What follows belongs to an exercise in optimizing a design on an open flow for small area; a production flow would make more cautious choices. Only simulation tests tie the RTL to the original design; equivalence was not proved. Power figures rest on the tool's default switching activity, not on a simulated workload.

==> design/flow/design.v <==
module decode_idffs (
    input   wire            clk,
    input   wire            resetn,
    input   wire            snoop_hit,
    input   wire            bco_valid,
    input   wire            i_wb_en,
    input   wire [3:0]      i_wb_dst_rob,
    input   wire [7:0]      i_wb_fid,
    input   wire [31:0]     i_wb_value,
    input   wire            i_wb_lsmiss,
    input   wire [3:0]      i_wb_cmtdelay,
    input   wire            i_wb_bco_valid,
    input   wire [1:0]      i_wb_bco_pattern,
    input   wire            i_wb_bco_taken,
    input   wire [31:0]     i_wb_bco_target,
    input   wire            i_valid,
    input   wire [31:0]     i_pc,
    input   wire [7:0]      i_fid,
    input   wire [31:0]     i_data,
    input   wire [1:0]      i_bp_pattern,
    input   wire            i_bp_taken,
    input   wire            i_bp_hit,
    input   wire [31:0]     i_bp_target,
    output  wire            o_wb_en,
    output  wire [3:0]      o_wb_dst_rob,
    output  wire [7:0]      o_wb_fid,
    output  wire [31:0]     o_wb_value,
    output  wire            o_wb_lsmiss,
    output  wire [3:0]      o_wb_cmtdelay,
    output  wire            o_wb_bco_valid,
    output  wire [1:0]      o_wb_bco_pattern,
    output  wire            o_wb_bco_taken,
    output  wire [31:0]     o_wb_bco_target,
    output  wire            o_valid,
    output  wire [31:0]     o_pc,
    output  wire [7:0]      o_fid,
    output  wire [31:0]     o_data,
    output  wire [1:0]      o_bp_pattern,
    output  wire            o_bp_taken,
    output  wire            o_bp_hit,
    output  wire [31:0]     o_bp_target
);
    reg         snoop_hit_R;
    reg         i_valid_R;
    reg  [31:0] i_pc_R;
    reg  [7:0]  i_fid_R;
    reg  [31:0] i_data_R;
    reg  [1:0]  i_bp_pattern_R;
    reg         i_bp_taken_R;
    reg         i_bp_hit_R;
    reg  [31:0] i_bp_target_R;
    always @(posedge clk) begin
        if (~resetn) begin
            snoop_hit_R    <= 'b0;
            i_valid_R      <= 'b0;
        end
        else begin
            snoop_hit_R    <= snoop_hit;
            if (snoop_hit | snoop_hit_R) begin 
                i_valid_R <= 'b0;
            end
            else if (bco_valid) begin
                i_valid_R <= 'b0;
            end
            else begin
                i_valid_R <= i_valid;
            end
        end
        i_pc_R         <= i_pc;
        i_fid_R        <= i_fid;
        i_data_R       <= i_data;
        i_bp_pattern_R <= i_bp_pattern;
        i_bp_taken_R   <= i_bp_taken;
        i_bp_hit_R     <= i_bp_hit;
        i_bp_target_R  <= i_bp_target;
    end
    assign o_valid      = i_valid_R;
    assign o_pc         = i_pc_R;
    assign o_fid        = i_fid_R;
    assign o_data       = i_data_R;
    assign o_bp_pattern = i_bp_pattern_R;
    assign o_bp_taken   = i_bp_taken_R;
    assign o_bp_hit     = i_bp_hit_R;
    assign o_bp_target  = i_bp_target_R;
    reg         wb_en_R;
    reg [3:0]   wb_dst_rob_R;
    reg [7:0]   wb_fid_R;
    reg [31:0]  wb_value_R;
    reg         wb_lsmiss_R;
    reg [3:0]   wb_cmtdelay_R;
    reg         wb_bco_valid_R;
    reg [1:0]   wb_bco_pattern_R;
    reg         wb_bco_taken_R;
    reg [31:0]  wb_bco_target_R;
    always @(posedge clk) begin
        if (~resetn) begin
            wb_en_R <= 1'b0;
        end
        else begin
            wb_en_R <= i_wb_en;
        end
        wb_dst_rob_R    <= i_wb_dst_rob;
        wb_fid_R        <= i_wb_fid;
        wb_value_R      <= i_wb_value;
        wb_lsmiss_R     <= i_wb_lsmiss;
        wb_cmtdelay_R   <= i_wb_cmtdelay;
        wb_bco_valid_R  <= i_wb_bco_valid;
        wb_bco_pattern_R<= i_wb_bco_pattern;
        wb_bco_taken_R  <= i_wb_bco_taken;
        wb_bco_target_R <= i_wb_bco_target;
    end
    assign o_wb_en          = wb_en_R;
    assign o_wb_dst_rob     = wb_dst_rob_R;
    assign o_wb_fid         = wb_fid_R;
    assign o_wb_value       = wb_value_R;
    assign o_wb_lsmiss      = wb_lsmiss_R;
    assign o_wb_cmtdelay    = wb_cmtdelay_R;
    assign o_wb_bco_valid   = wb_bco_valid_R;
    assign o_wb_bco_pattern = wb_bco_pattern_R;
    assign o_wb_bco_taken   = wb_bco_taken_R;
    assign o_wb_bco_target  = wb_bco_target_R;
endmodule
module decode_alloc_rob (
    input   wire            clk,
    input   wire            resetn,
    input   wire            snoop_hit,
    input   wire            en_alloc,
    input   wire            en_commit,
    input   wire            bco_valid,
    output  wire            readyn
);
    reg         en_alloc_R;
    always @(posedge clk) begin
        en_alloc_R  <= en_alloc;
    end
    reg [4:0]   wptr_R, wptr_next;
    reg [4:0]   rptr_R, rptr_next;
    always @(posedge clk) begin
        if (~resetn) begin
            wptr_R <= 'b0;
            rptr_R <= 'b0;
        end
        else if (snoop_hit) begin
            wptr_R <= 'b0;
            rptr_R <= 'b0;
        end
        else begin
            wptr_R <= wptr_next;
            rptr_R <= rptr_next;
        end
    end
    wire [4:0]  wptr_inc0;
    wire [4:0]  wptr_inc1;
    wire [4:0]  wptr_inc2;
    wire [4:0]  wptr_inc3;
    wire [4:0]  wptr_inc4;
    wire ptr_inc0_overlap, ptr_inc0_toured;
    wire ptr_inc1_overlap, ptr_inc1_toured;
    wire ptr_inc2_overlap, ptr_inc2_toured;
    wire ptr_inc3_overlap, ptr_inc3_toured;
    wire ptr_inc4_overlap, ptr_inc4_toured;
    assign wptr_inc0 = wptr_R;
    assign wptr_inc1 = wptr_R + 'd1;
    assign wptr_inc2 = wptr_R + 'd2;
    assign wptr_inc3 = wptr_R + 'd3;
    assign wptr_inc4 = wptr_R + 'd4;
    assign ptr_inc0_overlap = wptr_inc0[3:0] == rptr_R[3:0];
    assign ptr_inc1_overlap = wptr_inc1[3:0] == rptr_R[3:0];
    assign ptr_inc2_overlap = wptr_inc2[3:0] == rptr_R[3:0];
    assign ptr_inc3_overlap = wptr_inc3[3:0] == rptr_R[3:0];
    assign ptr_inc4_overlap = wptr_inc4[3:0] == rptr_R[3:0];
    assign ptr_inc0_toured = wptr_inc0[4] != rptr_R[4];
    assign ptr_inc1_toured = wptr_inc1[4] != rptr_R[4];
    assign ptr_inc2_toured = wptr_inc2[4] != rptr_R[4];
    assign ptr_inc3_toured = wptr_inc3[4] != rptr_R[4];
    assign ptr_inc4_toured = wptr_inc4[4] != rptr_R[4];
    wire s_readyn = ( ptr_inc0_overlap &  ptr_inc0_toured)
                  | ( ptr_inc1_overlap &  ptr_inc1_toured)
                  | ( ptr_inc2_overlap &  ptr_inc2_toured)
                  | ( ptr_inc3_overlap &  ptr_inc3_toured)
                  | ( ptr_inc4_overlap &  ptr_inc4_toured);
    wire s_empty  =   ptr_inc0_overlap & ~ptr_inc0_toured;
    always @(*) begin
        wptr_next = wptr_R;
        rptr_next = rptr_R;
        if (en_commit & ~s_empty) begin
            rptr_next = rptr_R + 'd1;
        end
        if (bco_valid) begin
            wptr_next = 'b0;
            rptr_next = 'b0;
        end
        else if (en_alloc_R) begin
            wptr_next = wptr_R + 'd1;
        end
    end
    assign readyn = s_readyn;
endmodule
module decode_alloc_storebuffer (
    input   wire            clk,
    input   wire            resetn,
    input   wire            snoop_hit,
    input   wire            en_alloc,
    input   wire            en_alloc_store,
    input   wire            en_commit,
    input   wire            en_commit_store,
    input   wire            bco_valid,
    output  wire            readyn
);
    wire [6:0]  fifo_p;
    wire s_full;
    wire s_empty;
    wire r_pop;    
    wire r_push;   
    wire p_hold;   
    wire p_pop;    
    wire p_push;   
    assign r_pop  = (en_commit & en_commit_store) & ~s_empty;
    assign r_push = (en_alloc  & en_alloc_store)  & ~s_full;
    assign p_hold = r_pop & (en_alloc & en_alloc_store);
    assign p_pop  = ~p_hold & r_pop;
    assign p_push = ~p_hold & r_push;
    reg [6:0]   fifo_p_R;
    assign fifo_p  = fifo_p_R;
    assign s_full  = fifo_p_R[6];
    assign s_empty = fifo_p_R[0];
    always @(posedge clk) begin
        if (~resetn) begin
            fifo_p_R <= 7'b1;
        end
        else if (snoop_hit) begin
            fifo_p_R <= 7'b1;
        end
        else if (bco_valid) begin
            fifo_p_R <= 7'b1;
        end
        else if (p_pop) begin
            fifo_p_R <= { 1'b0, fifo_p_R[6:1] };
        end
        else if (p_push) begin
            fifo_p_R <= { fifo_p_R[5:0], 1'b0 };
        end
    end
    assign readyn = fifo_p_R[6] | fifo_p_R[5] | fifo_p_R[4] | fifo_p_R[3] | fifo_p_R[2];
endmodule
module decode_alloc (
    input   wire            clk,
    input   wire            resetn,
    input   wire            snoop_hit,
    input   wire            en_alloc,
    input   wire            en_alloc_store,
    input   wire            bco_valid,
    input   wire            en_commit,
    input   wire            en_commit_store,
    output  wire            next_wen,
    input   wire            i_readyn,
    output  wire            o_readyn
);
    wire    rob_readyn;
    decode_alloc_rob decode_alloc_rob_INST (
        .clk        (clk),
        .resetn     (resetn),
        .snoop_hit  (snoop_hit),
        .en_alloc   (next_wen),
        .en_commit  (en_commit),
        .bco_valid  (bco_valid),
        .readyn     (rob_readyn)
    );
    wire    storebuffer_readyn;
    decode_alloc_storebuffer decode_alloc_storebuffer_INST (
        .clk            (clk),
        .resetn         (resetn),
        .snoop_hit      (snoop_hit),
        .en_alloc       (next_wen),
        .en_alloc_store (en_alloc_store),
        .en_commit      (en_commit),
        .en_commit_store(en_commit_store),
        .bco_valid      (bco_valid),
        .readyn         (storebuffer_readyn)
    );
    wire    s_readyn;
    assign s_readyn = rob_readyn | storebuffer_readyn | i_readyn;
    reg     s_readyn_dly1_R;
    reg     s_readyn_dly2_R;
    reg     s_readyn_dly3_R;
    always @(posedge clk) begin
        if (~resetn) begin
            s_readyn_dly1_R <= 'b0;
            s_readyn_dly2_R <= 'b0;
            s_readyn_dly3_R <= 'b0;
        end
        else if (snoop_hit) begin
            s_readyn_dly1_R <= 'b1;
            s_readyn_dly2_R <= 'b1;
            s_readyn_dly3_R <= 'b1;
        end
        else begin
            s_readyn_dly1_R <= s_readyn;
            s_readyn_dly2_R <= s_readyn_dly1_R;
            s_readyn_dly3_R <= s_readyn_dly2_R;
        end
    end
    assign next_wen = en_alloc & ~s_readyn_dly2_R;
    assign o_readyn = s_readyn;
endmodule
module decode_idecode (
    input   wire            clk,
    input   wire            resetn,
    input   wire [31:0]     insn,
    input   wire            valid,
    output  wire [4:0]      src0,
    output  wire [4:0]      src1,
    output  wire [4:0]      dst,
    output  wire [25:0]     imm,
    output  wire            branch,
    output  wire            load,
    output  wire            store,
    output  wire [1:0]      lswidth,
    output  wire            pipe_alu,
    output  wire            pipe_mul,
    output  wire            pipe_mem,
    output  wire            pipe_bru,
    output  wire [4:0]      alu_cmd,
    output  wire [0:0]      mul_cmd,
    output  wire [4:0]      mem_cmd,
    output  wire [6:0]      bru_cmd,
    output  wire [1:0]      bagu_cmd
);
    wire [5:0]  opcode;
    wire [4:0]  rs, rt, rd;
    wire [4:0]  sa;
    wire [5:0]  func;
    wire [15:0] iimm;
    wire [25:0] jindex;
    assign opcode = insn[31:26];
    assign rs = insn[25:21];
    assign rt = insn[20:16];
    assign rd = insn[15:11];
    assign sa       = insn[10:6];
    assign func     = insn[5:0];
    assign iimm     = insn[15:0];
    assign jindex   = insn[25:0];
    wire i_add, i_addi, i_addu, i_addiu, i_sub,  i_slt,  i_sltu,  i_mul;
    wire i_and, i_andi, i_lui,  i_or,    i_ori,  i_xor,  i_xori;
    wire i_sll, i_sllv, i_sra,  i_srav,  i_srl,  i_srlv;
    wire i_beq, i_bne,  i_bgez, i_bgtz,  i_blez, i_bltz;
    wire i_j,   i_jal,  i_jr,   i_jalr;
    wire i_lb,  i_lw,   i_sb,   i_sw;
    assign i_add    = opcode == 6'b000000 && func == 6'b100000 && sa == 5'b00000;
    assign i_addi   = opcode == 6'b001000;
    assign i_addu   = opcode == 6'b000000 && func == 6'b100001 && sa == 5'b00000;
    assign i_addiu  = opcode == 6'b001001;
    assign i_sub    = opcode == 6'b000000 && func == 6'b100010 && sa == 5'b00000;
    assign i_slt    = opcode == 6'b000000 && func == 6'b101010 && sa == 5'b00000;
    assign i_sltu   = opcode == 6'b000000 && func == 6'b101011 && sa == 5'b00000;
    assign i_mul    = opcode == 6'b011100 && func == 6'b000010 && sa == 5'b00000;
    assign i_and    = opcode == 6'b000000 && func == 6'b100100 && sa == 5'b00000;
    assign i_andi   = opcode == 6'b001100;
    assign i_lui    = opcode == 6'b001111                                        && rs == 5'b00000;
    assign i_or     = opcode == 6'b000000 && func == 6'b100101 && sa == 5'b00000;
    assign i_ori    = opcode == 6'b001101;
    assign i_xor    = opcode == 6'b000000 && func == 6'b100110 && sa == 5'b00000;
    assign i_xori   = opcode == 6'b001110;
    assign i_sllv   = opcode == 6'b000000 && func == 6'b000100 && sa == 5'b00000;
    assign i_sll    = opcode == 6'b000000 && func == 6'b000000                   && rs == 5'b00000;
    assign i_srav   = opcode == 6'b000000 && func == 6'b000111 && sa == 5'b00000;
    assign i_sra    = opcode == 6'b000000 && func == 6'b000011                   && rs == 5'b00000;
    assign i_srlv   = opcode == 6'b000000 && func == 6'b000110 && sa == 5'b00000;
    assign i_srl    = opcode == 6'b000000 && func == 6'b000010                   && rs == 5'b00000;
    assign i_beq    = opcode == 6'b000100;
    assign i_bne    = opcode == 6'b000101;
    assign i_bgez   = opcode == 6'b000001                                                          && rt == 5'b00001;
    assign i_bgtz   = opcode == 6'b000111                                                          && rt == 5'b00000;
    assign i_blez   = opcode == 6'b000110                                                          && rt == 5'b00000;
    assign i_bltz   = opcode == 6'b000001                                                          && rt == 5'b00000;
    assign i_j      = opcode == 6'b000010;
    assign i_jal    = opcode == 6'b000011;
    assign i_jr     = opcode == 6'b000000 && func == 6'b001000 && sa == 5'b00000                   && rt == 5'b00000 && rd == 5'b00000;
    assign i_jalr   = opcode == 6'b000000 && func == 6'b001001 && sa == 5'b00000                   && rt == 5'b00000;
    assign i_lb     = opcode == 6'b100000;
    assign i_lw     = opcode == 6'b100011;
    assign i_sb     = opcode == 6'b101000;
    assign i_sw     = opcode == 6'b101011;
    wire iform_i_1op;
    wire iform_i_1opn;
    wire iform_i_2opn;
    wire iform_r;
    wire iform_j_n;
    wire iform_j_r31;
    assign iform_i_1op      = i_addi  | i_addiu | i_andi  | i_lui   | i_ori   | i_xori  | i_lb    | i_lw;
    assign iform_i_1opn     = i_bgez  | i_bgtz  | i_blez  | i_bltz;
    assign iform_i_2opn     = i_beq   | i_bne   | i_sb    | i_sw;
    assign iform_r          = i_add   | i_addu  | i_sub   | i_slt   | i_sltu  | i_mul   | i_and   | i_or    | i_xor
                            | i_sllv  | i_sll   | i_srav  | i_sra   | i_srlv  | i_srl   | i_jr    | i_jalr;
    assign iform_j_n        = i_j;
    assign iform_j_r31      = i_jal;
    wire iattr_branch;
    wire iattr_load;
    wire iattr_store;
    assign iattr_branch     = i_beq   | i_bne   | i_bgez  | i_bgtz  | i_blez  | i_bltz
                            | i_j     | i_jal   | i_jr    | i_jalr;
    assign iattr_load       = i_lb    | i_lw;
    assign iattr_store      = i_sb    | i_sw;
    assign lswidth  = i_lb       ? 2'b00
                    : i_sb       ? 2'b00
                    : i_lw       ? 2'b10
                    : i_sw       ? 2'b10
                    :              2'b10;
    assign alu_cmd  = i_add      ? 5'h01
                    : i_addi     ? 5'h11
                    : i_addu     ? 5'h01
                    : i_addiu    ? 5'h11
                    : i_sub      ? 5'h02
                    : i_slt      ? 5'h06
                    : i_sltu     ? 5'h0B
                    : i_and      ? 5'h03
                    : i_andi     ? 5'h13
                    : i_or       ? 5'h04
                    : i_ori      ? 5'h14
                    : i_xor      ? 5'h05
                    : i_xori     ? 5'h15
                    : i_sll      ? 5'h07
                    : i_sllv     ? 5'h17
                    : i_sra      ? 5'h09
                    : i_srav     ? 5'h19
                    : i_srl      ? 5'h08
                    : i_srlv     ? 5'h18
                    : i_lui      ? 5'h0A
                    :              5'h00;
    assign mul_cmd  = i_mul      ? 1'b1
                    :              1'b0;
    assign mem_cmd  = i_lb       ? 5'h06
                    : i_lw       ? 5'h02
                    : i_sb       ? 5'h05
                    : i_sw       ? 5'h01
                    :              5'h00;
    assign bru_cmd  = i_beq      ? 7'h02
                    : i_bne      ? 7'h01
                    : i_bgez     ? 7'h18
                    : i_bgtz     ? 7'h10
                    : i_blez     ? 7'h0C
                    : i_bltz     ? 7'h04
                    : i_j        ? 7'h40
                    : i_jal      ? 7'h60
                    : i_jr       ? 7'h40
                    : i_jalr     ? 7'h60
                    :              7'h00;
    assign bagu_cmd = i_beq     ? 2'h1
                    : i_bne     ? 2'h1
                    : i_bgez    ? 2'h1
                    : i_bgtz    ? 2'h1
                    : i_blez    ? 2'h1
                    : i_bltz    ? 2'h1
                    : i_j       ? 2'h2
                    : i_jal     ? 2'h2
                    : i_jr      ? 2'h3
                    : i_jalr    ? 2'h3
                    :             2'h0;
    assign pipe_alu = alu_cmd != 5'h00;
    assign pipe_mul = mul_cmd != 1'b0;
    assign pipe_mem = mem_cmd != 5'h00;
    assign pipe_bru = bru_cmd != 7'h00;
    assign src0 = iform_i_1op   ? rs
                : iform_i_1opn  ? rs
                : iform_i_2opn  ? rs
                : iform_r       ? rs
                : iform_j_n     ? 'b0
                : iform_j_r31   ? 'b0
                :                 'b0;
    assign src1 = iform_i_1op   ? 'b0
                : iform_i_1opn  ? 'b0
                : iform_i_2opn  ? rt
                : iform_r       ? rt
                : iform_j_n     ? 'b0
                : iform_j_r31   ? 'b0
                :                 'b0;
    assign dst  = iform_i_1op   ? rt
                : iform_i_1opn  ? 'b0
                : iform_i_2opn  ? 'b0
                : iform_r       ? rd
                : iform_j_n     ? 'b0
                : iform_j_r31   ? 'd31
                :                 'b0;
    assign imm  = iform_i_1op   ? { 10'b0, iimm }
                : iform_i_1opn  ? { 10'b0, iimm }
                : iform_i_2opn  ? { 10'b0, iimm }
                : iform_r       ? { 21'b0, sa   }
                : iform_j_n     ? jindex
                : iform_j_r31   ? jindex
                :                 'b0;
    assign branch   = iattr_branch;
    assign load     = iattr_load;
    assign store    = iattr_store;
endmodule
module decode_idecdffs (
    input   wire            clk,
    input   wire            resetn,
    input   wire            snoop_hit,
    input   wire            bco_valid,
    input   wire [31:0]     i_pc,
    input   wire [4:0]      i_src0,
    input   wire [4:0]      i_src1,
    input   wire [4:0]      i_dst,
    input   wire [25:0]     i_imm,
    input   wire [7:0]      i_fid,
    input   wire            i_branch,
    input   wire            i_load,
    input   wire            i_store,
    input   wire [1:0]      i_lswidth,
    input   wire            i_pipe_alu,
    input   wire            i_pipe_mul,
    input   wire            i_pipe_mem,
    input   wire            i_pipe_bru,
    input   wire [4:0]      i_alu_cmd,
    input   wire [0:0]      i_mul_cmd,
    input   wire [4:0]      i_mem_cmd,
    input   wire [6:0]      i_bru_cmd,
    input   wire [1:0]      i_bagu_cmd,
    input   wire [1:0]      i_bp_pattern,
    input   wire            i_bp_taken,
    input   wire            i_bp_hit,
    input   wire [31:0]     i_bp_target,
    input   wire            i_next_wen,
    output  wire [31:0]     o_pc,
    output  wire [4:0]      o_src0,
    output  wire [4:0]      o_src1,
    output  wire [4:0]      o_dst,
    output  wire [25:0]     o_imm,
    output  wire [7:0]      o_fid,
    output  wire            o_branch,
    output  wire            o_load,
    output  wire            o_store,
    output  wire [1:0]      o_lswidth,
    output  wire            o_pipe_alu,
    output  wire            o_pipe_mul,
    output  wire            o_pipe_mem,
    output  wire            o_pipe_bru,
    output  wire [4:0]      o_alu_cmd,
    output  wire [0:0]      o_mul_cmd,
    output  wire [4:0]      o_mem_cmd,
    output  wire [6:0]      o_bru_cmd,
    output  wire [1:0]      o_bagu_cmd,
    output  wire [1:0]      o_bp_pattern,
    output  wire            o_bp_taken,
    output  wire            o_bp_hit,
    output  wire [31:0]     o_bp_target,
    output  wire            o_next_wen
);
    reg  [31:0] pc_OR;
    reg  [4:0]  src0_OR;
    reg  [4:0]  src1_OR;
    reg  [4:0]  dst_OR;
    reg  [25:0] imm_OR;
    reg  [7:0]  fid_OR;
    reg         branch_OR;
    reg         load_OR;
    reg         store_OR;
    reg  [1:0]  lswidth_OR;
    reg         pipe_alu_OR;
    reg         pipe_mul_OR;
    reg         pipe_mem_OR;
    reg         pipe_bru_OR;
    reg  [4:0]  alu_cmd_OR;
    reg  [0:0]  mul_cmd_OR;
    reg  [4:0]  mem_cmd_OR;
    reg  [6:0]  bru_cmd_OR;
    reg  [1:0]  bagu_cmd_OR;
    reg  [1:0]  bp_pattern_OR;
    reg         bp_taken_OR;
    reg         bp_hit_OR;
    reg  [31:0] bp_target_OR;
    reg         next_wen_OR;
    always @(posedge clk) begin
        if (~resetn) begin
            next_wen_OR <= 'b0;
        end
        else if (snoop_hit) begin
            next_wen_OR <= 'b0;
        end
        else if (bco_valid) begin
            next_wen_OR <= 'b0;
        end
        else begin
            next_wen_OR <= i_next_wen;
        end
        pc_OR           <= i_pc;
        src0_OR         <= i_src0;
        src1_OR         <= i_src1;
        dst_OR          <= i_dst;
        imm_OR          <= i_imm;
        fid_OR          <= i_fid;
        branch_OR       <= i_branch;
        load_OR         <= i_load;
        store_OR        <= i_store;
        lswidth_OR      <= i_lswidth;
        pipe_alu_OR     <= i_pipe_alu;
        pipe_mul_OR     <= i_pipe_mul;
        pipe_mem_OR     <= i_pipe_mem;
        pipe_bru_OR     <= i_pipe_bru;
        alu_cmd_OR      <= i_alu_cmd;
        mul_cmd_OR      <= i_mul_cmd;
        mem_cmd_OR      <= i_mem_cmd;
        bru_cmd_OR      <= i_bru_cmd;
        bagu_cmd_OR     <= i_bagu_cmd;
        bp_pattern_OR   <= i_bp_pattern;
        bp_taken_OR     <= i_bp_taken;
        bp_hit_OR       <= i_bp_hit;
        bp_target_OR    <= i_bp_target;
    end
    assign o_pc         = pc_OR;
    assign o_src0       = src0_OR;
    assign o_src1       = src1_OR;
    assign o_dst        = dst_OR;
    assign o_imm        = imm_OR;
    assign o_fid        = fid_OR;
    assign o_branch     = branch_OR;
    assign o_load       = load_OR;
    assign o_store      = store_OR;
    assign o_lswidth    = lswidth_OR;
    assign o_pipe_alu   = pipe_alu_OR;
    assign o_pipe_mul   = pipe_mul_OR;
    assign o_pipe_mem   = pipe_mem_OR;
    assign o_pipe_bru   = pipe_bru_OR;
    assign o_alu_cmd    = alu_cmd_OR;
    assign o_mul_cmd    = mul_cmd_OR;
    assign o_mem_cmd    = mem_cmd_OR;
    assign o_bru_cmd    = bru_cmd_OR;
    assign o_bagu_cmd   = bagu_cmd_OR;
    assign o_bp_pattern = bp_pattern_OR;
    assign o_bp_taken   = bp_taken_OR;
    assign o_bp_hit     = bp_hit_OR;
    assign o_bp_target  = bp_target_OR;
    assign o_next_wen   = next_wen_OR;
endmodule
module decode_rob (
    input   wire            clk,
    input   wire            resetn,
    input   wire            snoop_hit,
    input   wire [3:0]      addra,
    output  wire [31:0]     douta,
    output  wire            douta_ready,
    input   wire [3:0]      addrb,
    output  wire [31:0]     doutb,
    output  wire            doutb_ready,
    input   wire            en_alloc,
    input   wire [31:0]     dinc_pc,
    input   wire [4:0]      dinc_dst,
    input   wire [7:0]      dinc_fid,
    input   wire            dinc_load,
    input   wire            dinc_store,
    input   wire [1:0]      dinc_lswidth,
    input   wire            en_writeback,
    input   wire [3:0]      addrd,
    input   wire [7:0]      dind_fid,
    input   wire [31:0]     dind_value,
    input   wire            dind_lsmiss,
    input   wire [3:0]      dind_cmtdelay,
    input   wire            dind_bco_valid,
    input   wire [1:0]      dind_bco_pattern,
    input   wire            dind_bco_taken,
    input   wire [31:0]     dind_bco_target,
    input   wire            en_commit,
    output  wire            doute_valid,
    output  wire            doute_ready,
    output  wire [31:0]     doute_pc,
    output  wire [3:0]      doute_rob,
    output  wire [4:0]      doute_dst,
    output  wire [31:0]     doute_value,
    output  wire [7:0]      doute_fid,
    output  wire            doute_load,
    output  wire            doute_store,
    output  wire            doute_lsmiss,
    output  wire [1:0]      doute_lswidth,
    output  wire [3:0]      doute_cmtdelay,
    output  wire            doute_bco_valid,
    output  wire [1:0]      doute_bco_pattern,
    output  wire            doute_bco_taken,
    output  wire [31:0]     doute_bco_target,
    output  wire [4:0]      next_rob,
    input   wire            bco_valid
);
    integer i;
    genvar  j;
    reg [4:0]   wptr_R;
    reg [4:0]   rptr_R;
    reg [4:0]   cptr_R;
    reg [4:0]   wptr_next;
    reg [4:0]   rptr_next;
    reg [4:0]   cptr_next;
    wire ptr_overlap;
    wire ptr_toured;
    wire cptr_overlap;
    wire cptr_toured;
    wire s_c_commitable;
    wire s_empty;
    wire s_cempty;
    assign ptr_overlap  = wptr_R[3:0] == rptr_R[3:0];
    assign ptr_toured   = wptr_R[4]   != rptr_R[4];
    assign cptr_overlap = wptr_R[3:0] == cptr_R[3:0];
    assign cptr_toured  = wptr_R[4]   != cptr_R[4];
    assign s_empty  =  ptr_overlap & ~ ptr_toured;
    assign s_cempty = cptr_overlap & ~cptr_toured;
    always @(posedge clk) begin
        if (~resetn) begin
            wptr_R <= 'b0;
            rptr_R <= 'b0;
            cptr_R <= 'b0;
        end
        else if (snoop_hit) begin
            wptr_R <= 'b0;
            rptr_R <= 'b0;
            cptr_R <= 'b0;
        end
        else begin
            wptr_R <= wptr_next;
            rptr_R <= rptr_next;
            cptr_R <= cptr_next;
        end
    end
    always @(*) begin
        wptr_next = wptr_R;
        rptr_next = rptr_R;
        cptr_next = cptr_R;
        if ((~doute_valid || en_commit) && ~s_cempty) begin
            if (s_c_commitable) begin
                cptr_next = cptr_R + 'd1;
            end
        end
        if (en_commit && ~s_empty) begin
            rptr_next = rptr_R + 'd1;
        end
        if (bco_valid) begin
            wptr_next = 'b0;
            rptr_next = 'b0;
            cptr_next = 'b0;
        end
        else if (en_alloc) begin
            wptr_next = wptr_R + 'd1;
        end
    end
    reg         rob_ready_R         [15:0];
    reg [31:0]  rob_pc_R            [15:0];
    reg [4:0]   rob_dst_R           [15:0];
    reg [31:0]  rob_value_R         [15:0];
    reg [7:0]   rob_fid_R           [15:0];
    reg         rob_load_R          [15:0];
    reg         rob_store_R         [15:0];
    reg         rob_lsmiss_R        [15:0];
    reg [1:0]   rob_lswidth_R       [15:0];
    reg [3:0]   rob_cmtdelay_R      [15:0];
    reg         rob_bco_valid_R     [15:0];
    reg [1:0]   rob_bco_pattern_R   [15:0];
    reg         rob_bco_taken_R     [15:0];
    reg [31:0]  rob_bco_target_R    [15:0];
    generate
        for (j = 0; j < 16; j = j + 1) begin : GENERATED_ROB_ENTRY_READY
            always @(posedge clk) begin
                if (~resetn) begin
                    rob_ready_R  [j] <= 'b0;
                end
                else if ((wptr_R[3:0] == j) && en_alloc) begin     
                    rob_ready_R  [j] <= 'b0;
                end
                else if ((addrd == j) && en_writeback && (rob_fid_R[j] == dind_fid)) begin      
                    rob_ready_R  [j] <= 'b1;
                end
            end
        end
    endgenerate
    always @(posedge clk) begin
        if (en_alloc) begin
            rob_pc_R     [wptr_R[3:0]] <= dinc_pc;
            rob_dst_R    [wptr_R[3:0]] <= dinc_dst;
            rob_fid_R    [wptr_R[3:0]] <= dinc_fid;
            rob_load_R   [wptr_R[3:0]] <= dinc_load;
            rob_store_R  [wptr_R[3:0]] <= dinc_store;
            rob_lswidth_R[wptr_R[3:0]] <= dinc_lswidth;
        end
    end
    wire    fid_hit;
    assign fid_hit = rob_fid_R[addrd] == dind_fid;
    always @(posedge clk) begin
        if (en_writeback && fid_hit) begin
            rob_value_R     [addrd] <= dind_value;
            rob_lsmiss_R    [addrd] <= dind_lsmiss;
        end
    end
    always @(posedge clk) begin
        if (en_writeback && fid_hit) begin
            rob_bco_valid_R   [addrd] <= dind_bco_valid;
            rob_bco_pattern_R [addrd] <= dind_bco_pattern;
            rob_bco_taken_R   [addrd] <= dind_bco_taken;
            rob_bco_target_R  [addrd] <= dind_bco_target;
        end
    end
    always @(posedge clk) begin
        for (i = 0; i < 16; i = i + 1) begin
            if (en_writeback && addrd == i && fid_hit) begin
                rob_cmtdelay_R[i] <= dind_cmtdelay;
            end
            else if (rob_cmtdelay_R[i] != 'b0) begin
                rob_cmtdelay_R[i] <= rob_cmtdelay_R[i] - 'd1;
            end
        end
    end
    assign s_c_commitable = s_cempty ? 1'b0 
                          : (rob_ready_R[cptr_R[3:0]] && rob_cmtdelay_R[cptr_R[3:0]] == 'b0);
    reg         valid_OR;
    reg         ready_OR;
    reg [31:0]  pc_OR;
    reg [3:0]   rob_OR;
    reg [4:0]   dst_OR;
    reg [31:0]  value_OR;
    reg [7:0]   fid_OR;
    reg         load_OR;
    reg         store_OR;
    reg         lsmiss_OR;
    reg [1:0]   lswidth_OR;
    reg [3:0]   cmtdelay_OR;
    reg         bco_valid_OR;
    reg [1:0]   bco_pattern_OR;
    reg         bco_taken_OR;
    reg [31:0]  bco_target_OR;
    always @(posedge clk) begin
        if (~resetn) begin
            valid_OR <= 1'b0;
        end
        else if (bco_valid) begin
            valid_OR <= 1'b0;
        end
        else if (~valid_OR || en_commit) begin
            valid_OR <= s_c_commitable;
        end
    end
    always @(posedge clk) begin
        if ((~valid_OR || en_commit) && s_c_commitable) begin
            ready_OR        <= rob_ready_R      [cptr_R[3:0]];
            pc_OR           <= rob_pc_R         [cptr_R[3:0]];
            rob_OR          <=                   cptr_R[3:0];
            dst_OR          <= rob_dst_R        [cptr_R[3:0]];
            value_OR        <= rob_value_R      [cptr_R[3:0]];
            fid_OR          <= rob_fid_R        [cptr_R[3:0]];
            load_OR         <= rob_load_R       [cptr_R[3:0]];
            store_OR        <= rob_store_R      [cptr_R[3:0]];
            lsmiss_OR       <= rob_lsmiss_R     [cptr_R[3:0]];
            lswidth_OR      <= rob_lswidth_R    [cptr_R[3:0]];
            cmtdelay_OR     <= rob_cmtdelay_R   [cptr_R[3:0]];
            bco_valid_OR    <= rob_bco_valid_R  [cptr_R[3:0]];
            bco_pattern_OR  <= rob_bco_pattern_R[cptr_R[3:0]];
            bco_taken_OR    <= rob_bco_taken_R  [cptr_R[3:0]];
            bco_target_OR   <= rob_bco_target_R [cptr_R[3:0]];
        end
    end
    assign doute_valid          = valid_OR;
    assign doute_ready          = ready_OR;
    assign doute_pc             = pc_OR;
    assign doute_rob            = rob_OR;
    assign doute_dst            = dst_OR;
    assign doute_value          = value_OR;
    assign doute_fid            = fid_OR;
    assign doute_load           = load_OR;
    assign doute_store          = store_OR;
    assign doute_lsmiss         = lsmiss_OR;
    assign doute_lswidth        = lswidth_OR;
    assign doute_cmtdelay       = cmtdelay_OR;
    assign doute_bco_valid      = bco_valid_OR;
    assign doute_bco_pattern    = bco_pattern_OR;
    assign doute_bco_taken      = bco_taken_OR;
    assign doute_bco_target     = bco_target_OR;
    assign douta = rob_value_R[addra];
    assign doutb = rob_value_R[addrb];
    assign douta_ready  = rob_ready_R[addra] ? ~rob_lsmiss_R[addra] : 1'b0;
    assign doutb_ready  = rob_ready_R[addrb] ? ~rob_lsmiss_R[addrb] : 1'b0;
    assign next_rob = wptr_R;
endmodule
module decode_regfiles (
    input   wire            clk,
    input   wire            resetn,
    input   wire [4:0]      raddr0,
    input   wire [4:0]      raddr1,
    output  wire [31:0]     rdata0,
    output  wire [31:0]     rdata1,
    input   wire [4:0]      waddr,
    input   wire            wen,
    input   wire [31:0]     wdata
);
    (*ram_style = "distributed" *) reg[31:0] regstack[31:1];
    integer i;
    always @(posedge clk) begin
        if ((waddr != 5'b0) && wen) begin
            regstack[waddr] <= wdata;
        end
    end
    assign rdata0 = (raddr0 == 5'b0) ? 32'b0 : regstack[raddr0];
    assign rdata1 = (raddr1 == 5'b0) ? 32'b0 : regstack[raddr1];
endmodule
module decode_rat (
    input   wire            clk,
    input   wire            resetn,
    input   wire            snoop_hit,
    input   wire [4:0]      addra,
    output  wire            douta_valid,
    output  wire [3:0]      douta_rob,
    input   wire [4:0]      addrb,
    output  wire            doutb_valid,
    output  wire [3:0]      doutb_rob,
    input   wire [4:0]      addrc,
    input   wire            wec,
    input   wire [7:0]      dinc_fid,
    input   wire [3:0]      dinc_rob,
    input   wire [4:0]      addre,
    input   wire            wee,
    input   wire [7:0]      dine_fid,
    input   wire            bco_valid
);
    genvar i;
    reg         valid_R [31:1];
    reg  [7:0]  fid_R   [31:1];
    reg  [3:0]  rob_R   [31:1];
    generate 
        for (i = 1; i < 32; i = i + 1) begin : GENERATED_DECODE_RAT_ENTRY
            wire i_en_al, i_en_cm;
            assign i_en_al = wec && (addrc == i);
            assign i_en_cm = wee && (addre == i) && (dine_fid == fid_R[i]);
            always @(posedge clk) begin
                if (~resetn) begin
                    valid_R [i] <= 'b0;
                end
                else if (snoop_hit) begin
                    valid_R [i] <= 'b0;
                end
                else if (bco_valid) begin
                    valid_R [i] <= 'b0;
                end
                else if (i_en_al) begin
                    valid_R [i] <= 'b1;
                    fid_R   [i] <= dinc_fid;
                    rob_R   [i] <= dinc_rob;
                end
                else if (i_en_cm) begin
                    valid_R [i] <= 1'b0;
                end
            end
        end
    endgenerate
    assign douta_valid  = addra == 'b0 ? 'b0 : valid_R [addra];
    assign douta_rob    = addra == 'b0 ? 'b0 : rob_R   [addra];
    assign doutb_valid  = addrb == 'b0 ? 'b0 : valid_R [addrb];
    assign doutb_rob    = addrb == 'b0 ? 'b0 : rob_R   [addrb];
endmodule
module decode_rdffs (
    input   wire            clk,
    input   wire            resetn,
    input   wire            snoop_hit,
    input   wire            bco_valid,
    input   wire [31:0]     i_regfs_data0,
    input   wire [31:0]     i_regfs_data1,
    input   wire            i_rat_src0_valid,
    input   wire [3:0]      i_rat_src0_rob,
    input   wire            i_rat_src1_valid,
    input   wire [3:0]      i_rat_src1_rob,
    output  wire [31:0]     o_regfs_data0,
    output  wire [31:0]     o_regfs_data1,
    output  wire            o_rat_src0_valid,
    output  wire [3:0]      o_rat_src0_rob,
    output  wire            o_rat_src1_valid,
    output  wire [3:0]      o_rat_src1_rob
);
    assign o_regfs_data0    = i_regfs_data0;
    assign o_regfs_data1    = i_regfs_data1;
    assign o_rat_src0_valid = i_rat_src0_valid;
    assign o_rat_src0_rob   = i_rat_src0_rob;
    assign o_rat_src1_valid = i_rat_src1_valid;
    assign o_rat_src1_rob   = i_rat_src1_rob;
endmodule
module decode_regnrename (
    input   wire            clk,
    input   wire            resetn,
    input   wire            snoop_hit,
    input   wire            en,
    input   wire [7:0]      i_fid,
    input   wire [3:0]      i_rob,
    input   wire [4:0]      i_src0,
    input   wire [4:0]      i_src1,
    input   wire [4:0]      i_dst,
    output  wire [3:0]      o_src0_rob,
    output  wire            o_src0_ready,
    output  wire [31:0]     o_src0_value,
    output  wire [3:0]      o_src1_rob,
    output  wire            o_src1_ready,
    output  wire [31:0]     o_src1_value,
    output  wire [3:0]      rob_addra,
    input   wire [31:0]     rob_dina,
    input   wire            rob_dina_ready,
    output  wire [3:0]      rob_addrb,
    input   wire [31:0]     rob_dinb,
    input   wire            rob_dinb_ready,
    input   wire            rob_cm_en,
    input   wire [4:0]      rob_cm_addr,
    input   wire [7:0]      rob_cm_fid,
    input   wire [31:0]     rob_cm_data,
    input   wire            bco_valid
);
    wire [31:0] regfs_data0;
    wire [31:0] regfs_data1;
    decode_regfiles decode_regfiles_INST (
        .clk    (clk),
        .resetn (resetn),
        .raddr0 (i_src0),
        .raddr1 (i_src1),
        .rdata0 (regfs_data0),
        .rdata1 (regfs_data1),
        .wen    (rob_cm_en),
        .waddr  (rob_cm_addr),
        .wdata  (rob_cm_data)
    );
    wire        rat_src0_valid;
    wire [3:0]  rat_src0_rob;
    wire        rat_src1_valid;
    wire [3:0]  rat_src1_rob;
    decode_rat decode_rat_INST (
        .clk            (clk),
        .resetn         (resetn),
        .snoop_hit      (snoop_hit),
        .addra          (i_src0),
        .douta_valid    (rat_src0_valid),
        .douta_rob      (rat_src0_rob),
        .addrb          (i_src1),
        .doutb_valid    (rat_src1_valid),
        .doutb_rob      (rat_src1_rob),
        .wec            (en),
        .addrc          (i_dst),
        .dinc_fid       (i_fid),
        .dinc_rob       (i_rob[3:0]),
        .wee            (rob_cm_en),
        .addre          (rob_cm_addr),
        .dine_fid       (rob_cm_fid),
        .bco_valid      (bco_valid)
    );
    wire [31:0] rdffs_regfs_data0;
    wire [31:0] rdffs_regfs_data1;
    wire        rdffs_rat_src0_valid;
    wire [3:0]  rdffs_rat_src0_rob;
    wire        rdffs_rat_src1_valid;
    wire [3:0]  rdffs_rat_src1_rob;
    decode_rdffs decode_rdffs_INST (
        .clk                (clk),
        .resetn             (resetn),
        .snoop_hit          (snoop_hit),
        .bco_valid          (bco_valid),
        .i_regfs_data0      (regfs_data0),
        .i_regfs_data1      (regfs_data1),
        .i_rat_src0_valid   (rat_src0_valid),
        .i_rat_src0_rob     (rat_src0_rob),
        .i_rat_src1_valid   (rat_src1_valid),
        .i_rat_src1_rob     (rat_src1_rob),
        .o_regfs_data0      (rdffs_regfs_data0),
        .o_regfs_data1      (rdffs_regfs_data1),
        .o_rat_src0_valid   (rdffs_rat_src0_valid),
        .o_rat_src0_rob     (rdffs_rat_src0_rob),
        .o_rat_src1_valid   (rdffs_rat_src1_valid),
        .o_rat_src1_rob     (rdffs_rat_src1_rob)
    );
    assign rob_addra = rdffs_rat_src0_rob;
    assign rob_addrb = rdffs_rat_src1_rob;
    assign o_src0_rob   = rdffs_rat_src0_rob;
    assign o_src0_value = rdffs_rat_src0_valid ? rob_dina       : rdffs_regfs_data0;
    assign o_src0_ready = rdffs_rat_src0_valid ? rob_dina_ready : 1'b1;
    assign o_src1_rob   = rdffs_rat_src1_rob;
    assign o_src1_value = rdffs_rat_src1_valid ? rob_dinb       : rdffs_regfs_data1;
    assign o_src1_ready = rdffs_rat_src1_valid ? rob_dinb_ready : 1'b1;
endmodule
module decode_iregdffs (
    input   wire            clk,
    input   wire            resetn,
    input   wire            snoop_hit,
    input   wire            bco_valid,
    input   wire            i_issue_valid,
    input   wire [31:0]     i_issue_pc,
    input   wire [3:0]      i_issue_rob,
    input   wire [25:0]     i_issue_imm,
    input   wire [7:0]      i_issue_fid,
    input   wire            i_issue_branch,
    input   wire            i_issue_load,
    input   wire            i_issue_store,
    input   wire            i_issue_pipe_alu,
    input   wire            i_issue_pipe_mul,
    input   wire            i_issue_pipe_mem,
    input   wire            i_issue_pipe_bru,
    input   wire [4:0]      i_issue_alu_cmd,
    input   wire [0:0]      i_issue_mul_cmd,
    input   wire [4:0]      i_issue_mem_cmd,
    input   wire [6:0]      i_issue_bru_cmd,
    input   wire [1:0]      i_issue_bagu_cmd,
    output  wire            o_issue_valid,
    output  wire [31:0]     o_issue_pc,
    output  wire [3:0]      o_issue_rob,
    output  wire [25:0]     o_issue_imm,
    output  wire [7:0]      o_issue_fid,
    output  wire            o_issue_branch,
    output  wire            o_issue_load,
    output  wire            o_issue_store,
    output  wire            o_issue_pipe_alu,
    output  wire            o_issue_pipe_mul,
    output  wire            o_issue_pipe_mem,
    output  wire            o_issue_pipe_bru,
    output  wire [4:0]      o_issue_alu_cmd,
    output  wire [0:0]      o_issue_mul_cmd,
    output  wire [4:0]      o_issue_mem_cmd,
    output  wire [6:0]      o_issue_bru_cmd,
    output  wire [1:0]      o_issue_bagu_cmd
);
    assign o_issue_valid    = i_issue_valid;
    assign o_issue_pc       = i_issue_pc;
    assign o_issue_rob      = i_issue_rob;
    assign o_issue_imm      = i_issue_imm;
    assign o_issue_fid      = i_issue_fid;
    assign o_issue_branch   = i_issue_branch;
    assign o_issue_load     = i_issue_load;
    assign o_issue_store    = i_issue_store;
    assign o_issue_pipe_alu = i_issue_pipe_alu;
    assign o_issue_pipe_mul = i_issue_pipe_mul;
    assign o_issue_pipe_mem = i_issue_pipe_mem;
    assign o_issue_pipe_bru = i_issue_pipe_bru;
    assign o_issue_alu_cmd  = i_issue_alu_cmd;
    assign o_issue_mul_cmd  = i_issue_mul_cmd;
    assign o_issue_mem_cmd  = i_issue_mem_cmd;
    assign o_issue_bru_cmd  = i_issue_bru_cmd;
    assign o_issue_bagu_cmd = i_issue_bagu_cmd;
endmodule
module decode (
    input   wire            clk,
    input   wire            resetn,
    input   wire            snoop_hit,       
    output  wire            if_readyn,
    input   wire            issue_readyn,
    input   wire            bco_valid,
    input   wire [1:0]      bp_pattern,
    input   wire            bp_taken,
    input   wire            bp_hit,
    input   wire [31:0]     bp_target,
    input   wire            if_valid,
    input   wire [31:0]     if_pc,
    input   wire [7:0]      if_fid,
    input   wire [31:0]     if_data,
    input   wire            commit_i_en,
    input   wire            commit_i_store,
    input   wire [7:0]      commit_i_fid,
    input   wire [4:0]      commit_i_dst,
    input   wire [31:0]     commit_i_result,
    output  wire            commit_o_valid,
    output  wire            commit_o_ready,
    output  wire [31:0]     commit_o_pc,
    output  wire [3:0]      commit_o_rob,
    output  wire [4:0]      commit_o_dst,
    output  wire [31:0]     commit_o_value,
    output  wire [7:0]      commit_o_fid,
    output  wire            commit_o_load,
    output  wire            commit_o_store,
    output  wire [1:0]      commit_o_lswidth,
    output  wire            commit_o_lsmiss,
    output  wire [3:0]      commit_o_cmtdelay,
    output  wire            commit_o_bco_valid,
    output  wire [1:0]      commit_o_bco_pattern,
    output  wire            commit_o_bco_taken,
    output  wire [31:0]     commit_o_bco_target,
    input   wire            wb_en,
    input   wire [3:0]      wb_dst_rob,
    input   wire [7:0]      wb_fid,
    input   wire [31:0]     wb_value,
    input   wire            wb_lsmiss,
    input   wire [3:0]      wb_cmtdelay,
    input   wire            wb_bco_valid,
    input   wire [1:0]      wb_bco_pattern,
    input   wire            wb_bco_taken,
    input   wire [31:0]     wb_bco_target,
    output  wire            issue_valid,
    output  wire [31:0]     issue_pc,
    output  wire [3:0]      issue_src0_rob,
    output  wire            issue_src0_ready,
    output  wire [31:0]     issue_src0_value,
    output  wire [3:0]      issue_src1_rob,
    output  wire            issue_src1_ready,
    output  wire [31:0]     issue_src1_value,
    output  wire [3:0]      issue_dst_rob,
    output  wire [25:0]     issue_imm,
    output  wire [7:0]      issue_fid,
    output  wire            issue_branch,
    output  wire            issue_load,
    output  wire            issue_store,
    output  wire            issue_pipe_alu,
    output  wire            issue_pipe_mul,
    output  wire            issue_pipe_mem,
    output  wire            issue_pipe_bru,
    output  wire [4:0]      issue_alu_cmd,
    output  wire [0:0]      issue_mul_cmd,
    output  wire [4:0]      issue_mem_cmd,
    output  wire [6:0]      issue_bru_cmd,
    output  wire [1:0]      issue_bagu_cmd,
    output  wire [1:0]      o_bp_pattern,
    output  wire            o_bp_taken,
    output  wire            o_bp_hit,
    output  wire [31:0]     o_bp_target
); 
    wire        alloc_next_wen;
    wire [4:0]  rob_next_rob;
    wire        idffs_wb_en;
    wire [3:0]  idffs_wb_dst_rob;
    wire [7:0]  idffs_wb_fid;
    wire [31:0] idffs_wb_value;
    wire        idffs_wb_lsmiss;
    wire [3:0]  idffs_wb_cmtdelay;
    wire        idffs_wb_bco_valid;
    wire [1:0]  idffs_wb_bco_pattern;
    wire        idffs_wb_bco_taken;
    wire [31:0] idffs_wb_bco_target;
    wire        idffs_valid;
    wire [31:0] idffs_pc;
    wire [7:0]  idffs_fid;
    wire [31:0] idffs_data;
    wire [1:0]  idffs_bp_pattern;
    wire        idffs_bp_taken;
    wire        idffs_bp_hit;
    wire [31:0] idffs_bp_target;
    wire [4:0]  idec_src0;
    wire [4:0]  idec_src1;
    wire [4:0]  idec_dst;
    wire [25:0] idec_imm;
    wire        idec_branch;
    wire        idec_load;
    wire        idec_store;
    wire [1:0]  idec_lswidth;
    wire        idec_pipe_alu;
    wire        idec_pipe_mul;
    wire        idec_pipe_mem;
    wire        idec_pipe_bru;
    wire [4:0]  idec_alu_cmd;
    wire [0:0]  idec_mul_cmd;
    wire [4:0]  idec_mem_cmd;
    wire [6:0]  idec_bru_cmd;
    wire [1:0]  idec_bagu_cmd;
    wire [31:0] idecdffs_pc;
    wire [4:0]  idecdffs_src0;
    wire [4:0]  idecdffs_src1;
    wire [4:0]  idecdffs_dst;
    wire [25:0] idecdffs_imm;
    wire [7:0]  idecdffs_fid;
    wire        idecdffs_load;
    wire        idecdffs_store;
    wire [1:0]  idecdffs_lswidth;
    wire        idecdffs_pipe_alu;
    wire        idecdffs_pipe_mul;
    wire        idecdffs_pipe_mem;
    wire        idecdffs_pipe_bru;
    wire [4:0]  idecdffs_alu_cmd;
    wire [0:0]  idecdffs_mul_cmd;
    wire [4:0]  idecdffs_mem_cmd;
    wire [6:0]  idecdffs_bru_cmd;
    wire [1:0]  idecdffs_bagu_cmd;
    wire [1:0]  idecdffs_bp_pattern;
    wire        idecdffs_bp_taken;
    wire        idecdffs_bp_hit;
    wire [31:0] idecdffs_bp_target;
    wire        idecdffs_branch;
    wire        idecdffs_next_wen;
    decode_idffs decode_idffs_INST (
        .clk                (clk),
        .resetn             (resetn),
        .snoop_hit          (snoop_hit),
        .bco_valid          (bco_valid),
        .i_wb_en            (wb_en),
        .i_wb_dst_rob       (wb_dst_rob),
        .i_wb_fid           (wb_fid),
        .i_wb_value         (wb_value),
        .i_wb_lsmiss        (wb_lsmiss),
        .i_wb_cmtdelay      (wb_cmtdelay),
        .i_wb_bco_valid     (wb_bco_valid),
        .i_wb_bco_pattern   (wb_bco_pattern),
        .i_wb_bco_taken     (wb_bco_taken),
        .i_wb_bco_target    (wb_bco_target),
        .i_valid            (if_valid),
        .i_pc               (if_pc),
        .i_fid              (if_fid),
        .i_data             (if_data),
        .i_bp_pattern       (bp_pattern),
        .i_bp_taken         (bp_taken),
        .i_bp_hit           (bp_hit),
        .i_bp_target        (bp_target),
        .o_wb_en            (idffs_wb_en),
        .o_wb_dst_rob       (idffs_wb_dst_rob),
        .o_wb_fid           (idffs_wb_fid),
        .o_wb_value         (idffs_wb_value),
        .o_wb_lsmiss        (idffs_wb_lsmiss),
        .o_wb_cmtdelay      (idffs_wb_cmtdelay),
        .o_wb_bco_valid     (idffs_wb_bco_valid),
        .o_wb_bco_pattern   (idffs_wb_bco_pattern),
        .o_wb_bco_taken     (idffs_wb_bco_taken),
        .o_wb_bco_target    (idffs_wb_bco_target),
        .o_valid            (idffs_valid),
        .o_pc               (idffs_pc),
        .o_fid              (idffs_fid),
        .o_data             (idffs_data),
        .o_bp_pattern       (idffs_bp_pattern),
        .o_bp_taken         (idffs_bp_taken),
        .o_bp_hit           (idffs_bp_hit),
        .o_bp_target        (idffs_bp_target)
    );
    decode_alloc decode_alloc_INST (
        .clk                (clk),
        .resetn             (resetn),
        .snoop_hit          (snoop_hit),
        .en_alloc           (idffs_valid),
        .en_alloc_store     (idec_store),
        .bco_valid          (bco_valid),
        .en_commit          (commit_i_en),
        .en_commit_store    (commit_i_store),
        .next_wen           (alloc_next_wen),
        .i_readyn           (issue_readyn),
        .o_readyn           (if_readyn)
    );
    decode_idecode decode_idecode_INST (
        .clk        (clk),
        .resetn     (resetn),
        .valid      (idffs_valid),
        .insn       (idffs_data),
        .src0       (idec_src0),
        .src1       (idec_src1),
        .dst        (idec_dst),
        .imm        (idec_imm),
        .branch     (idec_branch),
        .load       (idec_load),
        .store      (idec_store),
        .lswidth    (idec_lswidth),
        .pipe_alu   (idec_pipe_alu),
        .pipe_mul   (idec_pipe_mul),
        .pipe_mem   (idec_pipe_mem),
        .pipe_bru   (idec_pipe_bru),
        .alu_cmd    (idec_alu_cmd),
        .mul_cmd    (idec_mul_cmd),
        .mem_cmd    (idec_mem_cmd),
        .bru_cmd    (idec_bru_cmd),
        .bagu_cmd   (idec_bagu_cmd)
    );
    decode_idecdffs decode_idecdffs_INST (
        .clk            (clk),
        .resetn         (resetn),
        .snoop_hit      (snoop_hit),
        .bco_valid      (bco_valid),
        .i_pc           (idffs_pc),
        .i_src0         (idec_src0),
        .i_src1         (idec_src1),
        .i_dst          (idec_dst),
        .i_imm          (idec_imm),
        .i_fid          (idffs_fid),
        .i_branch       (idec_branch),
        .i_load         (idec_load),
        .i_store        (idec_store),
        .i_lswidth      (idec_lswidth),
        .i_pipe_alu     (idec_pipe_alu),
        .i_pipe_mul     (idec_pipe_mul),
        .i_pipe_mem     (idec_pipe_mem),
        .i_pipe_bru     (idec_pipe_bru),
        .i_alu_cmd      (idec_alu_cmd),
        .i_mul_cmd      (idec_mul_cmd),
        .i_mem_cmd      (idec_mem_cmd),
        .i_bru_cmd      (idec_bru_cmd),
        .i_bagu_cmd     (idec_bagu_cmd),
        .i_bp_pattern   (idffs_bp_pattern),
        .i_bp_taken     (idffs_bp_taken),
        .i_bp_hit       (idffs_bp_hit),
        .i_bp_target    (idffs_bp_target),
        .i_next_wen     (alloc_next_wen),
        .o_pc           (idecdffs_pc),
        .o_src0         (idecdffs_src0),
        .o_src1         (idecdffs_src1),
        .o_dst          (idecdffs_dst),
        .o_imm          (idecdffs_imm),
        .o_fid          (idecdffs_fid),
        .o_branch       (idecdffs_branch),
        .o_load         (idecdffs_load),
        .o_store        (idecdffs_store),
        .o_lswidth      (idecdffs_lswidth),
        .o_pipe_alu     (idecdffs_pipe_alu),
        .o_pipe_mul     (idecdffs_pipe_mul),
        .o_pipe_mem     (idecdffs_pipe_mem),
        .o_pipe_bru     (idecdffs_pipe_bru),
        .o_alu_cmd      (idecdffs_alu_cmd),
        .o_mul_cmd      (idecdffs_mul_cmd),
        .o_mem_cmd      (idecdffs_mem_cmd),
        .o_bru_cmd      (idecdffs_bru_cmd),
        .o_bagu_cmd     (idecdffs_bagu_cmd),
        .o_bp_pattern   (idecdffs_bp_pattern),
        .o_bp_taken     (idecdffs_bp_taken),
        .o_bp_hit       (idecdffs_bp_hit),
        .o_bp_target    (idecdffs_bp_target),
        .o_next_wen     (idecdffs_next_wen)
    );
    wire [3:0]  rob_addra;
    wire [31:0] rob_douta;
    wire        rob_douta_ready;
    wire [3:0]  rob_addrb;
    wire [31:0] rob_doutb;
    wire        rob_doutb_ready;
    decode_rob decode_rob_INST (
        .clk                (clk),
        .resetn             (resetn),
        .snoop_hit          (snoop_hit),
        .addra              (rob_addra),
        .douta              (rob_douta),
        .douta_ready        (rob_douta_ready),
        .addrb              (rob_addrb),
        .doutb              (rob_doutb),
        .doutb_ready        (rob_doutb_ready),
        .en_alloc           (idecdffs_next_wen),
        .dinc_pc            (idecdffs_pc),
        .dinc_dst           (idecdffs_dst),
        .dinc_fid           (idecdffs_fid),
        .dinc_load          (idecdffs_load),
        .dinc_store         (idecdffs_store),
        .dinc_lswidth       (idecdffs_lswidth),
        .en_writeback       (idffs_wb_en),
        .addrd              (idffs_wb_dst_rob),
        .dind_fid           (idffs_wb_fid),
        .dind_value         (idffs_wb_value),
        .dind_lsmiss        (idffs_wb_lsmiss),
        .dind_cmtdelay      (idffs_wb_cmtdelay),
        .dind_bco_valid     (idffs_wb_bco_valid),
        .dind_bco_pattern   (idffs_wb_bco_pattern),
        .dind_bco_taken     (idffs_wb_bco_taken),
        .dind_bco_target    (idffs_wb_bco_target),
        .en_commit          (commit_i_en),
        .doute_valid        (commit_o_valid),
        .doute_ready        (commit_o_ready),
        .doute_pc           (commit_o_pc),
        .doute_rob          (commit_o_rob),
        .doute_dst          (commit_o_dst),
        .doute_value        (commit_o_value),
        .doute_fid          (commit_o_fid),
        .doute_load         (commit_o_load),
        .doute_store        (commit_o_store),
        .doute_lswidth      (commit_o_lswidth),
        .doute_lsmiss       (commit_o_lsmiss),
        .doute_cmtdelay     (commit_o_cmtdelay),
        .doute_bco_valid    (commit_o_bco_valid),
        .doute_bco_pattern  (commit_o_bco_pattern),
        .doute_bco_taken    (commit_o_bco_taken),
        .doute_bco_target   (commit_o_bco_target),
        .bco_valid          (bco_valid),
        .next_rob           (rob_next_rob)
    );
    wire [3:0]  regnrename_src0_rob;
    wire        regnrename_src0_ready;
    wire [31:0] regnrename_src0_value;
    wire [3:0]  regnrename_src1_rob;
    wire        regnrename_src1_ready;
    wire [31:0] regnrename_src1_value;
    decode_regnrename decode_regnrename_INST (
        .clk            (clk),
        .resetn         (resetn),
        .snoop_hit      (snoop_hit),
        .en             (idecdffs_next_wen),
        .i_rob          (rob_next_rob[3:0]),
        .i_fid          (idecdffs_fid),
        .i_src0         (idecdffs_src0),
        .i_src1         (idecdffs_src1),
        .i_dst          (idecdffs_dst),
        .o_src0_rob     (regnrename_src0_rob),
        .o_src0_ready   (regnrename_src0_ready),
        .o_src0_value   (regnrename_src0_value),
        .o_src1_rob     (regnrename_src1_rob),
        .o_src1_ready   (regnrename_src1_ready),
        .o_src1_value   (regnrename_src1_value),
        .rob_addra      (rob_addra),
        .rob_dina       (rob_douta),
        .rob_dina_ready (rob_douta_ready),
        .rob_addrb      (rob_addrb),
        .rob_dinb       (rob_doutb),
        .rob_dinb_ready (rob_doutb_ready),
        .rob_cm_en      (commit_i_en),
        .rob_cm_addr    (commit_i_dst),
        .rob_cm_fid     (commit_i_fid),
        .rob_cm_data    (commit_i_result),
        .bco_valid      (bco_valid)
    );
    wire        iregdffs_issue_valid;
    wire [31:0] iregdffs_issue_pc;
    wire [3:0]  iregdffs_issue_dst_rob;
    wire [25:0] iregdffs_issue_imm;
    wire [7:0]  iregdffs_issue_fid;
    wire        iregdffs_issue_branch;
    wire        iregdffs_issue_load;
    wire        iregdffs_issue_store;
    wire        iregdffs_issue_pipe_alu;
    wire        iregdffs_issue_pipe_mul;
    wire        iregdffs_issue_pipe_mem;
    wire        iregdffs_issue_pipe_bru;
    wire [4:0]  iregdffs_issue_alu_cmd;
    wire [0:0]  iregdffs_issue_mul_cmd;
    wire [4:0]  iregdffs_issue_mem_cmd;
    wire [6:0]  iregdffs_issue_bru_cmd;
    wire [1:0]  iregdffs_issue_bagu_cmd;
    decode_iregdffs decode_iregdffs_INST (
        .clk                (clk),
        .resetn             (resetn),
        .snoop_hit          (snoop_hit),
        .bco_valid          (bco_valid),
        .i_issue_valid      (idecdffs_next_wen),
        .i_issue_pc         (idecdffs_pc),
        .i_issue_rob        (rob_next_rob[3:0]),
        .i_issue_imm        (idecdffs_imm),
        .i_issue_fid        (idecdffs_fid),
        .i_issue_branch     (idecdffs_branch),
        .i_issue_load       (idecdffs_load),
        .i_issue_store      (idecdffs_store),
        .i_issue_pipe_alu   (idecdffs_pipe_alu),
        .i_issue_pipe_mul   (idecdffs_pipe_mul),
        .i_issue_pipe_mem   (idecdffs_pipe_mem),
        .i_issue_pipe_bru   (idecdffs_pipe_bru),
        .i_issue_alu_cmd    (idecdffs_alu_cmd),
        .i_issue_mul_cmd    (idecdffs_mul_cmd),
        .i_issue_mem_cmd    (idecdffs_mem_cmd),
        .i_issue_bru_cmd    (idecdffs_bru_cmd),
        .i_issue_bagu_cmd   (idecdffs_bagu_cmd),
        .o_issue_valid      (iregdffs_issue_valid),
        .o_issue_pc         (iregdffs_issue_pc),
        .o_issue_rob        (iregdffs_issue_dst_rob),
        .o_issue_imm        (iregdffs_issue_imm),
        .o_issue_fid        (iregdffs_issue_fid),
        .o_issue_branch     (iregdffs_issue_branch),
        .o_issue_load       (iregdffs_issue_load),
        .o_issue_store      (iregdffs_issue_store),
        .o_issue_pipe_alu   (iregdffs_issue_pipe_alu),
        .o_issue_pipe_mul   (iregdffs_issue_pipe_mul),
        .o_issue_pipe_mem   (iregdffs_issue_pipe_mem),
        .o_issue_pipe_bru   (iregdffs_issue_pipe_bru),
        .o_issue_alu_cmd    (iregdffs_issue_alu_cmd),
        .o_issue_mul_cmd    (iregdffs_issue_mul_cmd),
        .o_issue_mem_cmd    (iregdffs_issue_mem_cmd),
        .o_issue_bru_cmd    (iregdffs_issue_bru_cmd),
        .o_issue_bagu_cmd   (iregdffs_issue_bagu_cmd)
    );
    assign issue_src0_rob   = regnrename_src0_rob;
    assign issue_src0_ready = regnrename_src0_ready;
    assign issue_src0_value = regnrename_src0_value;
    assign issue_src1_rob   = regnrename_src1_rob;
    assign issue_src1_ready = regnrename_src1_ready;
    assign issue_src1_value = regnrename_src1_value;
    assign issue_valid      = iregdffs_issue_valid;
    assign issue_pc         = iregdffs_issue_pc;
    assign issue_dst_rob    = iregdffs_issue_dst_rob;
    assign issue_imm        = iregdffs_issue_imm;
    assign issue_fid        = iregdffs_issue_fid;
    assign issue_branch     = iregdffs_issue_branch;
    assign issue_load       = iregdffs_issue_load;
    assign issue_store      = iregdffs_issue_store;
    assign issue_pipe_alu   = iregdffs_issue_pipe_alu;
    assign issue_pipe_mul   = iregdffs_issue_pipe_mul;
    assign issue_pipe_mem   = iregdffs_issue_pipe_mem;
    assign issue_pipe_bru   = iregdffs_issue_pipe_bru;
    assign issue_alu_cmd    = iregdffs_issue_alu_cmd;
    assign issue_mul_cmd    = iregdffs_issue_mul_cmd;
    assign issue_mem_cmd    = iregdffs_issue_mem_cmd;
    assign issue_bru_cmd    = iregdffs_issue_bru_cmd;
    assign issue_bagu_cmd   = iregdffs_issue_bagu_cmd;
    assign o_bp_pattern     = idecdffs_bp_pattern;
    assign o_bp_taken       = idecdffs_bp_taken;
    assign o_bp_hit         = idecdffs_bp_hit;
    assign o_bp_target      = idecdffs_bp_target;
endmodule
==> design/flow/run.sh <==
#!/bin/bash
# synth_recipe.tcl (not shown) runs the flow's synth.tcl, then flattens the netlist and writes it again
# the make line also repeats each setting of config.mk as NAME=value (left out here)
make -C /OpenROAD-flow-scripts/flow DESIGN_CONFIG=/design/flow/config.mk WORK_HOME=/design/flow/orfs CLKGATE_MAP_FILE= SYNTH_SCRIPT=/design/flow/synth_recipe.tcl finish
==> design/flow/config.mk <==
export PLATFORM = sky130hd
export DESIGN_NAME = decode
export DESIGN_NICKNAME = decode
export VERILOG_FILES = /design/flow/design.v
export SDC_FILE = /design/flow/constraint.sdc
export NUM_CORES = 4
export LEC_CHECK = 0
export CAP_MARGIN = 20
export CORE_MARGIN = 2
export CORE_UTILIZATION = 40
export SLEW_MARGIN = 20
==> design/flow/constraint.sdc <==
create_clock -name core_clock -period 8.0 [get_ports {clk}]
set_input_delay 1.6000 -clock core_clock [delete_from_list [all_inputs] [get_ports {clk}]]
set_output_delay 1.6000 -clock core_clock [all_outputs]
set_load 0.01 [all_outputs]
Figure 1. Routing view.
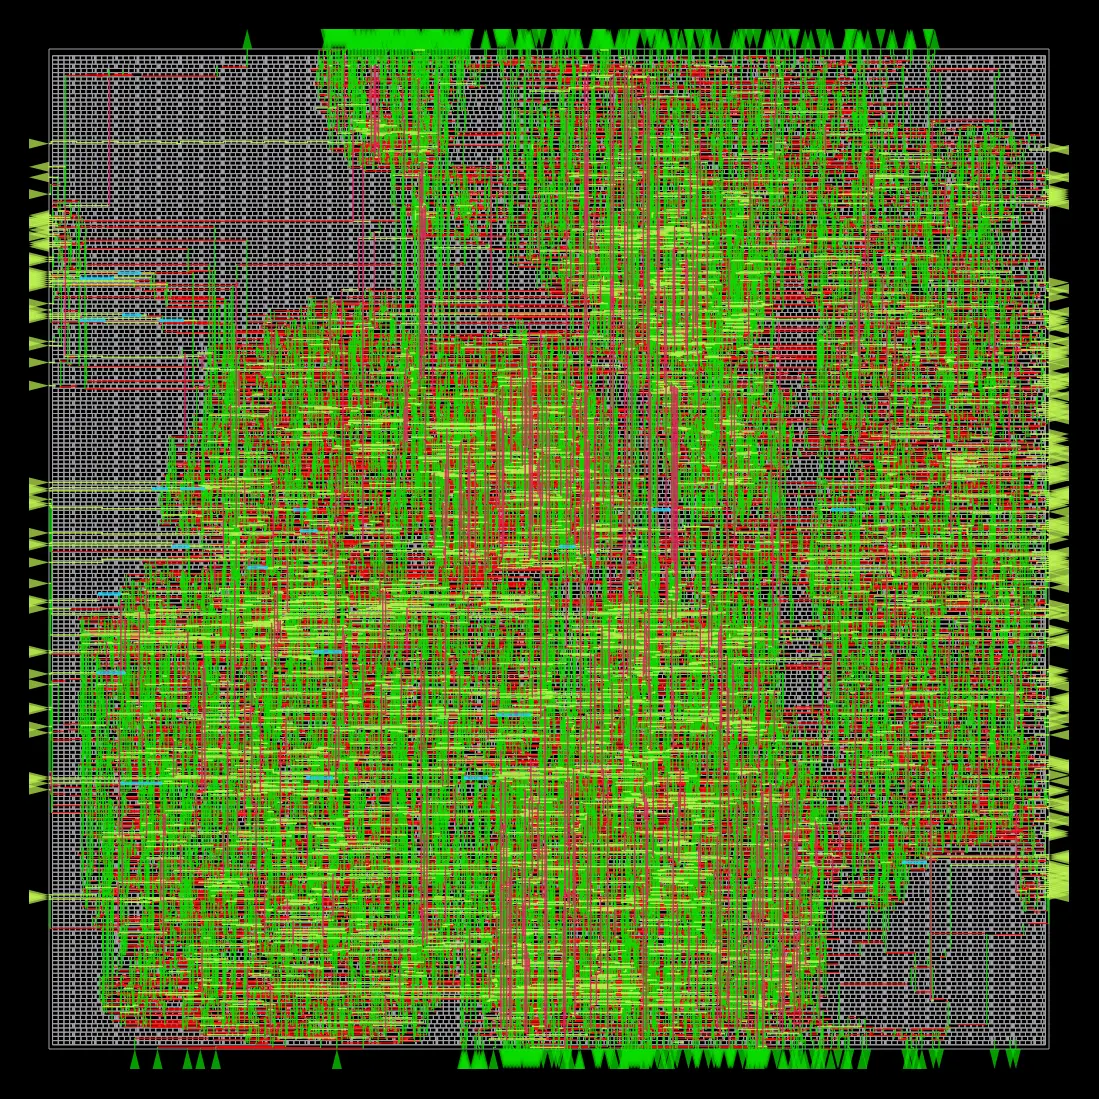
wl on met1: 207.2 mm
DR WL met2: 246.8 mm
WL met3: 42.40 mm
gr usage total: 0.2449
Max Used Layer: met5

Figure 2. Local utilization.
Scale bar: 200 um. 32 x 32 tiles, from white (low) to dark blue (high), 0 to 100% covered.
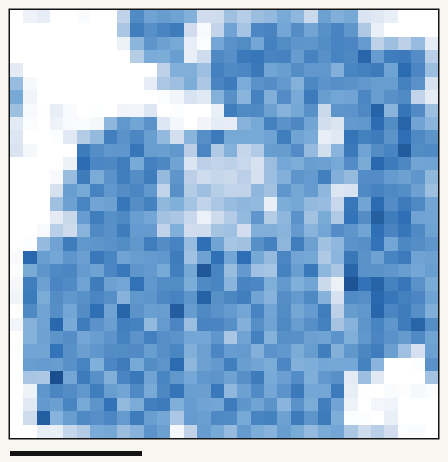
- mean over tiles: 44%
- nearly empty tiles: 13%
- tiles over 75% full: 2.4%
- fullest tile: 88%
core area: 410,200 um2
Initial Util: 0.4023
final core area utilization: 0.4673

Figure 3. Clock distribution.
Scale bar: 200 um.
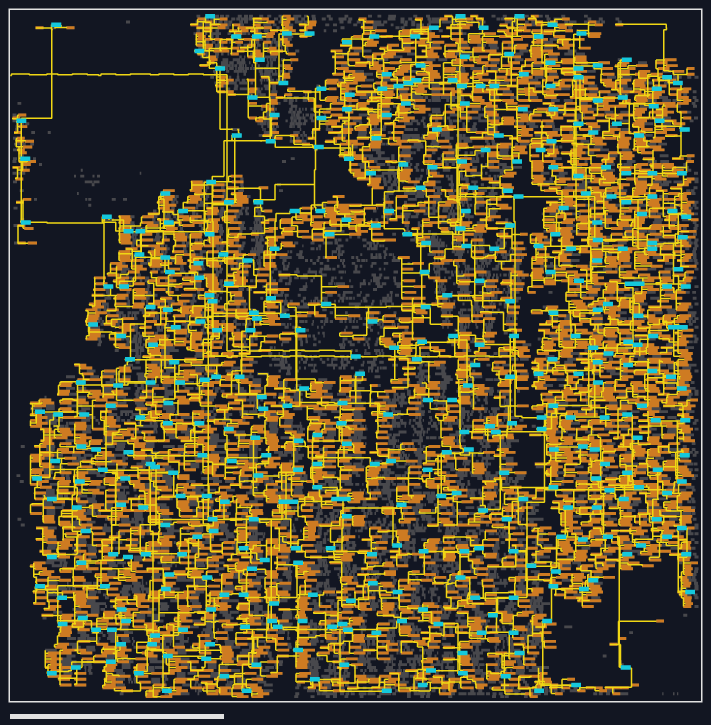
- yellow: clock wires (length 47.8 mm)
- orange: flip-flops (count 3,842)
- cyan: clock-net drivers (count 412)
- flops lie: all over the die
- routed clock nets: 413
final setup skew: 0.08590 ns
clock power share: 0.423
Clock net power: 19.1 mW
Clk Latency, worst-skew pair: 0.98 ns

Figure 4. Ports around the boundary.
Pins as bars across the die edge, other pins in grey.
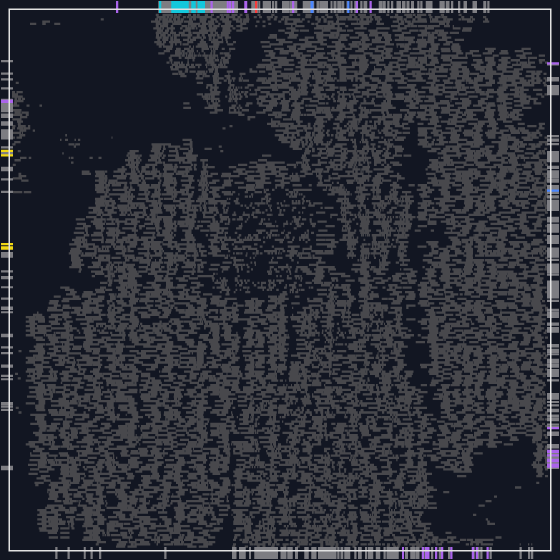
- cyan: issue_imm (pins 26; direction output; edge north)
- purple: o_bp_target (pins 32; direction output; edge 10 north, 10 east, 10 south, 2 west)
- red: bco_valid (pins 1; direction input; edge north)
- yellow: commit_i_dst (pins 5; direction input; edge west)
- blue: commit_o_rob (pins 4; direction output; edge 3 north, 1 east)

Figure 5. The metal 4 layer.
Supply wires on this layer in grey.
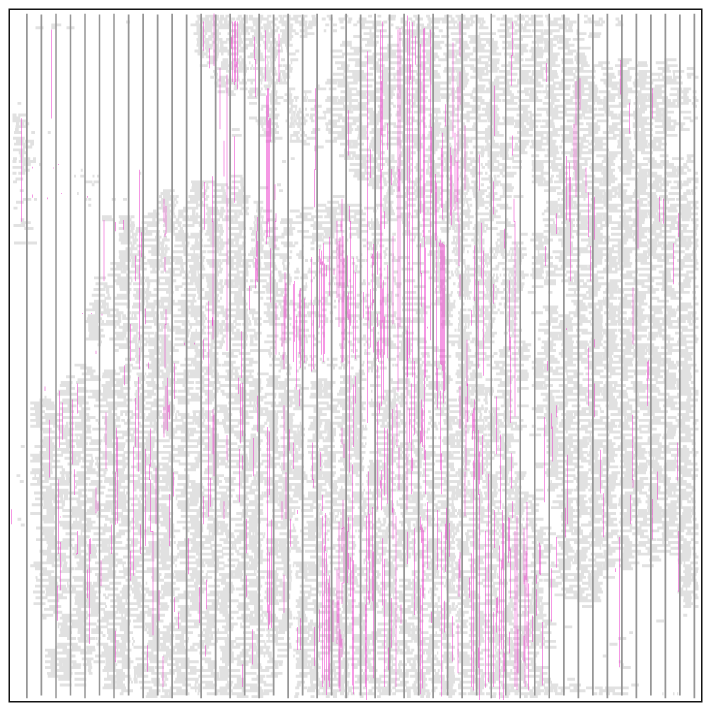
- longest straight run: 404 um
- nets with wire on the layer: 275
- wire length on this layer: 26.0 mm
- main direction: vertical
Vias: 94,335
DRT Wirelength: 522.8 mm

==> flow_summary.toml <==
[run_status]
outcome = "no timing/DRC/antenna violations"

[grt]
grtUsageMet1 = 0.3279
antenna_found_initial = 65
first_global_vias = 95350
grt-busiest-layer = "met2"
use_met2 = 0.3920
grt.overflow.total = 0
grt_start_max_net_pins = 154
grt_pass1_wl_mm = 729.0

[final_layout]
seq_share = 0.5806
nClkBuffers = 544
area_dominant_class = "registers"
seq_cell_count = 3842
n_all_inverters = 81
design_area_um2 = 191700
final_cells = 15656
signal_buffers = 853
n_antenna_cell = 63
regArea_um2 = 111300
multi_input_area_um2 = 51330
fillCellCount = 34306
final_common_cell = "edfxtp_1"
largest_reg_flops = 992
regMostFlops = "decode_regnrename_INST.decode_regfiles_INST.regstack"
drive_gt1_frac = 0.2349
final_cell_mix = "edfxtp_1 (3,426), mux4_2 (1,210), clkdlybuf4s50_1 (562), mux2i_1 (498), clkbuf_16 (422)"
multi_input_gates = 4596
area_growth_pct = 16.15

[logic_synthesis]
yosysWarnings = 18
synthXorXnorAreaFrac = 0.02356
synth_mux_area_frac = 0.2005
syn-mean-instance-area_um2 = 18.04
synth_simple_gate_area_frac = 0.04279
netlist_top_cells_area = "edfxtp_1 (62%), mux4_2 (17%), dfxtp_1 (5.0%)"
synth_top_family_by_area = "multiplexers"
synth_compound_area_frac = 0.03786
synthArstFlopShare = 0
yosys.area.top_type_share = 0.6234
synth.largest_area_cell = "edfxtp_1"
synth_edf_count = 3426
syn_area_um2 = 165000
synth_most_common_cell = "edfxtp_1"
synthAdderAreaFrac = 0.003488
synth_commonest_cells = "edfxtp_1 (3,426), mux4_2 (1,210), mux2i_1 (498), dfxtp_1 (416), clkbuf_1 (354)"
yosysUniqueCellTypes = 87

[floorplan]
dieArea_um2 = 417700
die_h_um = 646.3
taps = 5451
rows = 235
dieWidth_um = 646.3

[setup_path]
cp-start-kind = "register"
regToRegEndpoint = "decode_rob_INST.rob_bco_target_R[11][3]"
cpMostUsedCell = "nand3_1"
endpoint = "issue_src1_ready"
path_class = "register to primary output"
crit_arrival_ns = 6.31
cp.buffers_inverters = 2
path_cells = "and3b_1, nand3_1, nand3_1, nor4_1, a41oi_4, buf_4, mux4_2, o21ai_0, a22oi_2, clkdlybuf4s50_1"
crit_start = "decode_idecdffs_INST.src1_OR[2]"
critical-path-top-delay-family = "compound AO/OA/AOI/OAI gates"
reg2reg_slack_ns = 2.00
slowest_delay_ns = 0.82
setup.worst_path.end_class = "primary output"
cp_max_fo = 50
worst-path-stages = 10

[power]
powerSeq_mw = 22.7
p_per_area_nw_per_um2 = 235.2
combPwrFrac = 0.074
power.leakage_nw = 59.18
total_power_mw = 45.09
switching_share = 0.2335
peakVddDrop_uv = 189.9
maxPowerGroup = "sequential cells"
p_sw_mw = 10.53
seq_power_share = 0.503
p_comb_mw = 3.34

[sta]
hold_slack_ns = 0.3226
drv_slew = 0
period_share = 0.9888
fin_crit_ns = 7.911
fmax_ghz = 0.1264
final.setup.worst_slack_ns = 0.08931
setup_viol = 0
finalHoldViolations = 0
tightest_slew_ns = 1.179
fin_tns_setup_ns = 0
slew_headroom = 0.2134
rsz0062_at_grt = "no"

[worst_hold_path]
hp-start = "decode_idffs_INST.i_bp_target_R[3]"
holdPathEnd = "decode_idecdffs_INST.bp_target_OR[3]"
hold_path.class = "register to register"

[placed_design]
port_buffers = 580
pre_cts_ws_ns = 0.9599
dp.cells = 14823
place_congestion = 0.9356
hpwl_mm = 313.0

[clock_network]
clock-root-buffer = "clkbuf_16"
post-cts-setup-buffer-count = 0
htree_levels = 5
cts_buffers = 412
cts_tree = "yes"
clock-sinks = 3842
clock_path_buffers = 4
ctsHoldBuffers = 0

[job]
drv_cap = 0

[drt]
via_per_inst = 6.025
drc = 0
drtAntennaViolNets = 0
wl_per_cell_um = 33.39

## static timing again, ports no longer ideal
Ports are ideal in the flow. The routed layout listed here was re-timed in OpenROAD. Step 1, drivers: a clkbuf_16 drives clk and a buf_2 each remaining input, both assumed. Step 2, shift: input delay + t, output delay - t, t = (earliest + latest rising clock arrival at the registers) / 2. This alone moves slack from input paths to output paths. a / b / c = no drivers / after step 1 / after step 2; a / b = the first two.
t, ns: 1.044
setup WS [ns]: 0.089 / -0.020 / 1.024
slew at the worst register clock pin (ns): 0.07 / 0.07
After both steps this run still meets setup and hold. For this run, drivers alone change the setup slack by -0.109 ns; drivers and shift together by +0.935 ns.
